Source: an optimization exercise on an open RTL-to-GDS flow (aim: small area, a short achievable clock period and few clock cycles). Production flows keep margins and buffers that such runs may drop.
At most, simulation tests tie the RTL to the original design; equivalence was not proved.
Some runs may be left out. An edit can pass the tests and still lose a function that they never use.
Only the layout flow was run in runs 6 and 7; the RTL was not checked for function there.

File: run.sh
#!/bin/bash
# synth_recipe.tcl (not shown) runs the flow's synth.tcl, then flattens the netlist and writes it again
# the make line also repeats each setting of config.mk as NAME=value (left out here)
make -C /OpenROAD-flow-scripts/flow DESIGN_CONFIG=/design/flow/config.mk WORK_HOME=/design/flow/orfs CLKGATE_MAP_FILE= SYNTH_SCRIPT=/design/flow/synth_recipe.tcl finish
File: config.mk
export PLATFORM = sky130hd
export DESIGN_NAME = tpp_top
export DESIGN_NICKNAME = tpp_top
export VERILOG_FILES = /design/flow/design.v
export SDC_FILE = /design/flow/constraint.sdc
export NUM_CORES = 4
export LEC_CHECK = 0
export CAP_MARGIN = 20
export CORE_MARGIN = 2
export CORE_UTILIZATION = 40
export PLACE_DENSITY = 0.6
export SLEW_MARGIN = 20
File: constraint.sdc
create_clock -name core_clock -period 6.0 [get_ports {axi_aclk}]
set_input_delay 1.2000 -clock core_clock [delete_from_list [all_inputs] [get_ports {axi_aclk}]]
set_output_delay 1.2000 -clock core_clock [all_outputs]
set_load 0.01 [all_outputs]
File: design.v
`timescale 1ns/1ps
  module small_fifo
    #(parameter WIDTH = 72,
      parameter MAX_DEPTH_BITS = 3,
      parameter PROG_FULL_THRESHOLD = 2**MAX_DEPTH_BITS - 1
      )
    (
     input [WIDTH-1:0] din,      
     input          wr_en,    
     input          rd_en,    
     output reg [WIDTH-1:0]  dout,     
     output         full,
     output         nearly_full,
     output         prog_full,
     output         empty,
     input          reset,
     input          clk
     );
parameter MAX_DEPTH        = 2 ** MAX_DEPTH_BITS;
reg [WIDTH-1:0] queue [MAX_DEPTH - 1 : 0];
reg [MAX_DEPTH_BITS - 1 : 0] rd_ptr;
reg [MAX_DEPTH_BITS - 1 : 0] wr_ptr;
reg [MAX_DEPTH_BITS : 0] depth;
always @(posedge clk)
begin
   if (wr_en)
      queue[wr_ptr] <= din;
   if (rd_en)
      dout <=
	      queue[rd_ptr];
end
always @(posedge clk)
begin
   if (reset) begin
      rd_ptr <= 'h0;
      wr_ptr <= 'h0;
      depth  <= 'h0;
   end
   else begin
      if (wr_en) wr_ptr <= wr_ptr + 'h1;
      if (rd_en) rd_ptr <= rd_ptr + 'h1;
      if (wr_en & ~rd_en) depth <=
				   depth + 'h1;
      else if (~wr_en & rd_en) depth <=
				   depth - 'h1;
   end
end
assign full = depth == MAX_DEPTH;
assign prog_full = (depth >= PROG_FULL_THRESHOLD);
assign nearly_full = depth >= MAX_DEPTH-1;
assign empty = depth == 'h0;
always @(posedge clk)
begin
   if (wr_en && depth == MAX_DEPTH && !rd_en)
      $display($time, " ERROR: Attempt to write to full FIFO: %m");
   if (rd_en && depth == 'h0)
      $display($time, " ERROR: Attempt to read an empty FIFO: %m");
end
endmodule  
`timescale 1ns/1ps
  module fallthrough_small_fifo
    #(parameter WIDTH = 72,
      parameter MAX_DEPTH_BITS = 3,
      parameter PROG_FULL_THRESHOLD = 2**MAX_DEPTH_BITS - 1)
    (
     input [WIDTH-1:0] din,      
     input          wr_en,    
     input          rd_en,    
     output [WIDTH-1:0]  dout,     
     output         full,
     output         nearly_full,
     output         prog_full,
     output reg     empty,
     input          reset,
     input          clk
     );
   reg  fifo_rd_en, empty_nxt;
   small_fifo
     #(.WIDTH (WIDTH),
       .MAX_DEPTH_BITS (MAX_DEPTH_BITS),
       .PROG_FULL_THRESHOLD (PROG_FULL_THRESHOLD))
       fifo
        (.din           (din),
         .wr_en         (wr_en),
         .rd_en         (fifo_rd_en),
         .dout          (dout),
         .full          (full),
         .nearly_full   (nearly_full),
         .prog_full     (prog_full),
         .empty         (fifo_empty),
         .reset         (reset),
         .clk           (clk)
         );
   always @(*) begin
      empty_nxt  = empty;
      fifo_rd_en = 0;
      case (empty)
         1'b1: begin
            if(!fifo_empty) begin
               fifo_rd_en = 1;
               empty_nxt  = 0;
            end
         end
         1'b0: begin
            if(rd_en) begin
               if(fifo_empty) begin
                  empty_nxt = 1;
               end
               else begin
                  fifo_rd_en = 1;
               end
            end
         end
      endcase  
   end  
   always @(posedge clk) begin
      if(reset) begin
         empty <= 1'b1;
      end
      else begin
         empty <= empty_nxt;
      end
   end
   always @(posedge clk)
   begin
      if (wr_en && full) begin
         $display("%t ERROR: Attempt to write to full FIFO: %m", $time);
      end
      if (rd_en && empty) begin
         $display("%t ERROR: Attempt to read an empty FIFO: %m", $time);
      end
   end  
endmodule  
module tpp_ram #(
  parameter DEPTH_BITS = 4
) (
  input         clka,
  input         rsta,
  input  [0:0]  wea,
  input  [9:0]  addra,
  input  [63:0] dina,
  output reg [63:0] douta
);
reg [63:0] mem [0:(1<<DEPTH_BITS)-1];
wire [DEPTH_BITS-1:0] a = addra[DEPTH_BITS-1:0];
always @(posedge clka) begin
  if (wea[0])
    mem[a] <= dina;
end
always @(posedge clka) begin
  if (rsta)
    douta <= 64'd0;
  else if (wea[0])
    douta <= dina;
  else
    douta <= mem[a];
end
endmodule
module tpp
#(
    parameter C_FAMILY              = "virtex5",
    parameter C_M_AXIS_DATA_WIDTH=256,
    parameter C_S_AXIS_DATA_WIDTH=256,
    parameter C_M_AXIS_TUSER_WIDTH=128,
    parameter C_S_AXIS_TUSER_WIDTH=128,
    parameter TPP_STAGE=0,
    parameter TPP_REG_WRITE_PERMISSION = 8'b11111111,
    parameter TPP_REG0_DEFAULT = 64'd0,
    parameter TPP_REG1_DEFAULT = 64'd0,
    parameter TPP_REG2_DEFAULT = 64'd0,
    parameter TPP_REG3_DEFAULT = 64'd0,
    parameter TPP_REG4_DEFAULT = 64'd0,
    parameter TPP_REG5_DEFAULT = 64'd0,
    parameter TPP_REG6_DEFAULT = 64'd0,
    parameter TPP_REG7_DEFAULT = 64'd0
)
(
    input [63:0] tpp_reg0_in,
    input [63:0] tpp_reg1_in,
    input [63:0] tpp_reg2_in,
    input [63:0] tpp_reg3_in,
    input [63:0] tpp_reg4_in,
    input [63:0] tpp_reg5_in,
    input [63:0] tpp_reg6_in,
    input [63:0] tpp_reg7_in,
    output [63:0] tpp_reg0_out,
    output [63:0] tpp_reg1_out,
    output [63:0] tpp_reg2_out,
    output [63:0] tpp_reg3_out,
    output [63:0] tpp_reg4_out,
    output [63:0] tpp_reg5_out,
    output [63:0] tpp_reg6_out,
    output [63:0] tpp_reg7_out,
    input axi_aclk,
    input axi_resetn,
    output reg [C_M_AXIS_DATA_WIDTH - 1:0] m_axis_tdata,
    output reg [((C_M_AXIS_DATA_WIDTH / 8)) - 1:0] m_axis_tstrb,
    output reg [C_M_AXIS_TUSER_WIDTH-1:0] m_axis_tuser,
    output reg m_axis_tvalid,
    input  m_axis_tready,
    output reg m_axis_tlast,
    input [C_S_AXIS_DATA_WIDTH - 1:0] s_axis_tdata,
    input [((C_S_AXIS_DATA_WIDTH / 8)) - 1:0] s_axis_tstrb,
    input [C_S_AXIS_TUSER_WIDTH-1:0] s_axis_tuser,
    input  s_axis_tvalid,
    output s_axis_tready,
    input  s_axis_tlast
);
   function integer log2;
      input integer number;
      begin
         log2=0;
         while(2**log2<number) begin
            log2=log2+1;
         end
      end
   endfunction  
   reg [63:0] tpp_reg0, tpp_reg0_next;
   reg [63:0] tpp_reg1, tpp_reg1_next;
   reg [63:0] tpp_reg2, tpp_reg2_next;
   reg [63:0] tpp_reg3, tpp_reg3_next;
   reg [63:0] tpp_reg4, tpp_reg4_next;
   reg [63:0] tpp_reg5, tpp_reg5_next;
   reg [63:0] tpp_reg6, tpp_reg6_next;
   reg [63:0] tpp_reg7, tpp_reg7_next;
   assign tpp_reg0_out = tpp_reg0;
   assign tpp_reg1_out = tpp_reg1;
   assign tpp_reg2_out = tpp_reg2;
   assign tpp_reg3_out = tpp_reg3;
   assign tpp_reg4_out = tpp_reg4;
   assign tpp_reg5_out = tpp_reg5;
   assign tpp_reg6_out = tpp_reg6;
   assign tpp_reg7_out = tpp_reg7;
   always @(posedge axi_aclk) begin
      if(~axi_resetn) begin
	 tpp_reg0 <= TPP_REG0_DEFAULT;
	 tpp_reg1 <= TPP_REG1_DEFAULT;
	 tpp_reg2 <= TPP_REG2_DEFAULT;
	 tpp_reg3 <= TPP_REG3_DEFAULT;
	 tpp_reg4 <= TPP_REG4_DEFAULT;
	 tpp_reg5 <= TPP_REG5_DEFAULT;
	 tpp_reg6 <= TPP_REG6_DEFAULT;
	 tpp_reg7 <= TPP_REG7_DEFAULT;
      end
      else begin
	 if(~TPP_REG_WRITE_PERMISSION[0]) begin
             tpp_reg0 <= tpp_reg0_in;
         end
         else begin
             tpp_reg0 <= tpp_reg0_next;
         end
	 if(~TPP_REG_WRITE_PERMISSION[1]) begin
             tpp_reg1 <= tpp_reg1_in;
         end
         else begin
             tpp_reg1 <= tpp_reg1_next;
         end
	 if(~TPP_REG_WRITE_PERMISSION[2]) begin
             tpp_reg2 <= tpp_reg2_in;
         end
         else begin
             tpp_reg2 <= tpp_reg2_next;
         end
	 if(~TPP_REG_WRITE_PERMISSION[3]) begin
             tpp_reg3 <= tpp_reg3_in;
         end
         else begin
             tpp_reg3 <= tpp_reg3_next;
         end
	 if(~TPP_REG_WRITE_PERMISSION[4]) begin
             tpp_reg4 <= tpp_reg4_in;
         end
         else begin
             tpp_reg4 <= tpp_reg4_next;
         end
	 if(~TPP_REG_WRITE_PERMISSION[5]) begin
             tpp_reg5 <= tpp_reg5_in;
         end
         else begin
             tpp_reg5 <= tpp_reg5_next;
         end
	 if(~TPP_REG_WRITE_PERMISSION[6]) begin
             tpp_reg6 <= tpp_reg6_in;
         end
         else begin
             tpp_reg6 <= tpp_reg6_next;
         end
	 if(~TPP_REG_WRITE_PERMISSION[7]) begin
             tpp_reg7 <= tpp_reg7_in;
         end
         else begin
             tpp_reg7 <= tpp_reg7_next;
         end
      end
   end
   localparam MODULE_HEADER = 0;
   localparam HEADER_2      = 1;
   localparam INS           = 2;
   localparam INS_LOAD_REG_HOPMEM = 3;
   localparam INS_LOAD_SMEM_HOPMEM = 4;
   localparam INS_STORE_HOPMEM_REG = 5;
   localparam INS_STORE_HOPMEM_SMEM = 6;
   localparam INS_STOREC_HOPMEM_HOPMEM_REG_0 = 7;
   localparam INS_STOREC_HOPMEM_HOPMEM_REG_1 = 8;
   localparam INS_STOREC_HOPMEM_HOPMEM_REG_2 = 9;
   localparam INS_STOREC_HOPMEM_HOPMEM_SMEM_0 = 11;
   localparam INS_STOREC_HOPMEM_HOPMEM_SMEM_1 = 12;
   localparam INS_STOREC_HOPMEM_HOPMEM_SMEM_2 = 13;
   localparam IN_PACKET     = 14;
   localparam LOAD_REG_HOPMEM = 0;
   localparam LOAD_SMEM_HOPMEM = 1;
   localparam STORE_HOPMEM_REG = 2;
   localparam STORE_HOPMEM_SMEM = 3;
   localparam STOREC_HOPMEM_HOPMEM_REG = 4;
   localparam STOREC_HOPMEM_HOPMEM_SMEM = 5;
   wire [255:0] tdata_fifo_out;
   wire  [C_M_AXIS_TUSER_WIDTH-1:0] tuser_fifo_out;
   wire [31:0] tstrb_fifo_out;
   wire tlast_fifo_out;
   reg in_fifo_rd_en;
   reg [7:0] tpp_reg_addr, tpp_reg_addr_next;
   reg [3:0] tpp_hopmem_addr_0, tpp_hopmem_addr_0_next;
   reg [3:0] tpp_hopmem_addr_1, tpp_hopmem_addr_1_next;
   reg [63:0] tpp_hopmem_0, tpp_hopmem_0_next, tpp_hopmem_1, tpp_hopmem_1_next;
   reg [3:0] state, state_next;
   fallthrough_small_fifo
        #( .WIDTH(C_M_AXIS_DATA_WIDTH+C_M_AXIS_TUSER_WIDTH+C_M_AXIS_DATA_WIDTH/8+1),
           .MAX_DEPTH_BITS(2))
      input_fifo
        ( 
         .dout                           ({tlast_fifo_out, tuser_fifo_out, tstrb_fifo_out, tdata_fifo_out}),
         .full                           (),
         .nearly_full                    (in_fifo_nearly_full),
         .prog_full                      (),
         .empty                          (in_fifo_empty),
         .din                            ({s_axis_tlast, s_axis_tuser, s_axis_tstrb, s_axis_tdata}),
         .wr_en                          (s_axis_tvalid & ~in_fifo_nearly_full),
         .rd_en                          (in_fifo_rd_en),
         .reset                          (~axi_resetn),
         .clk                            (axi_aclk));
   reg ram_wr_en;
   reg [9:0] ram_addr, ram_addr_reg, ram_addr_next;
   reg [63:0] ram_din;
   wire [63:0] ram_dout;
   tpp_ram ram(axi_aclk, ~axi_resetn, ram_wr_en, ram_addr, ram_din, ram_dout);
   assign s_axis_tready = !in_fifo_nearly_full;
   always @(*) begin
      m_axis_tdata = tdata_fifo_out;
      m_axis_tuser = tuser_fifo_out;
      m_axis_tstrb = tstrb_fifo_out;
      m_axis_tlast = tlast_fifo_out;
      m_axis_tvalid = 0;
      in_fifo_rd_en = 0;
      state_next      = state;
      tpp_reg_addr_next = tpp_reg_addr;
      tpp_reg0_next = tpp_reg0;
      tpp_reg1_next = tpp_reg1;
      tpp_reg2_next = tpp_reg2;
      tpp_reg3_next = tpp_reg3;
      tpp_reg4_next = tpp_reg4;
      tpp_reg5_next = tpp_reg5;
      tpp_reg6_next = tpp_reg6;
      tpp_reg7_next = tpp_reg7;
      ram_wr_en = 0;
      ram_addr = ram_addr_reg;
      ram_din = 0;
      ram_addr_next = ram_addr_reg;
      tpp_hopmem_addr_0_next = tpp_hopmem_addr_0;
      tpp_hopmem_addr_1_next = tpp_hopmem_addr_1;
      tpp_hopmem_0_next = tpp_hopmem_0;
      tpp_hopmem_1_next = tpp_hopmem_1;
      case(state)
	MODULE_HEADER: begin
           if(~in_fifo_empty) begin
              m_axis_tvalid = 1;
              if(m_axis_tready) begin
                 in_fifo_rd_en = 1;
                 if(~m_axis_tlast) begin
                    state_next = HEADER_2;
                 end
                 else begin
                    state_next = MODULE_HEADER;
                 end
              end
           end
	end  
        HEADER_2: begin
           if(~in_fifo_empty) begin
              m_axis_tvalid = 1;
              if(m_axis_tready) begin
                 in_fifo_rd_en = 1;
                 if(~m_axis_tlast) begin
                    state_next = INS;
                 end
                 else begin
                    state_next = MODULE_HEADER;
                 end
              end
           end
        end
        INS: begin
           if(~in_fifo_empty) begin
              m_axis_tvalid = 1;
              if(m_axis_tready) begin
                 in_fifo_rd_en = 1;
                 if(~m_axis_tlast) begin
                    case(m_axis_tdata[7+TPP_STAGE*32:TPP_STAGE*32])
                       LOAD_REG_HOPMEM: begin
                          tpp_reg_addr_next = m_axis_tdata[15+TPP_STAGE*32:8+TPP_STAGE*32];
                          state_next = INS_LOAD_REG_HOPMEM;
                       end
                       LOAD_SMEM_HOPMEM: begin
                          ram_addr = m_axis_tdata[17+TPP_STAGE*32:8+TPP_STAGE*32];
                          ram_addr_next = m_axis_tdata[17+TPP_STAGE*32:8+TPP_STAGE*32];
                          state_next = INS_LOAD_SMEM_HOPMEM;
                       end
                       STORE_HOPMEM_REG: begin
                          tpp_reg_addr_next = m_axis_tdata[15+TPP_STAGE*32:8+TPP_STAGE*32];
                          state_next = INS_STORE_HOPMEM_REG;
                       end
                       STORE_HOPMEM_SMEM: begin
                          ram_addr_next = m_axis_tdata[17+TPP_STAGE*32:8+TPP_STAGE*32];
                          state_next = INS_STORE_HOPMEM_SMEM;
                       end
                       STOREC_HOPMEM_HOPMEM_REG: begin
                          tpp_reg_addr_next = m_axis_tdata[23+TPP_STAGE*32:16+TPP_STAGE*32];
                          tpp_hopmem_addr_0_next = m_axis_tdata[11+TPP_STAGE*32:8+TPP_STAGE*32];
                          tpp_hopmem_addr_1_next = m_axis_tdata[15+TPP_STAGE*32:12+TPP_STAGE*32];
                          state_next = INS_STOREC_HOPMEM_HOPMEM_REG_0;
                       end
                       STOREC_HOPMEM_HOPMEM_SMEM: begin
                          ram_addr_next = m_axis_tdata[25+TPP_STAGE*32:16+TPP_STAGE*32];
                          tpp_hopmem_addr_0_next = m_axis_tdata[11+TPP_STAGE*32:8+TPP_STAGE*32];
                          tpp_hopmem_addr_1_next = m_axis_tdata[15+TPP_STAGE*32:12+TPP_STAGE*32];
                          state_next = INS_STOREC_HOPMEM_HOPMEM_SMEM_0;
                       end
                       default: begin
                          state_next = IN_PACKET;
                       end
                    endcase
                 end
                 else begin
                    state_next = MODULE_HEADER;
                 end
              end
           end
        end
        INS_LOAD_REG_HOPMEM: begin
           case(tpp_reg_addr[2:0])
              3'd0: begin
                 m_axis_tdata[63+64*TPP_STAGE:64*TPP_STAGE] = tpp_reg0;
              end
              3'd1: begin
                 m_axis_tdata[63+64*TPP_STAGE:64*TPP_STAGE] = tpp_reg1;
              end
              3'd2: begin
                 m_axis_tdata[63+64*TPP_STAGE:64*TPP_STAGE] = tpp_reg2;
              end
              3'd3: begin
                 m_axis_tdata[63+64*TPP_STAGE:64*TPP_STAGE] = tpp_reg3;
              end
              3'd4: begin
                 m_axis_tdata[63+64*TPP_STAGE:64*TPP_STAGE] = tpp_reg4;
              end
              3'd5: begin
                 m_axis_tdata[63+64*TPP_STAGE:64*TPP_STAGE] = tpp_reg5;
              end
              3'd6: begin
                 m_axis_tdata[63+64*TPP_STAGE:64*TPP_STAGE] = tpp_reg6;
              end
              3'd7: begin
                 m_axis_tdata[63+64*TPP_STAGE:64*TPP_STAGE] = tpp_reg7;
              end
           endcase
           if(~in_fifo_empty) begin
              m_axis_tvalid = 1;
              if(m_axis_tready) begin
                 in_fifo_rd_en = 1;
                 if(~m_axis_tlast) begin
                    state_next = IN_PACKET;
                 end
                 else begin
                    state_next = MODULE_HEADER;
                 end
              end
           end
        end
        INS_LOAD_SMEM_HOPMEM: begin
           m_axis_tdata[63+64*TPP_STAGE:64*TPP_STAGE] = ram_dout;
           if(~in_fifo_empty) begin
              m_axis_tvalid = 1;
              if(m_axis_tready) begin
                 in_fifo_rd_en = 1;
                 if(~m_axis_tlast) begin
                    state_next = IN_PACKET;
                 end
                 else begin
                    state_next = MODULE_HEADER;
                 end
              end
           end
        end
        INS_STORE_HOPMEM_REG: begin
           if(~in_fifo_empty) begin
              m_axis_tvalid = 1;
              case(tpp_reg_addr[2:0])
                 3'd0: begin
                    tpp_reg0_next = m_axis_tdata[63+64*TPP_STAGE:64*TPP_STAGE];
                 end
                 3'd1: begin
                    tpp_reg1_next = m_axis_tdata[63+64*TPP_STAGE:64*TPP_STAGE];
                 end
                 3'd2: begin
                    tpp_reg2_next = m_axis_tdata[63+64*TPP_STAGE:64*TPP_STAGE];
                 end
                 3'd3: begin
                    tpp_reg3_next = m_axis_tdata[63+64*TPP_STAGE:64*TPP_STAGE];
                 end
                 3'd4: begin
                    tpp_reg4_next = m_axis_tdata[63+64*TPP_STAGE:64*TPP_STAGE];
                 end
                 3'd5: begin
                    tpp_reg5_next = m_axis_tdata[63+64*TPP_STAGE:64*TPP_STAGE];
                 end
                 3'd6: begin
                    tpp_reg6_next = m_axis_tdata[63+64*TPP_STAGE:64*TPP_STAGE];
                 end
                 3'd7: begin
                    tpp_reg7_next = m_axis_tdata[63+64*TPP_STAGE:64*TPP_STAGE];
                 end
              endcase
              if(m_axis_tready) begin
                 in_fifo_rd_en = 1;
                 if(~m_axis_tlast) begin
                    state_next = IN_PACKET;
                 end
                 else begin
                    state_next = MODULE_HEADER;
                 end
              end
           end
        end
        INS_STORE_HOPMEM_SMEM: begin
           if(~in_fifo_empty) begin
              m_axis_tvalid = 1;
              if(m_axis_tready) begin
                 in_fifo_rd_en = 1;
                 ram_din = m_axis_tdata[63+64*TPP_STAGE:64*TPP_STAGE];
                 ram_wr_en = 1;
                 if(~m_axis_tlast) begin
                    state_next = IN_PACKET;
                 end
                 else begin
                    state_next = MODULE_HEADER;
                 end
              end
           end
        end
        INS_STOREC_HOPMEM_HOPMEM_REG_0: begin
           case(tpp_hopmem_addr_0[1:0])
             2'd0: begin
                tpp_hopmem_0_next = m_axis_tdata[63:0];
             end
             2'd1: begin
                tpp_hopmem_0_next = m_axis_tdata[127:64];
             end
             2'd2: begin
                tpp_hopmem_0_next = m_axis_tdata[191:128];
             end
             2'd3: begin
                tpp_hopmem_0_next = m_axis_tdata[255:192];
             end   
           endcase
           case(tpp_hopmem_addr_1[1:0])
             2'd0: begin
                tpp_hopmem_1_next = m_axis_tdata[63:0];
             end
             2'd1: begin
                tpp_hopmem_1_next = m_axis_tdata[127:64];
             end
             2'd2: begin
                tpp_hopmem_1_next = m_axis_tdata[191:128];
             end
             2'd3: begin
                tpp_hopmem_1_next = m_axis_tdata[255:192];
             end   
           endcase
           if(~in_fifo_empty) begin
              m_axis_tvalid = 1;
              if(m_axis_tready) begin
                 in_fifo_rd_en = 1;
                 if(~m_axis_tlast) begin
                    state_next = INS_STOREC_HOPMEM_HOPMEM_REG_1;
                 end
                 else begin
                    state_next = INS_STOREC_HOPMEM_HOPMEM_REG_2;
                 end
              end
           end
        end
        INS_STOREC_HOPMEM_HOPMEM_REG_1: begin
           if(tpp_hopmem_0 == tpp_hopmem_1) begin
              case(tpp_reg_addr[2:0])
                 3'd0: begin
                    tpp_reg0_next = tpp_hopmem_1;
                 end
                 3'd1: begin
                    tpp_reg1_next = tpp_hopmem_1;
                 end
                 3'd2: begin
                    tpp_reg2_next = tpp_hopmem_1;
                 end
                 3'd3: begin
                    tpp_reg3_next = tpp_hopmem_1;
                 end
                 3'd4: begin
                    tpp_reg4_next = tpp_hopmem_1;
                 end
                 3'd5: begin
                    tpp_reg5_next = tpp_hopmem_1;
                 end
                 3'd6: begin
                    tpp_reg6_next = tpp_hopmem_1;
                 end
                 3'd7: begin
                    tpp_reg7_next = tpp_hopmem_1;
                 end
              endcase
           end
           if(~in_fifo_empty) begin
              m_axis_tvalid = 1;
              if(m_axis_tready) begin
                 in_fifo_rd_en = 1;
                 if(~m_axis_tlast) begin
                    state_next = IN_PACKET;
                 end
                 else begin
                    state_next = MODULE_HEADER;
                 end
              end
           end
        end
        INS_STOREC_HOPMEM_HOPMEM_REG_2: begin
           if(tpp_hopmem_0 == tpp_hopmem_1) begin
              case(tpp_reg_addr[2:0])
                 3'd0: begin
                    tpp_reg0_next = tpp_hopmem_1;
                 end
                 3'd1: begin
                    tpp_reg1_next = tpp_hopmem_1;
                 end
                 3'd2: begin
                    tpp_reg2_next = tpp_hopmem_1;
                 end
                 3'd3: begin
                    tpp_reg3_next = tpp_hopmem_1;
                 end
                 3'd4: begin
                    tpp_reg4_next = tpp_hopmem_1;
                 end
                 3'd5: begin
                    tpp_reg5_next = tpp_hopmem_1;
                 end
                 3'd6: begin
                    tpp_reg6_next = tpp_hopmem_1;
                 end
                 3'd7: begin
                    tpp_reg7_next = tpp_hopmem_1;
                 end
              endcase
           end
           state_next = MODULE_HEADER;
        end
        INS_STOREC_HOPMEM_HOPMEM_SMEM_0: begin
           case(tpp_hopmem_addr_0[1:0])
             2'd0: begin
                tpp_hopmem_0_next = m_axis_tdata[63:0];
             end
             2'd1: begin
                tpp_hopmem_0_next = m_axis_tdata[127:64];
             end
             2'd2: begin
                tpp_hopmem_0_next = m_axis_tdata[191:128];
             end
             2'd3: begin
                tpp_hopmem_0_next = m_axis_tdata[255:192];
             end   
           endcase
           case(tpp_hopmem_addr_1[1:0])
             2'd0: begin
                tpp_hopmem_1_next = m_axis_tdata[63:0];
             end
             2'd1: begin
                tpp_hopmem_1_next = m_axis_tdata[127:64];
             end
             2'd2: begin
                tpp_hopmem_1_next = m_axis_tdata[191:128];
             end
             2'd3: begin
                tpp_hopmem_1_next = m_axis_tdata[255:192];
             end   
           endcase
           if(~in_fifo_empty) begin
              m_axis_tvalid = 1;
              if(m_axis_tready) begin
                 in_fifo_rd_en = 1;
                 if(~m_axis_tlast) begin
                    state_next = INS_STOREC_HOPMEM_HOPMEM_SMEM_1;
                 end
                 else begin
                    state_next = INS_STOREC_HOPMEM_HOPMEM_SMEM_2;
                 end
              end
           end
        end
        INS_STOREC_HOPMEM_HOPMEM_SMEM_1: begin
            if(tpp_hopmem_0 == tpp_hopmem_1) begin
                ram_din = tpp_hopmem_1;
                ram_wr_en = 1;
            end
           if(~in_fifo_empty) begin
              m_axis_tvalid = 1;
              if(m_axis_tready) begin
                 in_fifo_rd_en = 1;
                 if(~m_axis_tlast) begin
                    state_next = IN_PACKET;
                 end
                 else begin
                    state_next = MODULE_HEADER;
                 end
              end
           end
        end
        INS_STOREC_HOPMEM_HOPMEM_SMEM_2: begin
            if(tpp_hopmem_0 == tpp_hopmem_1) begin
                ram_din = tpp_hopmem_1;
                ram_wr_en = 1;
            end
            state_next = MODULE_HEADER;
        end
	IN_PACKET: begin
           if(~in_fifo_empty) begin
              m_axis_tvalid = 1;
              if(m_axis_tready) begin
                 in_fifo_rd_en = 1;
                 if(m_axis_tlast) begin
                    state_next = MODULE_HEADER;
                 end
              end
           end
	end
      endcase  
   end  
   always @(posedge axi_aclk) begin
      if(~axi_resetn) begin
	 state <= MODULE_HEADER;
         tpp_reg_addr <= 0;
         ram_addr_reg <= 0;
         tpp_hopmem_addr_0 <= 0;
         tpp_hopmem_addr_1 <= 0;
         tpp_hopmem_0 <= 0;
         tpp_hopmem_1 <= 0;
      end
      else begin
	 state <= state_next;
         tpp_reg_addr <= tpp_reg_addr_next;
         ram_addr_reg <= ram_addr_next;
         tpp_hopmem_addr_0 <= tpp_hopmem_addr_0_next;
         tpp_hopmem_addr_1 <= tpp_hopmem_addr_1_next;
         tpp_hopmem_0 <= tpp_hopmem_0_next;
         tpp_hopmem_1 <= tpp_hopmem_1_next;
      end
   end
endmodule  
module tpp_top (
    input         axi_aclk,
    input         axi_resetn,
    input  [63:0] tpp_reg0_in,
    input  [63:0] tpp_reg1_in,
    input  [63:0] tpp_reg2_in,
    output [63:0] tpp_reg0_out,
    output [63:0] tpp_reg1_out,
    output [63:0] tpp_reg2_out,
    output [63:0] tpp_reg3_out,
    output [63:0] tpp_reg4_out,
    output [63:0] tpp_reg5_out,
    output [63:0] tpp_reg6_out,
    output [63:0] tpp_reg7_out,
    output [255:0] m_axis_tdata,
    output [31:0]  m_axis_tstrb,
    output [127:0] m_axis_tuser,
    output         m_axis_tvalid,
    input          m_axis_tready,
    output         m_axis_tlast,
    input  [255:0] s_axis_tdata,
    input  [31:0]  s_axis_tstrb,
    input  [127:0] s_axis_tuser,
    input          s_axis_tvalid,
    output         s_axis_tready,
    input          s_axis_tlast
);
   tpp
     #(.TPP_STAGE(0),
       .TPP_REG_WRITE_PERMISSION(8'b11111000),
       .TPP_REG3_DEFAULT(64'd160000))
   tpp_processor_0
     (.tpp_reg0_in(tpp_reg0_in),
      .tpp_reg1_in(tpp_reg1_in),
      .tpp_reg2_in(tpp_reg2_in),
      .tpp_reg3_in(64'd0),
      .tpp_reg4_in(64'd0),
      .tpp_reg5_in(64'd0),
      .tpp_reg6_in(64'd0),
      .tpp_reg7_in(64'd0),
      .tpp_reg0_out(tpp_reg0_out),
      .tpp_reg1_out(tpp_reg1_out),
      .tpp_reg2_out(tpp_reg2_out),
      .tpp_reg3_out(tpp_reg3_out),
      .tpp_reg4_out(tpp_reg4_out),
      .tpp_reg5_out(tpp_reg5_out),
      .tpp_reg6_out(tpp_reg6_out),
      .tpp_reg7_out(tpp_reg7_out),
      .axi_aclk(axi_aclk),
      .axi_resetn(axi_resetn),
      .m_axis_tdata(m_axis_tdata),
      .m_axis_tstrb(m_axis_tstrb),
      .m_axis_tuser(m_axis_tuser),
      .m_axis_tvalid(m_axis_tvalid),
      .m_axis_tready(m_axis_tready),
      .m_axis_tlast(m_axis_tlast),
      .s_axis_tdata(s_axis_tdata),
      .s_axis_tstrb(s_axis_tstrb),
      .s_axis_tuser(s_axis_tuser),
      .s_axis_tvalid(s_axis_tvalid),
      .s_axis_tready(s_axis_tready),
      .s_axis_tlast(s_axis_tlast));
endmodule
### The routed nets, run 1

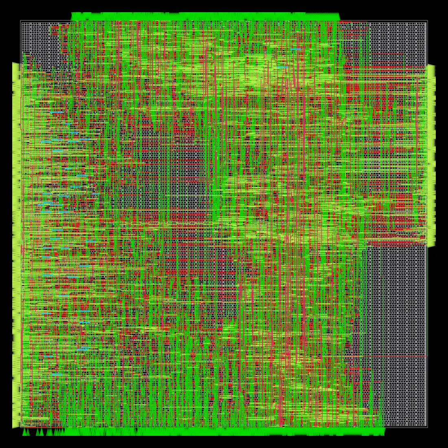
GRT Resource Usage Total: 29.1%
top routing layer in use: met5

### Signal metal coverage by tile, run 1

Scale bar: 200 um. 31 x 31 tiles, from black (low) to pale yellow (high), scaled to the fullest tile. Values are wire area over tile area, all layers added.
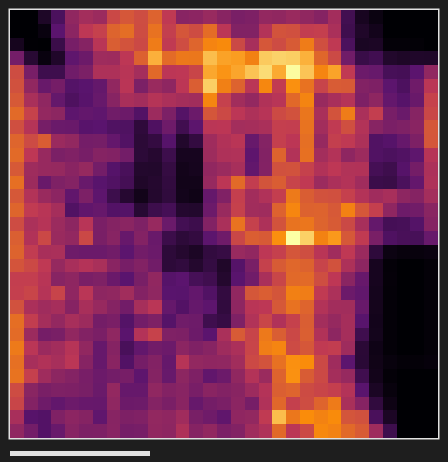
densest ninth of the die: north
tiles over half the peak: 27%
nearly empty tiles: 6.8%

### A small window of the routed layout, run 1

Region (141, 447) to (166, 472) um. Cells in grey, sequential cells in the stronger grey; small squares are vias.
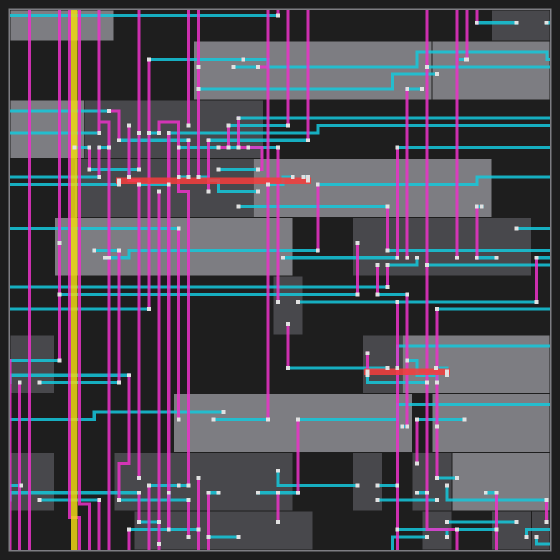
| colour | layer |
|---|---|
| yellow | M4 |
| red | M3 |
| cyan | M1 |
| magenta | M2 |
sequential cells in the window: 8
netlist names of flops here include: tpp_processor_0.input_fifo.fifo.queue (3), tpp_processor_0.tpp_hopmem_0 (3)
most frequent: mux4_2 (5)
cells with their middle in the window: 20

==> reports/results.txt, run 1 <==
The run finished with no timing, DRC or antenna violations. Dividing the detail-routed via count by the number of cells gives 5.76. The shortest clock period the worst path allows after layout is 5930 ps. The logs give 0 for the final number of max-transition violations and 259,000 um for the routed wire length on met2. For the initial core utilization, the log shows 40.2%. The largest registers in the layout are tpp_processor_0.input_fifo.fifo.queue (1668), tpp_processor_0.ram.mem (1024), tpp_processor_0.input_fifo.fifo.dout (417). For met1 alone, demand over resource in global routing was 36.7%. Gate family responsible for the most delay along the worst path: compound AO/OA/AOI/OAI gates.

The termination of the worst setup path was m_axis_tdata[54]. The tools report the cell area after synthesis as 148,000 um2. The proportion of synthesized chip area in sequential cells was 72.8%; the placed wire-length estimate after detailed placement was 390,000 um. Derived from the worst setup path, the maximum achievable clock frequency is 169 MHz. Category of the worst setup path launch point: a register.

The endpoint of the most critical register-to-register path was tpp_processor_0.tpp_reg6[16]$_SDFFE_PN0P_. The count of cells along the worst hold path came out at 2. Wire segments on met3 add up to 62,900 um in the final route.

The number of iterations in the first detailed-routing pass came out at 6. The tightest min-delay check is of the register to register type. The run gives 398 as the number of CTS-inserted buffers.

The actual slew at the worst max-slew pin was 1090 ps; the net count after synthesis was 9,326. The final worst-path cycle share was 98.9%. The detailed router placed 88,558 vias in this run. The final core area utilization came out at 49.1%.

The detailed router put a total of 210,000 um of wire on met1. The library cell used most frequently in the layout, excluding fill and tap cells, is sky130_fd_sc_hd__edfxtp_1. The synthesized design devotes to its leading area cell type 63.0% of total area. The die covers 375,000 um2. The required time at the worst-slack endpoint was 4800 ps; the post-CTS setup buffer count was 0. The worst clock skew was 102 ps. Clock tree synthesis found a total of 3,836 sinks. Setup repair after global routing left no endpoint under its margin. The cell sitting at the root of the clock tree is a sky130_fd_sc_hd__clkbuf_16.

The tools report the final weighted congestion in routability-driven placement as 0.918. On the final layout, the worst hold slack is 466 ps. The count of nets left with antenna violations once routing finished came out at 0. Counting buffers and inverters, the worst setup path is 6 cells deep.

The routed wire length was 561,000 um. The cell with the most instances after synthesis is sky130_fd_sc_hd__edfxtp_1. In the routed design, unresolved DRC markers number 0. Relative to the synthesized area, the layout overhead comes to 22.2%. The maximum number of pins on one net before global-route repair is 166, and the post-synthesis register bit count is 3,836. The clock transition at the registers of the reported paths came out at 70 ps. The number of hold buffers added after CTS was 0. After synthesis, the cell types taking the most area are sky130_fd_sc_hd__edfxtp_1 (63%), sky130_fd_sc_hd__dfxtp_1 (9.8%), sky130_fd_sc_hd__mux4_2 (8.6%), sky130_fd_sc_hd__mux2i_1 (5.3%), sky130_fd_sc_hd__buf_4 (1.8%). For the worst setup path, the data arrival time is 4730 ps. sky130_fd_sc_hd__edfxtp_1 takes more of the synthesized area than any other cell. tpp_processor_0.input_fifo.fifo.queue holds more flip-flops than any other register. The count of distinct cell types in the synthesized netlist came out at 63. The critical path goes through buf_6, mux2i_1, o21ai_0, a221oi_1, o21ai_0, clkdlybuf4s50_1. The area of the placeable core came out at 369,000 um2.

The worst hold path terminates at tpp_processor_0.tpp_hopmem_0[47]$_SDFFE_PN0N_. The post-cts repair resize count was 5; the number of enable-type register cells in the synthesized netlist was 3,109. The number of violations reported at the end of detailed-routing iteration 0 is 11,649. In the layout the commonest cells are sky130_fd_sc_hd__edfxtp_1 (3,109), sky130_fd_sc_hd__clkdlybuf4s50_1 (1,541), sky130_fd_sc_hd__mux2i_1 (782). Yosys printed 7 warnings. The fraction of met2 tracks used by global routing was 45.4%; the cell area after layout was 181,000 um2. The startpoint identified for the worst register-to-register timing path is tpp_processor_0.tpp_hopmem_1[42]$_SDFFE_PN0N_. In this run the register-to-register setup slack is 1220 ps. The initialized floorplan defines 223 standard-cell rows.

The clock insertion delay at the later pin of the skew report was 980 ps. Setup total negative slack on the finished layout was measured at 0 ps. The run gives 10,639 as the number of nets in the layout.

The mean instance size in the synthesized netlist was 17.0 um2. Cells with a size suffix above 1 make up 14.8% of the layout. By startpoint and endpoint, the worst setup path is classified as register to output pin. Kind of end point of the critical path: an output pin. The worst register-to-register path has a depth of 9.
Testbench counts for the RTL of run 1, summed over its fixed seeds: cycles 16,647.
## run 1: stage by stage
step,instances,setup WS (ps)
after CTS,15303,6.09
final,15372,66.7
after detailed placement,14570,701
after global placement,14568,709
after global routing,15329,13.6
after floorplan,8707,-1270
## run 1: area by class of cell
| type | instances | area, um2 |
|---|---|---|
| Inverter | 18 | 80.1 |
| Timing Repair Buffer | 1823 | 18300 |
| Tap cell | 4950 | 6190 |
| Multi-Input combinational cell | 3943 | 35600 |
| Clock buffer | 518 | 10700 |
| Sequential cell | 3836 | 108000 |
| Antenna cell | 69 | 173 |
| Clock inverter | 215 | 2050 |
| Fill cell | 30698 | 188000 |
## run 1: kinds of logic after synthesis
group,synth area share (%)
AOI/OAI and AO/OA,5.29
xor gates and xnor gates,0.437
adders and majority gates,0.0557
buffers and inverters,3.47
DFF,72.8
muxes,14.1
and+or+nand+nor,3.85
## Run 2: files that changed since run 1, shown whole
==> design.v <==
module tpp_top (
    input         axi_aclk,
    input         axi_resetn,
    input  [63:0] tpp_reg0_in,
    input  [63:0] tpp_reg1_in,
    input  [63:0] tpp_reg2_in,
    output [63:0] tpp_reg0_out,
    output [63:0] tpp_reg1_out,
    output [63:0] tpp_reg2_out,
    output [63:0] tpp_reg3_out,
    output [63:0] tpp_reg4_out,
    output [63:0] tpp_reg5_out,
    output [63:0] tpp_reg6_out,
    output [63:0] tpp_reg7_out,
    output [255:0] m_axis_tdata,
    output [31:0]  m_axis_tstrb,
    output [127:0] m_axis_tuser,
    output         m_axis_tvalid,
    input          m_axis_tready,
    output         m_axis_tlast,
    input  [255:0] s_axis_tdata,
    input  [31:0]  s_axis_tstrb,
    input  [127:0] s_axis_tuser,
    input          s_axis_tvalid,
    output         s_axis_tready,
    input          s_axis_tlast
);
   localparam [63:0] REG3_DEFAULT = 64'd160000;
   wire acc = axi_resetn & s_axis_tvalid & m_axis_tready;
   assign s_axis_tready = m_axis_tready;
   assign m_axis_tvalid = s_axis_tvalid;
   assign m_axis_tstrb  = s_axis_tstrb;
   assign m_axis_tuser  = s_axis_tuser;
   assign m_axis_tlast  = s_axis_tlast;
   assign m_axis_tdata[255:64] = s_axis_tdata[255:64];
   reg p0, p1, p2, w3;
   reg use_ld;                  
   reg [7:0]  rsel;             
   reg [15:0] asel;             
   reg        st;               
   reg        cond;             
   reg [1:0]  isel, jsel;       
   wire [7:0] op = s_axis_tdata[7:0];
   wire op0 = op == 8'd0;
   wire op1 = op == 8'd1;
   wire op2 = op == 8'd2;
   wire op3 = op == 8'd3;
   wire op4 = op == 8'd4;
   wire op5 = op == 8'd5;
   wire [2:0] r_in = op4 ? s_axis_tdata[18:16] : s_axis_tdata[10:8];
   wire [3:0] a_in = op5 ? s_axis_tdata[19:16] : s_axis_tdata[11:8];
   always @(posedge axi_aclk) begin
      if (~axi_resetn) begin
         p0 <= 1'b1;
         p1 <= 1'b0;
         p2 <= 1'b0;
         w3 <= 1'b0;
         use_ld <= 1'b0;
      end else if (acc) begin
         p0 <= s_axis_tlast;
         p1 <= p0 & ~s_axis_tlast;
         p2 <= p1 & ~s_axis_tlast;
         w3 <= p2 & ~s_axis_tlast;
         use_ld <= p2 & ~s_axis_tlast & (op0 | op1);
      end
   end
   always @(posedge axi_aclk) begin
      if (acc & p2) begin
         rsel <= (op0 | op2 | op4) ? (8'd1 << r_in) : 8'd0;
         asel <= (op1 | op3 | op5) ? (16'd1 << a_in) : 16'd0;
         st   <= op2 | op3 | op4 | op5;
         cond <= op4 | op5;
         isel <= s_axis_tdata[9:8];
         jsel <= (op4 | op5) ? s_axis_tdata[13:12] : 2'd0;
      end
   end
   wire [63:0] lane_i = s_axis_tdata[64*isel +: 64];
   wire [63:0] lane_j = s_axis_tdata[64*jsel +: 64];
   wire do_st = acc & w3 & st & (~cond | (lane_i == lane_j));
   reg [63:0] wd;
   reg [7:3]  wen_r;
   reg [15:0] wen_m;
   always @(posedge axi_aclk) begin
      wd    <= lane_j;
      wen_r <= do_st ? rsel[7:3] : 5'd0;
      wen_m <= do_st ? asel : 16'd0;
   end
   reg [63:0] r0, r1, r2, r3, r4, r5, r6, r7;
   always @(posedge axi_aclk) begin
      r0 <= axi_resetn ? tpp_reg0_in : 64'd0;
      r1 <= axi_resetn ? tpp_reg1_in : 64'd0;
      r2 <= axi_resetn ? tpp_reg2_in : 64'd0;
   end
   always @(posedge axi_aclk) begin
      if (~axi_resetn) begin
         r3 <= REG3_DEFAULT;
         r4 <= 64'd0;
         r5 <= 64'd0;
         r6 <= 64'd0;
         r7 <= 64'd0;
      end else begin
         if (wen_r[3]) r3 <= wd;
         if (wen_r[4]) r4 <= wd;
         if (wen_r[5]) r5 <= wd;
         if (wen_r[6]) r6 <= wd;
         if (wen_r[7]) r7 <= wd;
      end
   end
   assign tpp_reg0_out = r0;
   assign tpp_reg1_out = r1;
   assign tpp_reg2_out = r2;
   assign tpp_reg3_out = r3;
   assign tpp_reg4_out = r4;
   assign tpp_reg5_out = r5;
   assign tpp_reg6_out = r6;
   assign tpp_reg7_out = r7;
   reg [1023:0] mem;
   integer k;
   always @(posedge axi_aclk) begin
      for (k = 0; k < 16; k = k + 1)
         if (wen_m[k]) mem[64*k +: 64] <= wd;
   end
   reg [63:0] ld_data;
   always @(*) begin
      ld_data = ({64{rsel[0]}} & r0) | ({64{rsel[1]}} & r1) |
                ({64{rsel[2]}} & r2) | ({64{rsel[3]}} & r3) |
                ({64{rsel[4]}} & r4) | ({64{rsel[5]}} & r5) |
                ({64{rsel[6]}} & r6) | ({64{rsel[7]}} & r7);
      for (k = 0; k < 16; k = k + 1)
         ld_data = ld_data | ({64{asel[k]}} & mem[64*k +: 64]);
   end
   assign m_axis_tdata[63:0] = use_ld ? ld_data : s_axis_tdata[63:0];
endmodule
==> reports/results.txt, run 2 <==
The run stopped with a tool error. The flow stopped in 3_2_place_iop. The tool reported: "[ERROR PPL-0024] Number of IO pins (1544) exceeds maximum number of available positions (1486). Increase the die perimeter from 1642.84um to 2099.84um".

The count of distinct cell types in the synthesized netlist was 37 (-41%). The mean instance size in the synthesized netlist works out to 14.6 um2 (-14%). The floorplan die height works out to 411 um.

For this run, the leading register cell type out of synthesis is sky130_fd_sc_hd__edfxtp_1. sky130_fd_sc_hd__edfxtp_1 takes more of the synthesized area than any other cell. For the initial core utilization, the log shows 40.2% (about the same). In the synthesized netlist the async set-or-reset flop fraction comes to 0%. The net count after synthesis was 5,138 (-45%); the count of synthesis-stage warnings from yosys was 1 (-6). The run gives 66.1% (-6.8 points) as the proportion of synthesized chip area in sequential cells. Number of enable-type register cells in the synthesized netlist: 1,054 (-66%). The post-synthesis register bit count came out at 1,656 (-57%). The cell with the most instances after synthesis is sky130_fd_sc_hd__edfxtp_1. In the post-synthesis netlist, the biggest area contributors are sky130_fd_sc_hd__edfxtp_1 (48%), sky130_fd_sc_hd__dfxtp_1 (18%), sky130_fd_sc_hd__mux2i_1 (4.9%), sky130_fd_sc_hd__mux4_2 (4.4%), sky130_fd_sc_hd__buf_4 (4.0%). Synthesis produced 4,525 cells. The die width is 411 um. For the number of placement rows, the log shows 149 (-33%).

In the synthesized netlist, the cells that appear most often are sky130_fd_sc_hd__edfxtp_1 (1,054), sky130_fd_sc_hd__dfxtp_1 (602), sky130_fd_sc_hd__buf_4 (356). The cell area after synthesis is 66,200 um2 (-55%), and the fraction of post-synthesis cell area in the top cell type by area is 47.8% (-15 points).
Testbench counts for the RTL of run 2, summed over its fixed seeds: cycles 16,624.
[run 2: logic make-up after synthesis]
group                     share of synthesized area (%)
muxes                                              9.31
and+or+nand+nor                                    7.81
buffers and inverters                              5.93
DFF                                                66.1
AOI/OAI and AO/OA                                  10.0
xor gates and xnor gates                          0.860
==> run 3, diff against run 2 <==
--- a/config.mk
+++ b/config.mk
@@ -6,7 +6,7 @@
 export NUM_CORES = 4
 export LEC_CHECK = 0
 export CAP_MARGIN = 20
-export CORE_MARGIN = 2
-export CORE_UTILIZATION = 40
+export CORE_AREA = 4 4 536 536
+export DIE_AREA = 0 0 540 540
 export PLACE_DENSITY = 0.6
 export SLEW_MARGIN = 20
### Sizing map, run 3

Scale bar: 200 um.
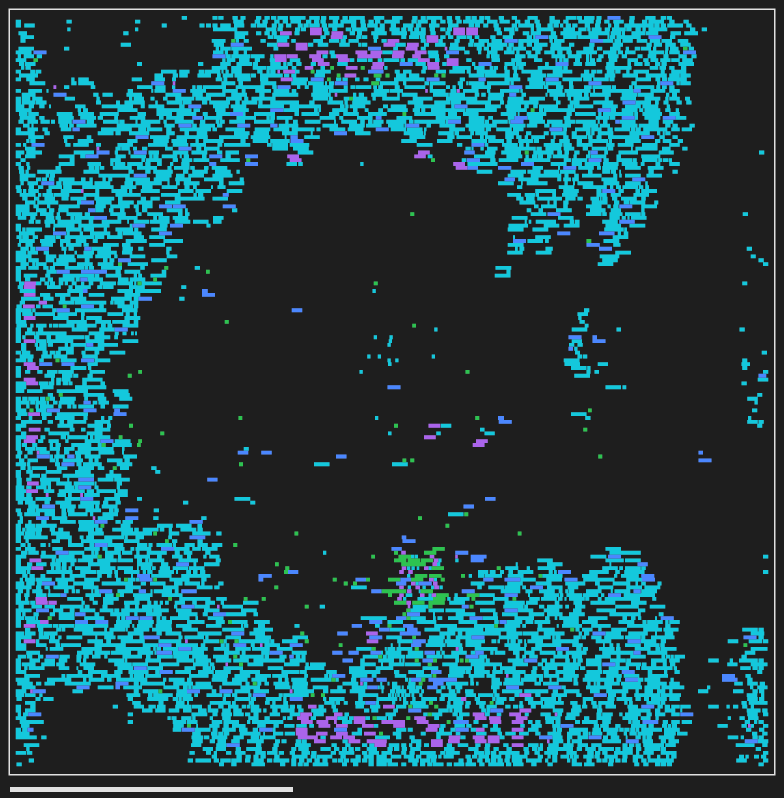
| colour | size | cells | share |
|---|---|---|---|
| cyan | x1 and smaller | 4,961 | 89% |
| blue | x6 and larger | 288 | 5.1% |
| purple | x2 | 188 | 3.4% |
| green | x3 and x4 | 157 | 2.8% |
area delta synth->final: 32.0%
setup ws final: 727 ps
final non-filler cell area: 87,300 um2
Buffers, non-clock: 1,383

### The routed nets, run 3

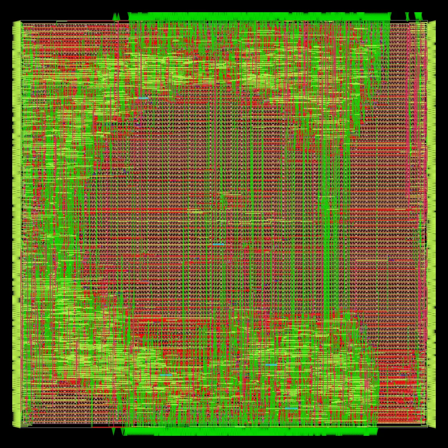
routed wire length per instance: 37.7 um
routed wire length: 352,000 um
GRT Resource Usage Total: 23.0%
wire length on met3: 39,200 um
total routed wire length on the met1 layer: 124,000 um

### A small window of the routed layout, run 3

Region (122, 392) to (147, 417) um. Cells in grey, sequential cells in the stronger grey; small squares are vias.
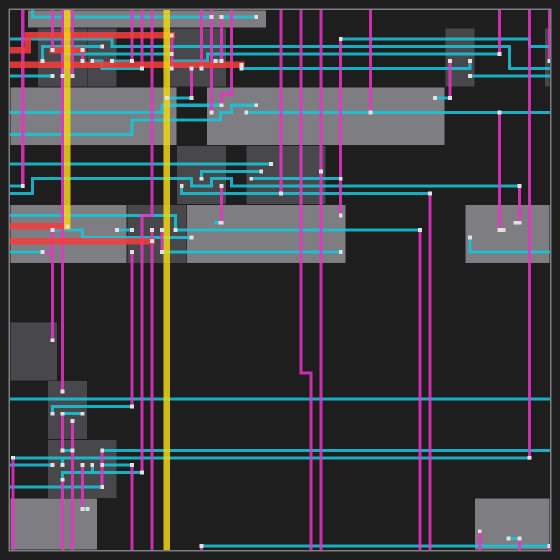
| colour | layer |
|---|---|
| cyan | M1 |
| magenta | M2 |
| red | M3 |
| yellow | M4 |
sequential cells in the window: 3
netlist names of flops here include: mem (2), r7 (1)
cells with their middle in the window: 12
most frequent: nand2_1 (2), a22oi_1 (2), edfxtp_1 (2)

==> reports/results.txt, run 3 <==
Clock latency on the worst-skew pair, taken at its later pin, is 890 ps. The flow ran to the end and the layout has no timing, DRC or antenna violations. The tools report the area of the die as 292,000 um2. Startpoint of the most critical hold path: p0$_SDFFE_PN1P_. The initial core utilization is 23.5% (-17 points). The register with the most flip-flops in the layout has 1,024 of them.

The run gives 4,525 (unchanged) as the synthesized instance count. Input and output buffers added on the ports amount to 1,223. Setup repair after global routing left no endpoint under its margin. Post-cts repair resize count: 0.

The fraction of post-synthesis cell area in the top cell type by area was 47.8% (unchanged). The proportion of synthesized flip-flops having asynchronous set or reset came out at 0% (unchanged). The register-to-register setup slack came out at 1630 ps.

In the final layout, clock buffers and inverters account for 7.22% of the cell area. Cell type with the largest total area after synthesis: sky130_fd_sc_hd__edfxtp_1. In the routed design, unresolved DRC markers number 0. Counting instances in the post-synthesis netlist gives the leading cell types as sky130_fd_sc_hd__edfxtp_1 (1,054), sky130_fd_sc_hd__dfxtp_1 (602), sky130_fd_sc_hd__buf_4 (356).

After routing, the total negative slack on setup checks comes to 0 ps. The most frequently used flop master after synthesis is sky130_fd_sc_hd__edfxtp_1. Count of distinct cell types in the synthesized netlist: 37 (unchanged).

The net count after synthesis is 5,138 (unchanged), and the post-synthesis register bit count is 1,656 (unchanged). The count of buffering cells on the critical path with inverters included came out at 2. The most common cell in the synthesized netlist is sky130_fd_sc_hd__edfxtp_1.

For the pin with the worst max-slew slack, the measured transition is 1150 ps. The die width is 540 um (+31%), and the number of enable-type register cells in the synthesized netlist is 1,054 (unchanged). The proportion of synthesized chip area in sequential cells came out at 66.1% (unchanged). Mean instance size in the synthesized netlist: 14.6 um2 (unchanged). The design has 1,656 sequential cells.

Number of placement rows: 195 (+31%). The H-tree was split into 4 levels. The cell area after synthesis came out at 66,200 um2 (unchanged). After synthesis, the cell types taking the most area are sky130_fd_sc_hd__edfxtp_1 (48%), sky130_fd_sc_hd__dfxtp_1 (18%), sky130_fd_sc_hd__mux2i_1 (4.9%), sky130_fd_sc_hd__mux4_2 (4.4%), sky130_fd_sc_hd__buf_4 (4.0%). The floorplan die height is 540 um (+31%). For this run, the detailed router's first-pass iteration total came to 7.

The tightest hold margin was 478 ps; the number of violations reported at the end of detailed-routing iteration 0 was 7,368. Final number of setup-violating endpoints: 0. Reg-to-reg startpoint: jsel[0]$_SDFFCE_PN0P_. The count of synthesis-stage warnings from yosys is 1 (unchanged).
-- run 3: routing by layer --
layer  vias up  share of wire (%)  track usage, %
met3       747                 11            5.97
met4        10                5.7            11.2
met5         -              0.018               0
met2      3686                 48            38.5
li1      19167                  -               -
met1     24929                 35            27.4
-- run 3: kinds of logic after synthesis --
logic type             share of synthesized area, %
flip-flops                                     66.1
AND/OR/NAND/NOR                                7.81
AO/OA/AOI/OAI                                  10.0
buffers and inverters                          5.93
multiplexers                                   9.31
XOR/XNOR                                      0.860
-- run 3: final timing paths --
path,end,cells past startpoint
worst min-delay path,p0$_SDFFE_PN1P_,2
worst max register to register,wen_m[2]$_SDFF_PN0_,8
worst max-delay path,m_axis_tdata[52],6
worst min register to register,p0$_SDFFE_PN1P_,2
==> run 4, diff against run 3 <==
--- a/design.v
+++ b/design.v
@@ -91,20 +91,14 @@
       r1 <= axi_resetn ? tpp_reg1_in : 64'd0;
       r2 <= axi_resetn ? tpp_reg2_in : 64'd0;
    end
+   wire [63:0] wd_z = wd & {64{axi_resetn}};
+   wire [63:0] wd_3 = (wd & {64{axi_resetn}}) | (REG3_DEFAULT & {64{~axi_resetn}});
    always @(posedge axi_aclk) begin
-      if (~axi_resetn) begin
-         r3 <= REG3_DEFAULT;
-         r4 <= 64'd0;
-         r5 <= 64'd0;
-         r6 <= 64'd0;
-         r7 <= 64'd0;
-      end else begin
-         if (wen_r[3]) r3 <= wd;
-         if (wen_r[4]) r4 <= wd;
-         if (wen_r[5]) r5 <= wd;
-         if (wen_r[6]) r6 <= wd;
-         if (wen_r[7]) r7 <= wd;
-      end
+      if (wen_r[3] | ~axi_resetn) r3 <= wd_3;
+      if (wen_r[4] | ~axi_resetn) r4 <= wd_z;
+      if (wen_r[5] | ~axi_resetn) r5 <= wd_z;
+      if (wen_r[6] | ~axi_resetn) r6 <= wd_z;
+      if (wen_r[7] | ~axi_resetn) r7 <= wd_z;
    end
    assign tpp_reg0_out = r0;
    assign tpp_reg1_out = r1;
--- a/config.mk
+++ b/config.mk
@@ -9,4 +9,5 @@
 export CORE_AREA = 4 4 536 536
 export DIE_AREA = 0 0 540 540
 export PLACE_DENSITY = 0.6
+export SETUP_SLACK_MARGIN = 3.4
 export SLEW_MARGIN = 20
### Sizing map, run 4

Scale bar: 200 um.
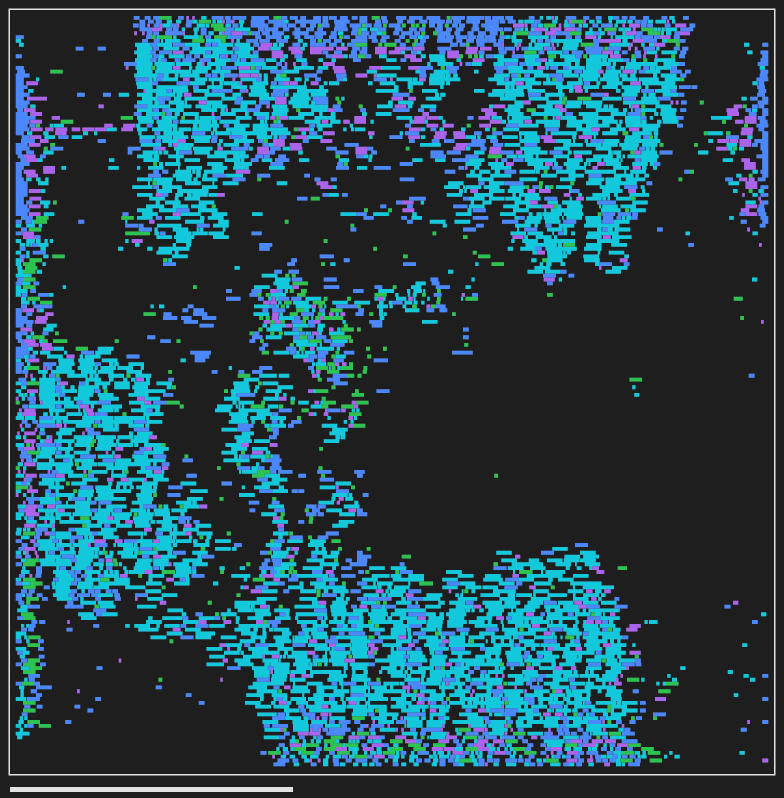
| colour | size | cells | share |
|---|---|---|---|
| purple | x2 | 603 | 11% |
| green | x3 and x4 | 472 | 8.5% |
| cyan | x1 and smaller | 2,997 | 54% |
| blue | x6 and larger | 1,457 | 26% |
area delta synth->final: 47.9%
final non-filler cell area: 95,100 um2
setup ws final: 1170 ps

### A small window of the routed layout, run 4

Region (122, 392) to (147, 417) um. Cells in grey, sequential cells in the stronger grey; small squares are vias.
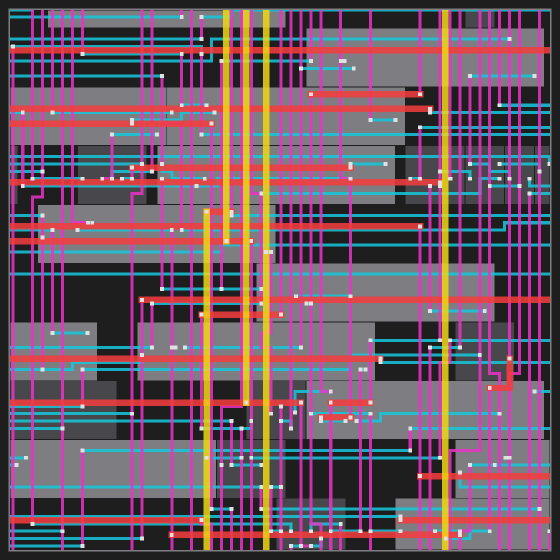
| colour | layer |
|---|---|
| yellow | M4 |
| cyan | M1 |
| magenta | M2 |
| red | M3 |
sequential cells in the window: 10
netlist names of flops here include: mem (10)
cells with their middle in the window: 19
most frequent: edfxtp_1 (10), a22oi_1 (2), a22o_1 (2)

### The routed nets, run 4

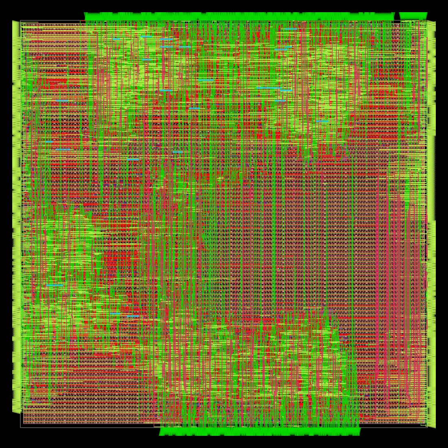
total routed wire length on the met1 layer: 129,000 um
vias post-DR: 49,207
Met2 Routed Length: 189,000 um
GRT Resource Usage Total: 27.0%

==> reports/results.txt, run 4 <==
The signal on the critical path passes through buf_4, buf_12, a22oi_2, nand3_2, a221oi_2, nand4_1, o22a_4, buf_6. The floorplan die height came out at 540 um (unchanged). The die width is 540 um (unchanged). The accumulated negative setup slack is 0 ps (unchanged), and the fraction of post-synthesis cell area in the top cell type by area is 64.2% (+16 points). The worst hold path belongs to the class register to register. The final critical path takes up 80.6% of the cycle. The non-clock buffer share of cell area is 22.6%, and the quantity of I/O buffers inserted on ports is 1,223 (unchanged). The number of placement rows came out at 195 (unchanged).

Cell type with the largest total area after synthesis: sky130_fd_sc_hd__edfxtp_1. The register with the most flip-flops in the final layout is mem. The placed cell area is 79,500 um2.

In this run the count of I/O pins placed on the die edge is 1,544. The worst pin sits at a relative slew slack of 18.1%. Sequential cell area share: 49.9%.

The number of enable-type register cells in the synthesized netlist was 1,374 (+30%). Yosys attributes the largest share of cell area to sky130_fd_sc_hd__edfxtp_1 (64%), sky130_fd_sc_hd__dfxtp_1 (8.8%), sky130_fd_sc_hd__mux4_2 (4.5%), sky130_fd_sc_hd__buf_4 (4.2%), sky130_fd_sc_hd__a22oi_1 (3.8%). The proportion of synthesized chip area in sequential cells came out at 72.9% (+6.9 points).

In the layout the commonest cells are sky130_fd_sc_hd__edfxtp_1 (1,374), sky130_fd_sc_hd__buf_6 (906), sky130_fd_sc_hd__buf_4 (286). For the net count after synthesis, the log shows 4,512 (-12%). The clock insertion delay at the later pin of the skew report is 880 ps (about the same). The flow ran to the end and the layout has no timing, DRC or antenna violations. The number of sinks driven by the clock tree is 1,656, and the count of buffering cells on the critical path with inverters included is 3 (+1).

Flip-flop count of the largest register, all copies and words added: 1,024 (unchanged). The share of final-layout standard cells stronger than drive strength 1 came out at 45.8%. The actual slew at the worst max-slew pin is 1230 ps (+73.4 ps).

The detailed-route wire length per cell was 44.7 um (+19%); the final-layout clock buffer total was 230. For the number of DRC violations after detailed routing, the log shows 0 (unchanged). Buffer type at the clock tree root: sky130_fd_sc_hd__clkbuf_16.

Placed wire-length estimate after detailed placement: 283,000 um. Ranked by total area, the top cell class in this layout is registers. Entering global routing, the biggest net connects 103 pins. The tools report the count of distinct cell types in the synthesized netlist as 41 (+11%). Gate family responsible for the most delay along the worst path: compound AO/OA/AOI/OAI gates. The area of the die is 292,000 um2 (unchanged), and the cell area after synthesis is 64,300 um2 (-2.8%). The final sequential cell count came out at 1,656 (unchanged). The tools report the number of violations reported at the end of detailed-routing iteration 0 as 7,919 (+7.5%).

The tools report the synthesized instance count as 3,899 (-14%). TritonCTS built the clock tree. For the final standard cell count with taps included and fillers excluded, the log shows 9,314.

For the count of synthesis-stage warnings from yosys, the log shows 1 (unchanged). The placed instance count is 8,410. The cell with the most instances after synthesis is sky130_fd_sc_hd__edfxtp_1. Timing would allow up to 207 MHz. The non-clock buffer instance count of the final layout works out to 1,901 (+37%).

For the final number of setup-violating endpoints, the log shows 0 (unchanged). The number of iterations in the first detailed-routing pass is 6 (-1). The mean instance size in the synthesized netlist was 16.5 um2 (+13%). In the synthesized netlist the dominant register cell turns out to be sky130_fd_sc_hd__edfxtp_1. Among all stages on the critical path, the largest delay is contributed by sky130_fd_sc_hd__nand4_1.

For the number of CTS-inserted buffers, the log shows 186. The clock network area share is 6.32% (-0.90 points). The overflow left after global routing came out at 0. The first-pass GRT wire length was 514,000 um; the CTS H-tree depth was 4 (unchanged). The commonest cells after synthesis are sky130_fd_sc_hd__edfxtp_1 (1,374), sky130_fd_sc_hd__buf_4 (359), sky130_fd_sc_hd__a22oi_1 (322). The count of nets left with antenna violations once routing finished came out at 0.

The via count of the first global-routing pass is 46,532. Setup repair after global routing could not meet its margin everywhere. The run gives 4 as the number of buffers on the longest clock path. The tightest hold margin is 469 ps (-8.44 ps). The area of the placeable core was 282,000 um2. The post-synthesis register bit count works out to 1,656 (unchanged). The proportion of synthesized flip-flops having asynchronous set or reset is 0% (unchanged). The initial core utilization was 22.8% (-0.66 points); the routed wire length was 416,000 um (+18%). The number of antenna violations at the first check in global routing is 69.
Testbench counts for the RTL of run 4, summed over its fixed seeds: cycles 16,624.
## run 4: path summary, 6_finish.rpt
kind                                             from                   to  slack [ps]  depth (start not counted)
worst min register to register        p0$_SDFFE_PN1P_      p0$_SDFFE_PN1P_         470                          2
worst max register to register      isel[0]$_DFFE_PP_  wen_m[0]$_SDFF_PN0_        2380                         11
worst max-delay path            asel[6]$_SDFFCE_PP0P_     m_axis_tdata[15]        1170                          8
worst min-delay path                  p0$_SDFFE_PN1P_      p0$_SDFFE_PN1P_         470                          2
## run 4: timing repair
action,in CTS,in global routing
endpoints found under the hold margin,0,0
resized for setup,5997,403
pin swaps,172,176
cloned,25,5
buffers inserted,404,87
setup endpoints to repair,851,748
hold buffers,0,0
## run 4: cells by family after synthesis
| family | count (synthesis) | share of synthesized area, % |
|---|---|---|
| multiplexers | 130 | 4.52 |
| XOR/XNOR | 64 | 0.872 |
| flip-flops | 1656 | 72.9 |
| buffers and inverters | 616 | 5.71 |
| AO/OA/AOI/OAI | 807 | 10.3 |
| AND/OR/NAND/NOR | 626 | 5.66 |
## run 4: per-layer routing
metal  routed length [um]  track usage, %
met1               129000            28.7
met2               189000            43.5
met3                57000            10.7
met4                40400            20.2
met5                  332               0
==> run 5, diff against run 4 <==
--- a/config.mk
+++ b/config.mk
@@ -9,5 +9,4 @@
 export CORE_AREA = 4 4 536 536
 export DIE_AREA = 0 0 540 540
 export PLACE_DENSITY = 0.6
-export SETUP_SLACK_MARGIN = 3.4
 export SLEW_MARGIN = 20
### Sizing map, run 5

Scale bar: 200 um.
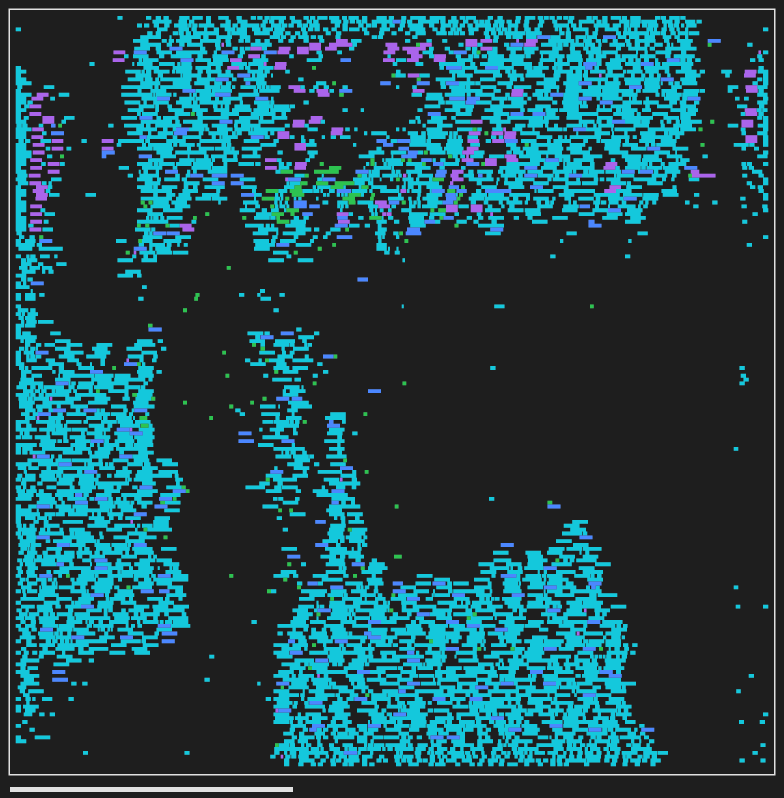
| colour | size | cells | share |
|---|---|---|---|
| blue | x6 and larger | 248 | 5.0% |
| purple | x2 | 157 | 3.1% |
| green | x3 and x4 | 163 | 3.3% |
| cyan | x1 and smaller | 4,434 | 89% |

### The routed nets, run 5

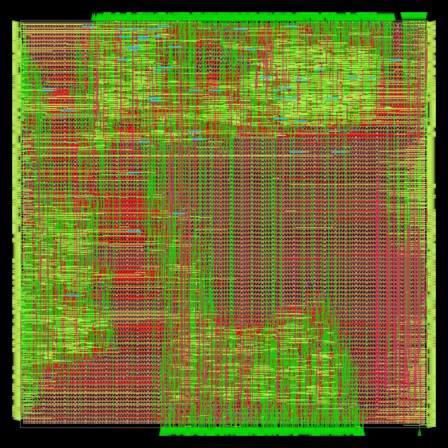
total routed wire length on the met1 layer: 120,000 um
GRT Resource Usage Total: 25.5%

### Signal metal coverage by tile, run 5

Scale bar: 200 um. 27 x 27 tiles, from black (low) to pale yellow (high), scaled to the fullest tile. Values are wire area over tile area, all layers added.
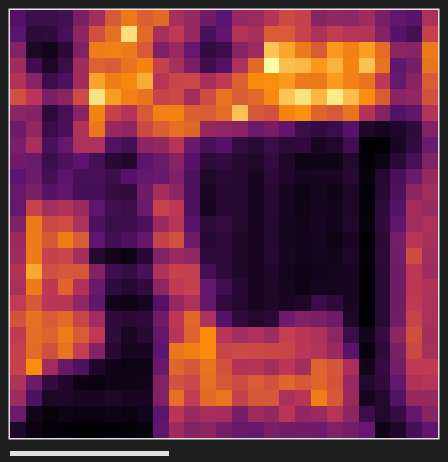
emptiest ninth of the die: east
mean over tiles: 0.24
fullest tile: 0.71

==> reports/results.txt, run 5 <==
The flow ran to the end and the layout has no timing, DRC or antenna violations. The logs give 0 ps (unchanged) for the accumulated negative setup slack and 22.8% (unchanged) for the initial core utilization. The number of placement rows is 195 (unchanged).

The synthesized-area fraction occupied by ao, oa, aoi and oai cells works out to 10.3% (unchanged). The number of enable-type register cells in the synthesized netlist was 1,374 (unchanged); the maximum clock rate was 177 MHz (-15%). Number of DRC violations after detailed routing: 0 (unchanged). The count of cell instances traversed by the critical path was 8 (unchanged). In the post-synthesis netlist, the biggest area contributors are sky130_fd_sc_hd__edfxtp_1 (64%), sky130_fd_sc_hd__dfxtp_1 (8.8%), sky130_fd_sc_hd__mux4_2 (4.5%), sky130_fd_sc_hd__buf_4 (4.2%), sky130_fd_sc_hd__a22oi_1 (3.8%). The number of sinks driven by the clock tree is 1,656 (unchanged). Cell at the slowest stage of the critical path: sky130_fd_sc_hd__o22a_1.

The number of iterations in the first detailed-routing pass came out at 8 (+2). Startpoint of the most critical hold path: p0$_SDFFE_PN1P_.

The quantity of I/O buffers inserted on ports was 1,223 (unchanged). The detailed-route wire length per cell is 44.4 um (-0.69%). The final worst-path cycle share came out at 94.3% (+14 points). Setup repair after global routing left no endpoint under its margin. The synthesized-area fraction occupied by and/or/nand/nor cells was 5.66% (unchanged); the actual slew at the worst max-slew pin was 1270 ps (+46.0 ps). The routed wire length on met2 was 184,000 um (-2.4%); the mean instance size in the synthesized netlist was 16.5 um2 (unchanged). Met1 demand-to-capacity share in global routing: 26.7% (-1.9 points).

Worst-case headroom to the max-slew limit: 14.4% (-3.7 points). The cell type with the largest total area after synthesis is sky130_fd_sc_hd__edfxtp_1. The tools report the termination of the worst setup path as m_axis_tdata[15]. The signed area change from the synthesized netlist to the final layout works out to 32.3%. For the number of vias in the routed layout, the log shows 46,607 (-5.3%). Overflow left after global routing: 0 (unchanged). The post-CTS setup buffer count is 0 (-100%), and the final standard cell count with taps included and fillers excluded is 8,778 (-5.8%). Flip-flop count of the largest register, all copies and words added: 1,024 (unchanged). The run gives 100 (+45%) as the number of antenna violations at the first check in global routing.

Clock insertion delay at the later pin of the skew report: 870 ps (about the same). The routed wire length was 389,000 um (-6.4%); the die width was 540 um (unchanged). The tightest hold margin was 464 ps (-5.33 ps).

The most frequently used flop master after synthesis is sky130_fd_sc_hd__edfxtp_1. The tools report the area of the die as 292,000 um2 (unchanged). The count of cells along the worst hold path works out to 2 (unchanged). The gate family responsible for the most delay along the worst path was buffers and inverters.

Met3 global-route usage: 9.96% (-0.70 points). The run gives 187 (+0.54%) as the number of CTS-inserted buffers.

In this run the most used layer during global routing was met2. The combinational family with the most area after synthesis was compound AO/OA/AOI/OAI gates. The logs give 42.2% (-1.2 points) for the fraction of met2 tracks used by global routing and 0 (unchanged) for the number of nets with antenna violations after routing. The via count of the first global-routing pass was 43,966 (-5.5%); the floorplan die height was 540 um (unchanged).

Proportion of synthesized flip-flops having asynchronous set or reset: 0% (unchanged).
run 5: cell count changes in the layout (fill, tap and decap cells not counted), moves of 59 or more:
| cell | previous run | this run |
|---|---|---|
| sky130_fd_sc_hd__buf_12 | 86 | 27 |
| sky130_fd_sc_hd__a221oi_1 | 80 | 190 |
| sky130_fd_sc_hd__buf_2 | 127 | 2 |
| sky130_fd_sc_hd__dfxtp_2 | 77 | 0 |
| sky130_fd_sc_hd__buf_8 | 195 | 1 |
| sky130_fd_sc_hd__buf_6 | 906 | 0 |
| sky130_fd_sc_hd__a221oi_2 | 104 | 0 |
| sky130_fd_sc_hd__dfxtp_4 | 127 | 17 |
| sky130_fd_sc_hd__dfxtp_1 | 78 | 265 |
| sky130_fd_sc_hd__buf_4 | 286 | 129 |
| sky130_fd_sc_hd__clkdlybuf4s50_1 | 243 | 1220 |
run 5: cell type report:
type	instances	area share (%)
multi-input combinational	1627	16.2
antenna	33	0.0970
inverter	5	0.0221
clock inverter	74	0.857
tap	3743	5.50
timing repair buffer	1380	16.2
sequential	1656	55.2
clock buffer	260	5.96
==> run 6, diff against run 5 <==
--- a/design.v
+++ b/design.v
@@ -35,6 +35,8 @@
    assign m_axis_tdata[255:64] = s_axis_tdata[255:64];
    reg p0, p1, p2, w3;
    reg use_ld;                  
+   reg use_st;                  
+   reg [2:0] lsel;              
    reg [7:0]  rsel;             
    reg [15:0] asel;             
    reg        st;               
@@ -56,18 +58,22 @@
          p2 <= 1'b0;
          w3 <= 1'b0;
          use_ld <= 1'b0;
+         use_st <= 1'b0;
+         lsel <= 3'd0;
       end else if (acc) begin
          p0 <= s_axis_tlast;
          p1 <= p0 & ~s_axis_tlast;
          p2 <= p1 & ~s_axis_tlast;
          w3 <= p2 & ~s_axis_tlast;
          use_ld <= p2 & ~s_axis_tlast & (op0 | op1);
+         use_st <= p2 & ~s_axis_tlast & (op1 | (op0 & (r_in >= 3'd3)));
+         lsel <= (p2 & ~s_axis_tlast & op0) ? (3'd1 << r_in) : 3'd0;
       end
    end
    always @(posedge axi_aclk) begin
       if (acc & p2) begin
-         rsel <= (op0 | op2 | op4) ? (8'd1 << r_in) : 8'd0;
-         asel <= (op1 | op3 | op5) ? (16'd1 << a_in) : 16'd0;
+         rsel <= (op2 | op4) ? (8'd1 << r_in) : 8'd0;
+         asel <= (op3 | op5) ? (16'd1 << a_in) : 16'd0;
          st   <= op2 | op3 | op4 | op5;
          cond <= op4 | op5;
          isel <= s_axis_tdata[9:8];
@@ -114,14 +120,21 @@
       for (k = 0; k < 16; k = k + 1)
          if (wen_m[k]) mem[64*k +: 64] <= wd;
    end
-   reg [63:0] ld_data;
+   wire [7:0]  lr_in = op0 ? (8'd1 << r_in) : 8'd0;
+   wire [15:0] la_in = op1 ? (16'd1 << a_in) : 16'd0;
+   reg [63:0] ld_next, ld_data;
    always @(*) begin
-      ld_data = ({64{rsel[0]}} & r0) | ({64{rsel[1]}} & r1) |
-                ({64{rsel[2]}} & r2) | ({64{rsel[3]}} & r3) |
-                ({64{rsel[4]}} & r4) | ({64{rsel[5]}} & r5) |
-                ({64{rsel[6]}} & r6) | ({64{rsel[7]}} & r7);
+      ld_next = ({64{lr_in[3]}} & r3) | ({64{lr_in[4]}} & r4) |
+                ({64{lr_in[5]}} & r5) | ({64{lr_in[6]}} & r6) |
+                ({64{lr_in[7]}} & r7);
       for (k = 0; k < 16; k = k + 1)
-         ld_data = ld_data | ({64{asel[k]}} & mem[64*k +: 64]);
+         ld_next = ld_next | ({64{la_in[k]}} & mem[64*k +: 64]);
    end
-   assign m_axis_tdata[63:0] = use_ld ? ld_data : s_axis_tdata[63:0];
+   always @(posedge axi_aclk) begin
+      if (acc & p2) ld_data <= ld_next;
+   end
+   wire [63:0] ld_word = use_st ? ld_data :
+                         (({64{lsel[0]}} & r0) | ({64{lsel[1]}} & r1) |
+                          ({64{lsel[2]}} & r2));
+   assign m_axis_tdata[63:0] = use_ld ? ld_word : s_axis_tdata[63:0];
 endmodule
--- a/config.mk
+++ b/config.mk
@@ -9,4 +9,6 @@
 export CORE_AREA = 4 4 536 536
 export DIE_AREA = 0 0 540 540
 export PLACE_DENSITY = 0.6
+export SETUP_SLACK_MARGIN = 3.2
 export SLEW_MARGIN = 20
+export TNS_END_PERCENT = 20
### Sizing map, run 6

Scale bar: 200 um.
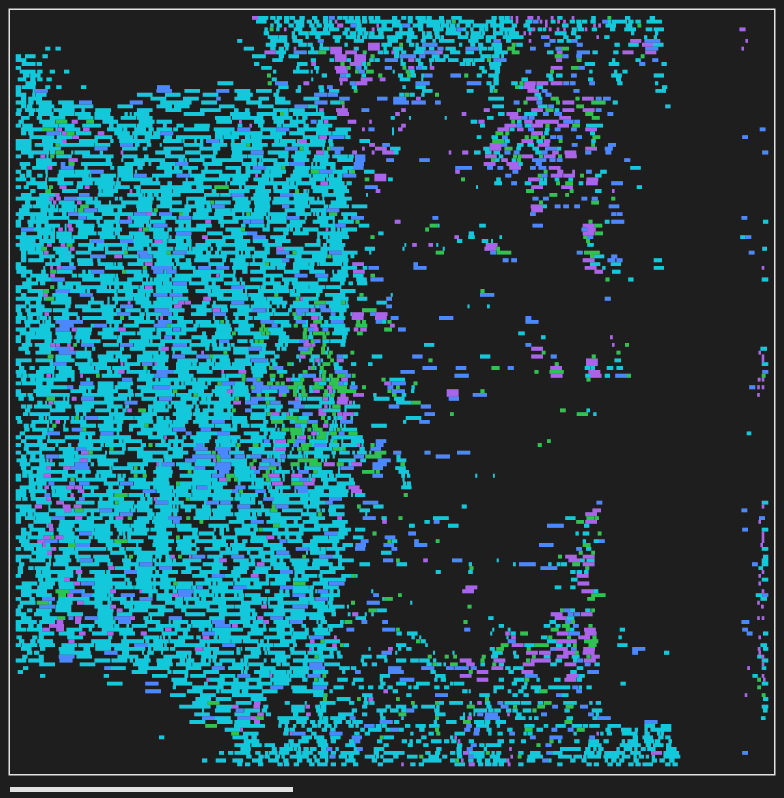
| colour | size | cells | share |
|---|---|---|---|
| blue | x6 and larger | 593 | 10% |
| cyan | x1 and smaller | 4,132 | 73% |
| purple | x2 | 496 | 8.7% |
| green | x3 and x4 | 471 | 8.3% |

### Signal metal coverage by tile, run 6

Scale bar: 200 um. 27 x 27 tiles, from black (low) to pale yellow (high), scaled to the fullest tile. Values are wire area over tile area, all layers added.
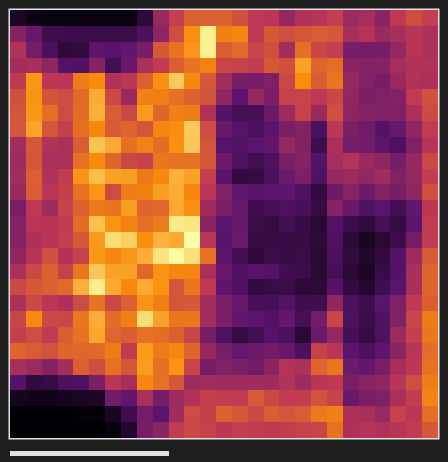
mean over tiles: 0.27
emptiest ninth of the die: east
tiles over half the peak: 44%
fullest tile: 0.61
densest ninth of the die: west
nearly empty tiles: 1.6%

### A small window of the routed layout, run 6

Region (122, 392) to (147, 417) um. Cells in grey, sequential cells in the stronger grey; small squares are vias.
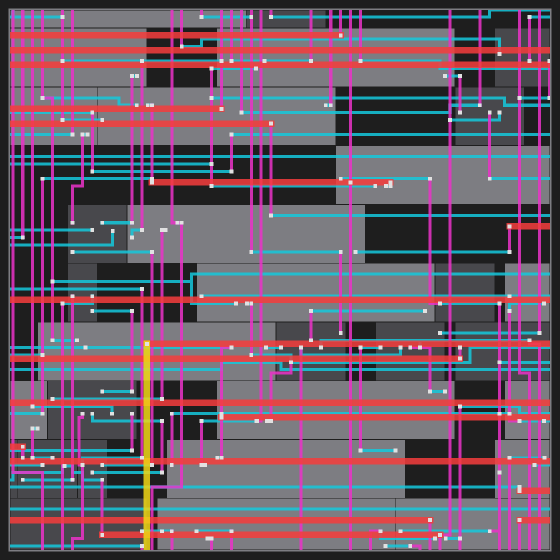
| colour | layer |
|---|---|
| cyan | M1 |
| yellow | M4 |
| red | M3 |
| magenta | M2 |
cells with their middle in the window: 21
most frequent: edfxtp_1 (11), a22o_1 (3)
netlist names of flops here include: mem (10), ld_data (1)
sequential cells in the window: 11

==> reports/results.txt, run 6 <==
The flow ran to the end and the layout has no timing, DRC or antenna violations. 1,544 I/O pins were placed. The hold violation count in the final report came out at 0.

Launching instance or port of the critical path: lsel[0]$_SDFFE_PN0P_. The run gives 0 as the max-capacitance violation count. The quantity of I/O buffers inserted on ports works out to 1,223 (unchanged). The actual slew at the worst max-slew pin was 1180 ps (-98.5 ps). The worst setup path is launched from a register. The synthesized instance count came out at 4,310. The mean instance size in the synthesized netlist was 15.9 um2 (-3.7%). On the critical path, the stage with the largest delay is an instance of sky130_fd_sc_hd__a222oi_1. Accumulated negative setup slack: 0 ps (unchanged). The count of synthesis-stage warnings from yosys was 1; the number of antenna violations at the first check in global routing was 158 (+58%). The number of violations reported at the end of detailed-routing iteration 0 was 8,558. The startpoint identified for the worst register-to-register timing path is jsel[0]$_SDFFCE_PN0P_. The number of enable-type register cells in the synthesized netlist is 1,435 (+4.4%). The most common cell after layout, fill and taps aside was sky130_fd_sc_hd__edfxtp_1. After routing the design area is 95,500 um2. The area of the die is 292,000 um2 (unchanged), and the overflow left after global routing is 0 (unchanged). The count of cell instances traversed by the critical path is 6 (-2). The run gives 68,400 um2 as the cell area after synthesis.

The flip-flop count of the largest register, all copies and words added is 1,024 (unchanged), and the post-synthesis register bit count is 1,721. Number of vias in the routed layout: 51,027 (+9.5%). For the number of iterations in the first detailed-routing pass, the log shows 10 (+2).

The detailed-route wire length per cell came out at 48.3 um (+9.0%). The worst setup path is of the register to output pin kind. The H-tree was split into 4 levels. The register with the most flip-flops was mem.

The die width is 540 um (unchanged). The met1 routed wirelength after detailed routing was 161,000 um (+34%). The critical path goes through buf_12, buf_12, a222oi_1, o21ai_1, mux2_4, buf_6. The count of cells along the worst hold path came out at 2 (unchanged). Routed wire length: 461,000 um (+18%).

The count of distinct cell types in the synthesized netlist is 71. The worst setup path is captured at an output pin. The worst hold path belongs to the class register to register.

The worst hold path terminates at p0$_SDFFE_PN1P_. The library cells used most frequently in the layout, excluding fill and tap cells, are sky130_fd_sc_hd__edfxtp_1 (1,435), sky130_fd_sc_hd__clkdlybuf4s50_1 (817), sky130_fd_sc_hd__buf_4 (294).

For the total global-route track usage, the log shows 30.3% (+4.9 points). The tools report the termination of the worst setup path as m_axis_tdata[12]. The tools report the met3 wire length as 62,300 um.

Setup slack closes at 1670 ps. The most frequently used flop master after synthesis was sky130_fd_sc_hd__edfxtp_1. The number of placement rows came out at 195 (unchanged).

The tools report the number of nets with antenna violations after routing as 0 (unchanged). For the first-pass GRT wire length, the log shows 569,000 um. The kind of cell with the highest combined delay along the critical path is compound AO/OA/AOI/OAI gates.

The run gives 184 (-1.6%) as the number of CTS-inserted buffers. The tightest hold margin was 466 ps (+1.46 ps). The count of buffering cells on the critical path with inverters included came out at 3. For the placed instance count, the log shows 8,814. Met3 global-route usage: 11.9% (+1.9 points). After synthesis, the most frequently instantiated cells are sky130_fd_sc_hd__edfxtp_1 (1,435), sky130_fd_sc_hd__buf_4 (358), sky130_fd_sc_hd__dfxtp_1 (286). The worst register-to-register path has a setup slack of 2800 ps.

The final worst-path cycle share works out to 72.1% (-22 points). The global routing stage identified its most utilized layer as met2. Setup repair after global routing could not meet its margin everywhere.

The signed area change from the synthesized netlist to the final layout works out to 39.6%. TritonCTS built the clock tree. For the placed wire-length estimate after detailed placement, the log shows 352,000 um. For the final standard cell count with taps included and fillers excluded, the log shows 9,536 (+8.6%). The logs give 1,721 (+3.9%) for the number of sinks driven by the clock tree and 77.4 ps for the worst clock skew. On the worst path, the slowest cell contributes a delay of 920 ps. The number of cells on the worst reg-to-reg path was 10. The maximum number of pins on one net before global-route repair was 126. Sorting the synthesized cells by area gives the leading types as sky130_fd_sc_hd__edfxtp_1 (63%), sky130_fd_sc_hd__dfxtp_1 (8.4%), sky130_fd_sc_hd__mux4_2 (4.2%), sky130_fd_sc_hd__buf_4 (3.9%), sky130_fd_sc_hd__a222oi_1 (2.8%).

Among all cell types in the netlist, the one instantiated most often is sky130_fd_sc_hd__edfxtp_1. Startpoint of the most critical hold path: p0$_SDFFE_PN1P_. Signal routing reaches up to met5.

Prior to clock tree synthesis, the placed netlist has a worst setup slack of 339 ps. The logs give 860 ps (about the same) for the clock insertion delay at the later pin of the skew report and 231 MHz (+31%) for the maximum clock rate. The number of DRC violations after detailed routing was 0 (unchanged); the met1 demand-to-capacity share in global routing was 36.1% (+9.3 points). The cell type with the largest total area after synthesis was sky130_fd_sc_hd__edfxtp_1.

The routed wire length on met2 is 216,000 um (+17%). The proportion of synthesized flip-flops having asynchronous set or reset was 0% (unchanged); the proportion of synthesized chip area in sequential cells was 71.3%. The share of final-layout standard cells stronger than drive strength 1 came out at 27.4%.

Fraction of met2 tracks used by global routing: 49.4% (+7.1 points). Data arrives at the worst endpoint at 3130 ps. The logs give 24.3% (+1.5 points) for the initial core utilization and 0 for the final number of max-transition violations. The clock period could shrink to 4330 ps.

For the via count of the first global-routing pass, the log shows 48,154 (+9.5%). The worst-case headroom to the max-slew limit was 21.6% (+7.2 points); the floorplan die height was 540 um (unchanged). The average vias per placed instance came out at 5.35. The worst register-to-register path ends at wen_m[0]$_SDFF_PN0_.
[run 6: cell count changes after synthesis, sizes merged, moves of 61 or more]
cell	previous run	this run
edfxtp	1374	1435
o22a	62	0
o21ai	3	83
nand2	73	216
nand4	166	44
a221oi	190	59
a222oi	64	194
a21oi	25	87
a22oi	322	193
mux2	1	83
[run 6: layout make-up]
type / instances / area [um2]
clock buffer: 219 / 4890
fill: 27190 / 187000
multi-input combinational: 1953 / 17700
inverter: 9 / 35.0
tap: 3743 / 4680
sequential: 1721 / 48900
antenna: 101 / 253
timing repair buffer: 1682 / 18000
clock inverter: 108 / 1160
[run 6: what timing repair did]
item | in CTS | in global routing
endpoints found under the setup margin | 972 | 899
buffers inserted | 228 | 25
gates cloned | 40 | 1
resized for setup | 1497 | 781
pin swaps | 249 | 94
[run 6: cell families (layout without fill, tap and decap cells)]
kind of cell	Yosys count	in the layout	synth area share [%]
xor gates and xnor gates	64	64	0.819
and+or+nand+nor	765	767	5.95
AOI/OAI and AO/OA	847	850	9.83
DFF	1721	1721	71.3
buffers and inverters	642	2018	5.58
other	0	101	0
muxes	271	272	6.48
==> run 7, diff against run 6 <==
--- a/design.v
+++ b/design.v
@@ -82,15 +82,19 @@
    end
    wire [63:0] lane_i = s_axis_tdata[64*isel +: 64];
    wire [63:0] lane_j = s_axis_tdata[64*jsel +: 64];
-   wire do_st = acc & w3 & st & (~cond | (lane_i == lane_j));
    reg [63:0] wd;
-   reg [7:3]  wen_r;
-   reg [15:0] wen_m;
+   reg [7:0]  eqb;
+   reg        do_w;
+   integer b;
    always @(posedge axi_aclk) begin
-      wd    <= lane_j;
-      wen_r <= do_st ? rsel[7:3] : 5'd0;
-      wen_m <= do_st ? asel : 16'd0;
+      wd   <= lane_j;
+      for (b = 0; b < 8; b = b + 1)
+         eqb[b] <= lane_i[8*b +: 8] == lane_j[8*b +: 8];
+      do_w <= acc & w3 & st;
    end
+   wire       wr    = do_w & (~cond | (&eqb));
+   wire [7:3] wen_r = wr ? rsel[7:3] : 5'd0;
+   wire [15:0] wen_m = wr ? asel : 16'd0;
    reg [63:0] r0, r1, r2, r3, r4, r5, r6, r7;
    always @(posedge axi_aclk) begin
       r0 <= axi_resetn ? tpp_reg0_in : 64'd0;
--- a/config.mk
+++ b/config.mk
@@ -9,6 +9,6 @@
 export CORE_AREA = 4 4 536 536
 export DIE_AREA = 0 0 540 540
 export PLACE_DENSITY = 0.6
-export SETUP_SLACK_MARGIN = 3.2
+export SETUP_SLACK_MARGIN = 3.3
 export SLEW_MARGIN = 20
 export TNS_END_PERCENT = 20
### Signal metal coverage by tile, run 7

Scale bar: 200 um. 27 x 27 tiles, from black (low) to pale yellow (high), scaled to the fullest tile. Values are wire area over tile area, all layers added.
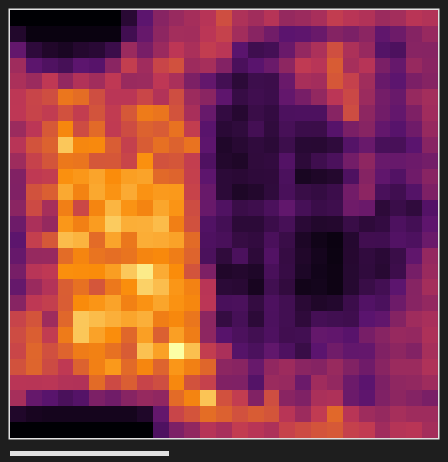
mean over tiles: 0.29
emptiest ninth of the die: east
fullest tile: 0.74
densest ninth of the die: west

### Sizing map, run 7

Scale bar: 200 um.
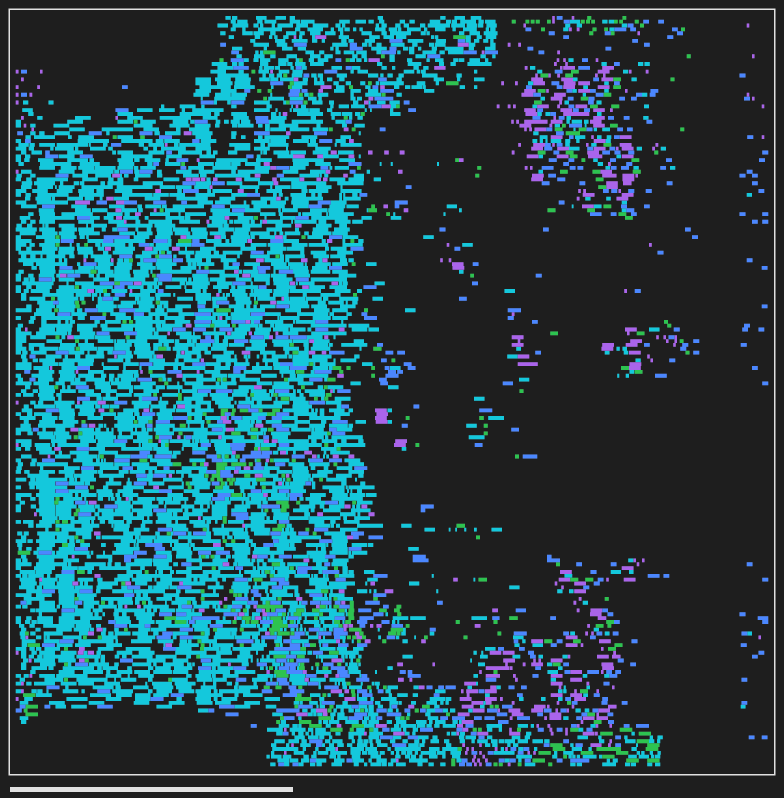
| colour | size | cells | share |
|---|---|---|---|
| green | x3 and x4 | 493 | 8.5% |
| cyan | x1 and smaller | 4,006 | 69% |
| purple | x2 | 568 | 9.8% |
| blue | x6 and larger | 748 | 13% |
setup ws final: 1630 ps
area delta synth->final: 37.7%
final non-filler cell area: 95,600 um2

### A small window of the routed layout, run 7

Region (122, 392) to (147, 417) um. Cells in grey, sequential cells in the stronger grey; small squares are vias.
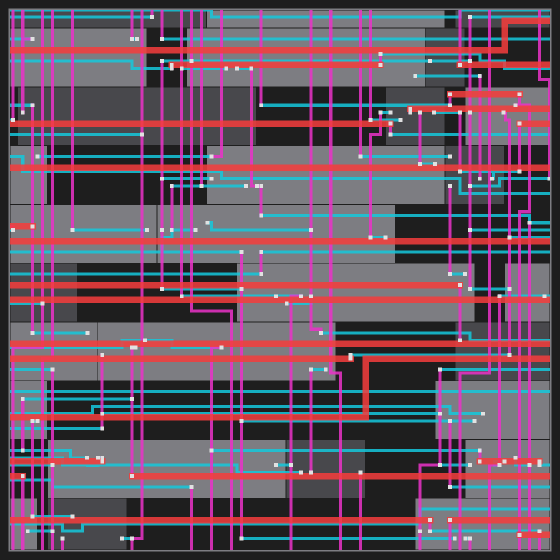
| colour | layer |
|---|---|
| magenta | M2 |
| red | M3 |
| cyan | M1 |
cells with their middle in the window: 16
sequential cells in the window: 9
most frequent: edfxtp_1 (9), a22oi_1 (2), mux2i_1 (2)
netlist names of flops here include: mem (9)

==> reports/results.txt, run 7 <==
The quantity of I/O buffers inserted on ports was 1,223 (unchanged); the count of distinct cell types in the synthesized netlist was 73 (+2.8%). The slowest stage of the critical path belongs to the cell sky130_fd_sc_hd__a222oi_1. The total global-route track usage is 31.4% (+1.1 points). The run gives 119 (-25%) as the number of antenna violations at the first check in global routing.

The largest stage delay on the critical path came out at 560 ps (-360 ps). Counting instances in the post-synthesis netlist gives the leading cell types as sky130_fd_sc_hd__edfxtp_1 (1,435), sky130_fd_sc_hd__buf_4 (360), sky130_fd_sc_hd__dfxtp_1 (274). For the worst slack after detailed placement, the log shows 786 ps (+447 ps). The initial core utilization was 24.6% (+0.35 points).

Actual slew at the worst max-slew pin: 1330 ps (+157 ps). In this run the most critical hold path is launched from w3$_SDFFE_PN0P_. The worst clock skew was 71.5 ps (-5.91 ps); the detailed-route wire length per cell was 50.3 um (+4.1%). The tools report the cell area after synthesis as 69,400 um2 (+1.4%). The met1 routed wirelength after detailed routing came out at 165,000 um (+2.9%). The run gives 75,600 um (+21%) as the met3 wire length.

The global routing stage identified its most utilized layer as met2. The shortest clock period the worst path allows after layout was 4370 ps (+47.5 ps). The category of the worst setup path launch point is a register.

The signal on the critical path passes through buf_12, buf_16, buf_4, buf_4, a222oi_1, o21ai_2, mux2_4, buf_2. Placed wire-length estimate after detailed placement: 362,000 um (+2.9%). The top routing layer in use is met5.

The count of buffering cells on the critical path with inverters included was 5 (+2); the post-cts repair resize count was 2,457 (+64%). The count of cells along the worst hold path was 2 (unchanged); the area of the die was 292,000 um2 (unchanged).

The cell with the most instances after synthesis is sky130_fd_sc_hd__edfxtp_1. The average vias per placed instance was 5.54 (+3.5%); the met3 global-route usage was 14.2% (+2.3 points). The critical path arrival is 3170 ps (+40 ps). The flip-flop count of the largest register, all copies and words added came out at 1,024 (unchanged).

The tools report the routed wire length on met2 as 217,000 um (+0.38%). The run finished with no timing, DRC or antenna violations. The final worst-path cycle share is 72.9% (+0.79 points).

First-pass GRT wire length: 589,000 um (+3.6%). The tools report the post-CTS setup buffer count as 161 (-29%). Setup repair after global routing could not meet its margin everywhere. The number of CTS-inserted buffers came out at 184 (unchanged). The logs give 0 (unchanged) for the hold violation count in the final report and 9,634 (+13%) for the number of violations reported at the end of detailed-routing iteration 0.

The via count of the first global-routing pass is 49,165 (+2.1%), and the count of cell instances traversed by the critical path is 8 (+2). The post-synthesis register bit count was 1,709 (-0.70%). The number of cells on the worst reg-to-reg path came out at 6 (-4). The synthesized design spends more area on one cell type than any other, namely sky130_fd_sc_hd__edfxtp_1. The run gives 0 ps (unchanged) as the accumulated negative setup slack.

The tools report the endpoint of the most critical register-to-register path as mem[244]$_DFFE_PP_. The startpoint identified for the worst register-to-register timing path is eqb[5]$_DFF_P_. The die width is 540 um (unchanged), and the worst-case headroom to the max-slew limit is 11.1% (-10 points). The number of nets with antenna violations after routing was 0 (unchanged). Clock insertion delay at the later pin of the skew report: 870 ps (about the same).

The mean instance size in the synthesized netlist came out at 15.7 um2 (-0.97%). The tools report the number of DRC violations after detailed routing as 0 (unchanged). In the layout the commonest cells are sky130_fd_sc_hd__edfxtp_1 (1,435), sky130_fd_sc_hd__clkdlybuf4s50_1 (641), sky130_fd_sc_hd__buf_4 (316).

The run gives 1,544 (unchanged) as the number of primary I/O pins. The tools report the hold path endpoint as do_w$_DFF_P_. The number of filler cells placed in the layout was 27,068 (-0.45%). The synthesized instance count is 4,415 (+2.4%).

The clock passes through at most 4 buffers. Most common cell after layout, fill and taps aside: sky130_fd_sc_hd__edfxtp_1. The floorplan die height came out at 540 um (unchanged).

The path class of the lowest-slack min-delay path is register to register. In this run the worst setup path begins at lsel[0]$_SDFFE_PN0P_. Worst setup path category: register to output pin. The routed wire length was 483,000 um (+4.7%). TritonCTS built the clock tree. The number of enable-type register cells in the synthesized netlist works out to 1,435 (unchanged). By area the synthesized netlist is led by sky130_fd_sc_hd__edfxtp_1 (62%), sky130_fd_sc_hd__dfxtp_1 (7.9%), sky130_fd_sc_hd__mux4_2 (4.2%), sky130_fd_sc_hd__buf_4 (3.9%), sky130_fd_sc_hd__and2_1 (2.4%).

For the met1 demand-to-capacity share in global routing, the log shows 37.7% (+1.7 points). For the maximum number of pins on one net before global-route repair, the log shows 146 (+16%). The CTS H-tree depth is 4 (unchanged). Following the worst setup path forward leads to its endpoint at m_axis_tdata[34]. The proportion of synthesized chip area in sequential cells was 70.0% (-1.4 points).

The run gives 195 (unchanged) as the number of placement rows. The logs give 429 ps (-36.3 ps) for the tightest hold margin and 1,709 (-0.70%) for the number of sinks driven by the clock tree. The number of iterations in the first detailed-routing pass is 10 (unchanged), and the proportion of synthesized flip-flops having asynchronous set or reset is 0% (unchanged). The max-capacitance violation count is 0 (unchanged).

The overflow left after global routing is 0 (unchanged). Counting flops per register, the top entry is mem. The run gives 49.7% (+0.36 points) as the fraction of met2 tracks used by global routing.

The count of synthesis-stage warnings from yosys was 1 (unchanged); the share of final-layout standard cells stronger than drive strength 1 was 31.1% (+3.7 points). In the synthesized netlist the dominant register cell turns out to be sky130_fd_sc_hd__edfxtp_1. The number of vias in the routed layout is 53,120 (+4.1%). The final number of max-transition violations is 0 (unchanged), and the final standard cell count with taps included and fillers excluded is 9,593 (+0.60%). The kind of end point of the critical path was an output pin. Placed instance count: 8,947 (+1.5%). The cell family contributing the most delay on the critical path is buffers and inverters.
run 7: cell count changes after synthesis, sizes merged, moves of 31 or more:
| cell | previous run | this run |
|---|---|---|
| a222oi | 194 | 110 |
| clkbuf | 211 | 158 |
| xnor2 | 32 | 64 |
| buf | 422 | 463 |
| xor2 | 32 | 1 |
| mux2 | 83 | 118 |
| nor2 | 60 | 102 |
| o21ai | 83 | 126 |
| mux2i | 60 | 158 |
run 7: cells by family after synthesis:
logic type | after synthesis | synth area share, %
AOI/OAI and AO/OA | 858 | 9.49
and+or+nand+nor | 748 | 5.82
buffers and inverters | 631 | 5.54
DFF | 1709 | 70.0
xor gates and xnor gates | 65 | 0.820
muxes | 404 | 8.36
run 7: cell type report:
| cell class | count | area, um2 | area share, % |
|---|---|---|---|
| multi-input combinational | 2088 | 18500 | 19.3 |
| clock buffer | 236 | 5010 | 5.24 |
| sequential | 1709 | 48700 | 51.0 |
| tap | 3743 | 4680 | 4.90 |
| antenna | 35 | 87.6 | 0.0916 |
| inverter | 10 | 55.1 | 0.0576 |
| timing repair inverter | 1 | 5.00 | 0.00523 |
| timing repair buffer | 1677 | 17600 | 18.4 |
| clock inverter | 94 | 957 | 1.00 |
==> run 8: a larger rewrite; changed files in full <==
removed: run.sh
==> design.v <==
module tpp_top (
    input         axi_aclk,
    input         axi_resetn,
    input  [63:0] tpp_reg0_in,
    input  [63:0] tpp_reg1_in,
    input  [63:0] tpp_reg2_in,
    output [63:0] tpp_reg0_out,
    output [63:0] tpp_reg1_out,
    output [63:0] tpp_reg2_out,
    output [63:0] tpp_reg3_out,
    output [63:0] tpp_reg4_out,
    output [63:0] tpp_reg5_out,
    output [63:0] tpp_reg6_out,
    output [63:0] tpp_reg7_out,
    output [255:0] m_axis_tdata,
    output [31:0]  m_axis_tstrb,
    output [127:0] m_axis_tuser,
    output         m_axis_tvalid,
    input          m_axis_tready,
    output         m_axis_tlast,
    input  [255:0] s_axis_tdata,
    input  [31:0]  s_axis_tstrb,
    input  [127:0] s_axis_tuser,
    input          s_axis_tvalid,
    output         s_axis_tready,
    input          s_axis_tlast
);
   localparam [63:0] REG3_DEFAULT = 64'd160000;
   wire acc = axi_resetn & s_axis_tvalid & m_axis_tready;
   assign s_axis_tready = m_axis_tready;
   assign m_axis_tvalid = s_axis_tvalid;
   assign m_axis_tstrb  = s_axis_tstrb;
   assign m_axis_tuser  = s_axis_tuser;
   assign m_axis_tlast  = s_axis_tlast;
   assign m_axis_tdata[255:64] = s_axis_tdata[255:64];
   reg p0, p1, p2, w3;
   reg use_ld;                  
   reg        lsm;              
   reg [3:0]  laddr;            
   reg [7:0]  rsel;             
   reg [15:0] asel;             
   reg        st;               
   reg        cond;             
   reg [1:0]  isel, jsel;       
   wire [7:0] op = s_axis_tdata[7:0];
   wire op0 = op == 8'd0;
   wire op1 = op == 8'd1;
   wire op2 = op == 8'd2;
   wire op3 = op == 8'd3;
   wire op4 = op == 8'd4;
   wire op5 = op == 8'd5;
   wire [2:0] r_in = op4 ? s_axis_tdata[18:16] : s_axis_tdata[10:8];
   wire [3:0] a_in = op5 ? s_axis_tdata[19:16] : s_axis_tdata[11:8];
   always @(posedge axi_aclk) begin
      if (~axi_resetn) begin
         p0 <= 1'b1;
         p1 <= 1'b0;
         p2 <= 1'b0;
         w3 <= 1'b0;
         use_ld <= 1'b0;
      end else if (acc) begin
         p0 <= s_axis_tlast;
         p1 <= p0 & ~s_axis_tlast;
         p2 <= p1 & ~s_axis_tlast;
         w3 <= p2 & ~s_axis_tlast;
         use_ld <= p2 & ~s_axis_tlast & (op0 | op1);
      end
   end
   always @(posedge axi_aclk) begin
      if (p2) begin
         rsel <= (op2 | op4) ? (8'd1 << r_in) : 8'd0;
         asel <= (op3 | op5) ? (16'd1 << a_in) : 16'd0;
         st   <= op2 | op3 | op4 | op5;
         cond <= op4 | op5;
         lsm   <= s_axis_tdata[0];
         laddr <= s_axis_tdata[11:8];
         isel <= s_axis_tdata[9:8];
         jsel <= (op4 | op5) ? s_axis_tdata[13:12] : 2'd0;
      end
   end
   wire [63:0] lane_i = s_axis_tdata[64*isel +: 64];
   wire [63:0] lane_j = s_axis_tdata[64*jsel +: 64];
   reg [63:0] wd;
   reg [7:0]  eqb;
   reg        do_w;
   integer b;
   always @(posedge axi_aclk) begin
      wd   <= lane_j;
      for (b = 0; b < 8; b = b + 1)
         eqb[b] <= lane_i[8*b +: 8] == lane_j[8*b +: 8];
      do_w <= acc & w3 & st;
   end
   wire       wr    = do_w & (~cond | (&eqb));
   wire [7:3] wen_r = wr ? rsel[7:3] : 5'd0;
   wire [15:0] wen_m = wr ? asel : 16'd0;
   reg [63:0] r0, r1, r2, r3, r4, r5, r6, r7;
   always @(posedge axi_aclk) begin
      r0 <= axi_resetn ? tpp_reg0_in : 64'd0;
      r1 <= axi_resetn ? tpp_reg1_in : 64'd0;
      r2 <= axi_resetn ? tpp_reg2_in : 64'd0;
   end
   wire [63:0] wd_z = wd & {64{axi_resetn}};
   wire [63:0] wd_3 = (wd & {64{axi_resetn}}) | (REG3_DEFAULT & {64{~axi_resetn}});
   always @(posedge axi_aclk) begin
      if (wen_r[3] | ~axi_resetn) r3 <= wd_3;
      if (wen_r[4] | ~axi_resetn) r4 <= wd_z;
      if (wen_r[5] | ~axi_resetn) r5 <= wd_z;
      if (wen_r[6] | ~axi_resetn) r6 <= wd_z;
      if (wen_r[7] | ~axi_resetn) r7 <= wd_z;
   end
   assign tpp_reg0_out = r0;
   assign tpp_reg1_out = r1;
   assign tpp_reg2_out = r2;
   assign tpp_reg3_out = r3;
   assign tpp_reg4_out = r4;
   assign tpp_reg5_out = r5;
   assign tpp_reg6_out = r6;
   assign tpp_reg7_out = r7;
   reg [1023:0] mem;
   integer k;
   always @(posedge axi_aclk) begin
      for (k = 0; k < 16; k = k + 1)
         if (wen_m[k]) mem[64*k +: 64] <= wd;
   end
   wire       ls = p2 ? s_axis_tdata[0] : lsm;
   wire [3:0] la = p2 ? s_axis_tdata[11:8] : laddr;
   reg [63:0] rd_reg, rd_mem, ld_data;
   always @(*) begin
      case (la[2:0])
        3'd0: rd_reg = r0;
        3'd1: rd_reg = r1;
        3'd2: rd_reg = r2;
        3'd3: rd_reg = r3;
        3'd4: rd_reg = r4;
        3'd5: rd_reg = r5;
        3'd6: rd_reg = r6;
        default: rd_reg = r7;
      endcase
      rd_mem = mem[64*la +: 64];
   end
   always @(posedge axi_aclk) ld_data <= ls ? rd_mem : rd_reg;
   assign m_axis_tdata[63:0] = use_ld ? ld_data : s_axis_tdata[63:0];
endmodule
==> flow/run.sh <==
#!/bin/bash
# Layout flow: the standard ORFS flow (standard.sh, unchanged synthesis,
# floorplan, power grid, placement, CTS and routing) with these changes:
#  - pin placement constraints (flow/pins.tcl,
#    sourced just before ORFS places the pins): each pass-through input pin
#    sits next to the output pin it feeds, and each group of pins is kept on
#    one edge of the die;
#  - the port buffers that ORFS inserts are buf_1 cells.
# The make output goes to layout.log; ORFS keeps each step's log under orfs/logs.
set -euo pipefail
here=$(pwd)
export PRE_IO_PLACEMENT_TCL=$here/flow/pins.tcl
export BUFFER_PORTS_ARGS="-buffer_cell sky130_fd_sc_hd__buf_1"
bash standard.sh > "$here/layout.log" 2>&1
==> flow/pins.tcl <==
# Pin placement constraints, sourced by ORFS just before it places the pins.
#  - each pass-through input pin sits next to the output pin it feeds;
#  - the stream data and control pins share the bottom edge, so that the
#    LOAD/STORE logic can sit close to all of them;
#  - tuser/tstrb (plain wires) go on the left edge, register mirrors 0-1 on
#    the right, mirror 2 and registers 3-7 on the top.
proc tpp_pair {edge a b} {
  set_io_pin_constraint -group -order -region $edge:* -pin_names [list $a $b]
}
for {set k 0} {$k < 256} {incr k} {
  tpp_pair bottom "s_axis_tdata\[$k\]" "m_axis_tdata\[$k\]"
}
tpp_pair bottom s_axis_tlast m_axis_tlast
tpp_pair bottom s_axis_tvalid m_axis_tvalid
tpp_pair bottom m_axis_tready s_axis_tready
set_io_pin_constraint -region bottom:* -pin_names {axi_resetn}
for {set k 0} {$k < 32} {incr k} {
  tpp_pair left "s_axis_tstrb\[$k\]" "m_axis_tstrb\[$k\]"
}
for {set k 0} {$k < 128} {incr k} {
  tpp_pair left "s_axis_tuser\[$k\]" "m_axis_tuser\[$k\]"
}
foreach r {0 1} {
  for {set k 0} {$k < 64} {incr k} {
    tpp_pair right "tpp_reg${r}_in\[$k\]" "tpp_reg${r}_out\[$k\]"
  }
}
for {set k 0} {$k < 64} {incr k} {
  tpp_pair top "tpp_reg2_in\[$k\]" "tpp_reg2_out\[$k\]"
}
set tpp_top_pins {}
foreach r {3 4 5 6 7} {
  for {set k 0} {$k < 64} {incr k} { lappend tpp_top_pins "tpp_reg${r}_out\[$k\]" }
}
set_io_pin_constraint -region top:* -pin_names $tpp_top_pins
==> standard.sh <==
#!/bin/bash
# synth_recipe.tcl (not shown) runs the flow's synth.tcl, then flattens the netlist and writes it again
# the make line also repeats each setting of config.mk as NAME=value (left out here)
make -C /OpenROAD-flow-scripts/flow DESIGN_CONFIG=/design/flow/config.mk WORK_HOME=/design/flow/orfs CLKGATE_MAP_FILE= SYNTH_SCRIPT=/design/flow/synth_recipe.tcl "${@:-finish}"
### Signal metal coverage by tile, run 8

Scale bar: 200 um. 27 x 27 tiles, from black (low) to pale yellow (high), scaled to the fullest tile. Values are wire area over tile area, all layers added.
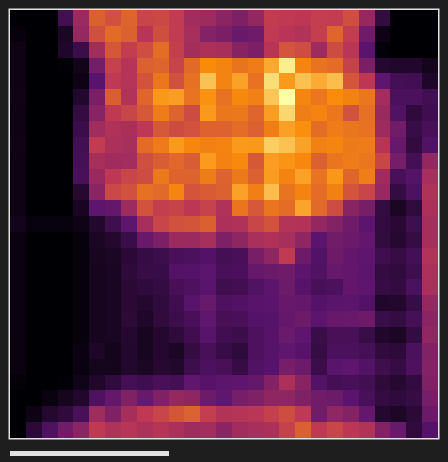
emptiest ninth of the die: south-west
tiles over half the peak: 28%
mean over tiles: 0.24
nearly empty tiles: 12%
densest ninth of the die: north
fullest tile: 0.75
GRT Resource Usage Total: 25.7%
routed wire length: 394,000 um
routed wire length per instance: 39.3 um
vias post-DR: 52,715

### Sizing map, run 8

Scale bar: 200 um.
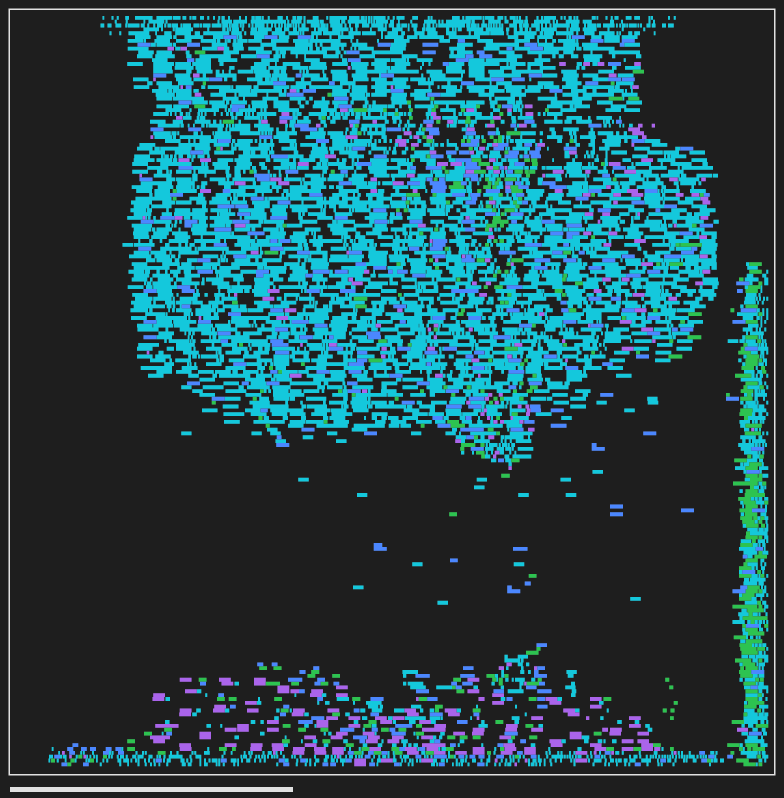
| colour | size | cells | share |
|---|---|---|---|
| blue | x6 and larger | 451 | 7.2% |
| green | x3 and x4 | 448 | 7.2% |
| cyan | x1 and smaller | 5,009 | 80% |
| purple | x2 | 349 | 5.6% |
area delta synth->final: 25.7%
Buffers, non-clock: 1,592
setup ws final: 2650 ps
final non-filler cell area: 88,900 um2

### A small window of the routed layout, run 8

Region (122, 392) to (147, 417) um. Cells in grey, sequential cells in the stronger grey; small squares are vias.
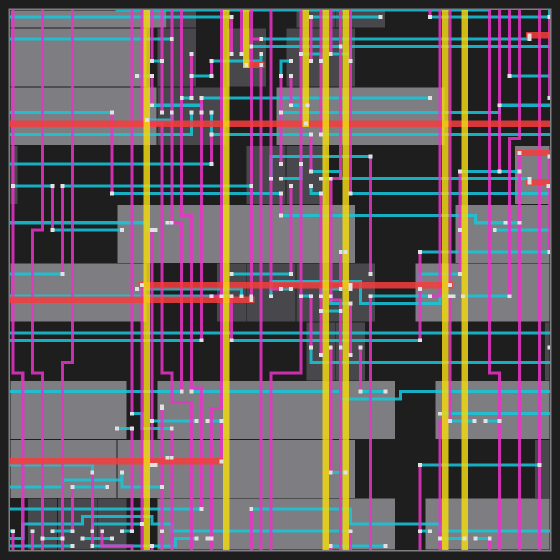
| colour | layer |
|---|---|
| red | M3 |
| magenta | M2 |
| cyan | M1 |
| yellow | M4 |
cells with their middle in the window: 26
sequential cells in the window: 10
most frequent: edfxtp_1 (9), nand2_1 (6), nand3_1 (3)
netlist names of flops here include: mem (9), ld_data (1)

==> reports/results.txt, run 8 <==
The logs give 67.9% (-2.1 points) for the proportion of synthesized chip area in sequential cells and 195 (unchanged) for the number of placement rows. The met1 demand-to-capacity share in global routing was 26.5% (-11 points); the share of final-layout standard cells stronger than drive strength 1 was 19.9% (-11 points). The count of synthesis-stage warnings from yosys was 1 (unchanged); the synthesized-area fraction occupied by and/or/nand/nor cells was 8.70% (+2.9 points).

The post-synthesis register bit count was 1,710 (+0.059%); the hold violation count in the final report was 0 (unchanged). The placed wire-length estimate after detailed placement was 288,000 um (-21%). The register-to-register setup slack is 3010 ps, and the initial core utilization is 25.1% (+0.44 points). For the accumulated negative setup slack, the log shows 0 ps (unchanged). The tools report the final number of max-transition violations as 0 (unchanged).

Following the worst setup path forward leads to its endpoint at m_axis_tdata[8]. The critical path starts at s_axis_tdata[8].

sky130_fd_sc_hd__edfxtp_1 is the most common cell in the netlist. By area the synthesized netlist is led by sky130_fd_sc_hd__edfxtp_1 (58%), sky130_fd_sc_hd__dfxtp_1 (9.6%), sky130_fd_sc_hd__mux4_2 (4.7%), sky130_fd_sc_hd__buf_4 (4.0%), sky130_fd_sc_hd__nand2_1 (3.2%). Number of antenna violations at the first check in global routing: 54 (-55%). Leaving out fill and tap cells, the most frequent cell in the layout is sky130_fd_sc_hd__edfxtp_1. The min-delay analysis places its worst path in the category register to register.

The worst setup path is of the input pin to output pin kind. STA classifies the critical path startpoint as an input pin.

The register with the most flip-flops was mem. The largest total area in the synthesized netlist belongs to sky130_fd_sc_hd__edfxtp_1. The actual slew at the worst max-slew pin came out at 1190 ps (-142 ps). The maximum number of pins on one net before global-route repair is 93 (-36%), and the average vias per placed instance is 5.26 (-5.0%). The count of distinct cell types in the synthesized netlist came out at 69 (-5.5%). The worst-case headroom to the max-slew limit came out at 20.6% (+9.5 points). The mean instance size in the synthesized netlist was 14.1 um2 (-10%).

The shortest clock period the worst path allows after layout came out at 3350 ps (-1020 ps). Cell area after synthesis: 70,700 um2 (+1.8%). The first-pass GRT wire length was 498,000 um (-15%); the xor and xnor fraction of the mapped netlist area was 0.793% (-0.027 points).

The die width was 540 um (unchanged); the fraction of met2 tracks used by global routing was 42.0% (-7.8 points). The tools report the number of CTS-inserted buffers as 180 (-2.2%). The count of buffering cells on the critical path with inverters included is 4 (-1).

The adder and majority gate portion of the synthesized area is 0% (unchanged). In the layout the commonest cells are sky130_fd_sc_hd__edfxtp_1 (1,371), sky130_fd_sc_hd__buf_1 (1,127), sky130_fd_sc_hd__nand2_1 (578). By count the netlist is led by sky130_fd_sc_hd__edfxtp_1 (1,371), sky130_fd_sc_hd__nand2_1 (594), sky130_fd_sc_hd__buf_4 (374).

The max-capacitance violation count was 0 (unchanged). The area of the die came out at 292,000 um2 (unchanged). TritonCTS built the clock tree. The largest stage delay on the critical path was 250 ps (-310 ps); the floorplan die height was 540 um (unchanged).

For the number of buffers on the longest clock path, the log shows 4 (unchanged). Kind of end point of the critical path: an output pin. The number of violations reported at the end of detailed-routing iteration 0 was 7,725 (-20%).

The number of DRC violations after detailed routing came out at 0 (unchanged). The cell at the slowest stage of the critical path was sky130_fd_sc_hd__clkinvlp_4. Combinational family with the most area after synthesis: simple AND/OR/NAND/NOR gates. The CTS H-tree depth is 4 (unchanged), and the overflow left after global routing is 0 (unchanged). The tools report the endpoint of the most critical register-to-register path as ld_data[34]$_DFF_P_. The mux share of post-synthesis cell area was 8.54% (+0.18 points). The count of cell instances traversed by the critical path works out to 5 (-3). The most used flip-flop cell after synthesis is sky130_fd_sc_hd__edfxtp_1. For the clock insertion delay at the later pin of the skew report, the log shows 900 ps (+30 ps). The startpoint identified for the worst hold timing path is p0$_SDFFE_PN1P_. The gate family responsible for the most delay along the worst path was buffers and inverters.

The run gives 49,163 (-0.0041%) as the via count of the first global-routing pass. The flow ran to the end and the layout has no timing, DRC or antenna violations. The number of iterations in the first detailed-routing pass came out at 7 (-3). The final worst-path cycle share is 55.9% (-17 points). The flip-flop count of the largest register, all copies and words added was 1,024 (unchanged); the synthesized instance count was 5,009 (+13%).

The quantity of I/O buffers inserted on ports was 1,223 (unchanged). The tools report the number of nets with antenna violations after routing as 0 (unchanged). The tools report the critical path arrival as 2150 ps (-1020 ps).

In this run the critical register-to-register path is launched from p2$_SDFFE_PN0P_. The layer flagged by global routing as most heavily used is met2. Setup repair after global routing could not meet its margin everywhere. The number of cells on the worst reg-to-reg path was 13 (+7). The met3 global-route usage was 8.73% (-5.4 points).
Testbench counts for the RTL of run 8, summed over its fixed seeds: cycles 16,624.
## run 8: per-layer routing
layer	part of all wire, %	vias to the layer above
li1	-	21012
met1	30	26881
met2	47	3804
met3	12	1002
met4	11	16
met5	0.027	-
## run 8: repair_timing
action | in CTS | in global routing
pin swaps | 47 | 42
setup buffers | 116 | 90
endpoints found under the setup margin | 1764 | 1449
resized for setup | 438 | 449
cloned | 36 | 7
## run 8: through the flow
step           hold slack [ps]  std cells  util, %
3_3_place_gp               452       9427     27.4
3_5_place_dp               458       9427     27.4
6_report                   467      10026     31.5
2_1_floorplan              422       5009        -
4_1_cts                    472       9902     30.7
5_1_grt                    474      10012     31.5
## run 8: area by class of cell
type,count,area [um2]
clock buffers,249,5000
inverters,10,114
well taps,3743,4680
fillers,27859,193000
diodes,26,65.1
flip-flops and latches,1710,48300
multi-input cells,2616,20100
clock inverters,74,822
repair inverters,6,57.6
repair buffers,1592,9790

-- port drivers added, routing unchanged --
The flow's constraints put no driver on any port. The routed layouts listed below were extracted and timed again, unchanged, in two steps.
Step 1 (the two cells are an assumption about what drives the block):
set clk [get_ports {axi_aclk}]
set_driving_cell -lib_cell sky130_fd_sc_hd__clkbuf_16 $clk
set_driving_cell -lib_cell sky130_fd_sc_hd__buf_2 [delete_from_list [all_inputs] $clk]
Step 2, shift: input delay + t, output delay - t, t = (earliest + latest rising clock arrival at the registers) / 2. This alone moves slack from input paths to output paths.
Three values: ideal ports, drivers, drivers and shift; two values: the first two.
run | t (ns) | setup WS [ns] | worst slew at a driven data input, ns
run 1 | 1.055 | 0.067 / -0.054 / 0.765 | 0.33
run 3 | 0.916 | 0.727 / 0.654 / 1.072 | 0.29
run 4 | 0.948 | 1.165 / 1.065 / 1.350 | 0.43
run 5 | 0.888 | 0.345 / 0.275 / 1.002 | 0.42
run 6 | 0.920 | 1.675 / 1.581 / 1.571 | 0.47
run 7 | 0.936 | 1.627 / 1.521 / 2.002 | 0.46
run 8 | 0.933 | 2.646 / 2.571 / 2.080 | 0.08
After both steps every run listed still meets setup and hold. The setup slack of run 8, which loses most, moves by -0.075 ns with the drivers and by -0.566 ns with both steps.
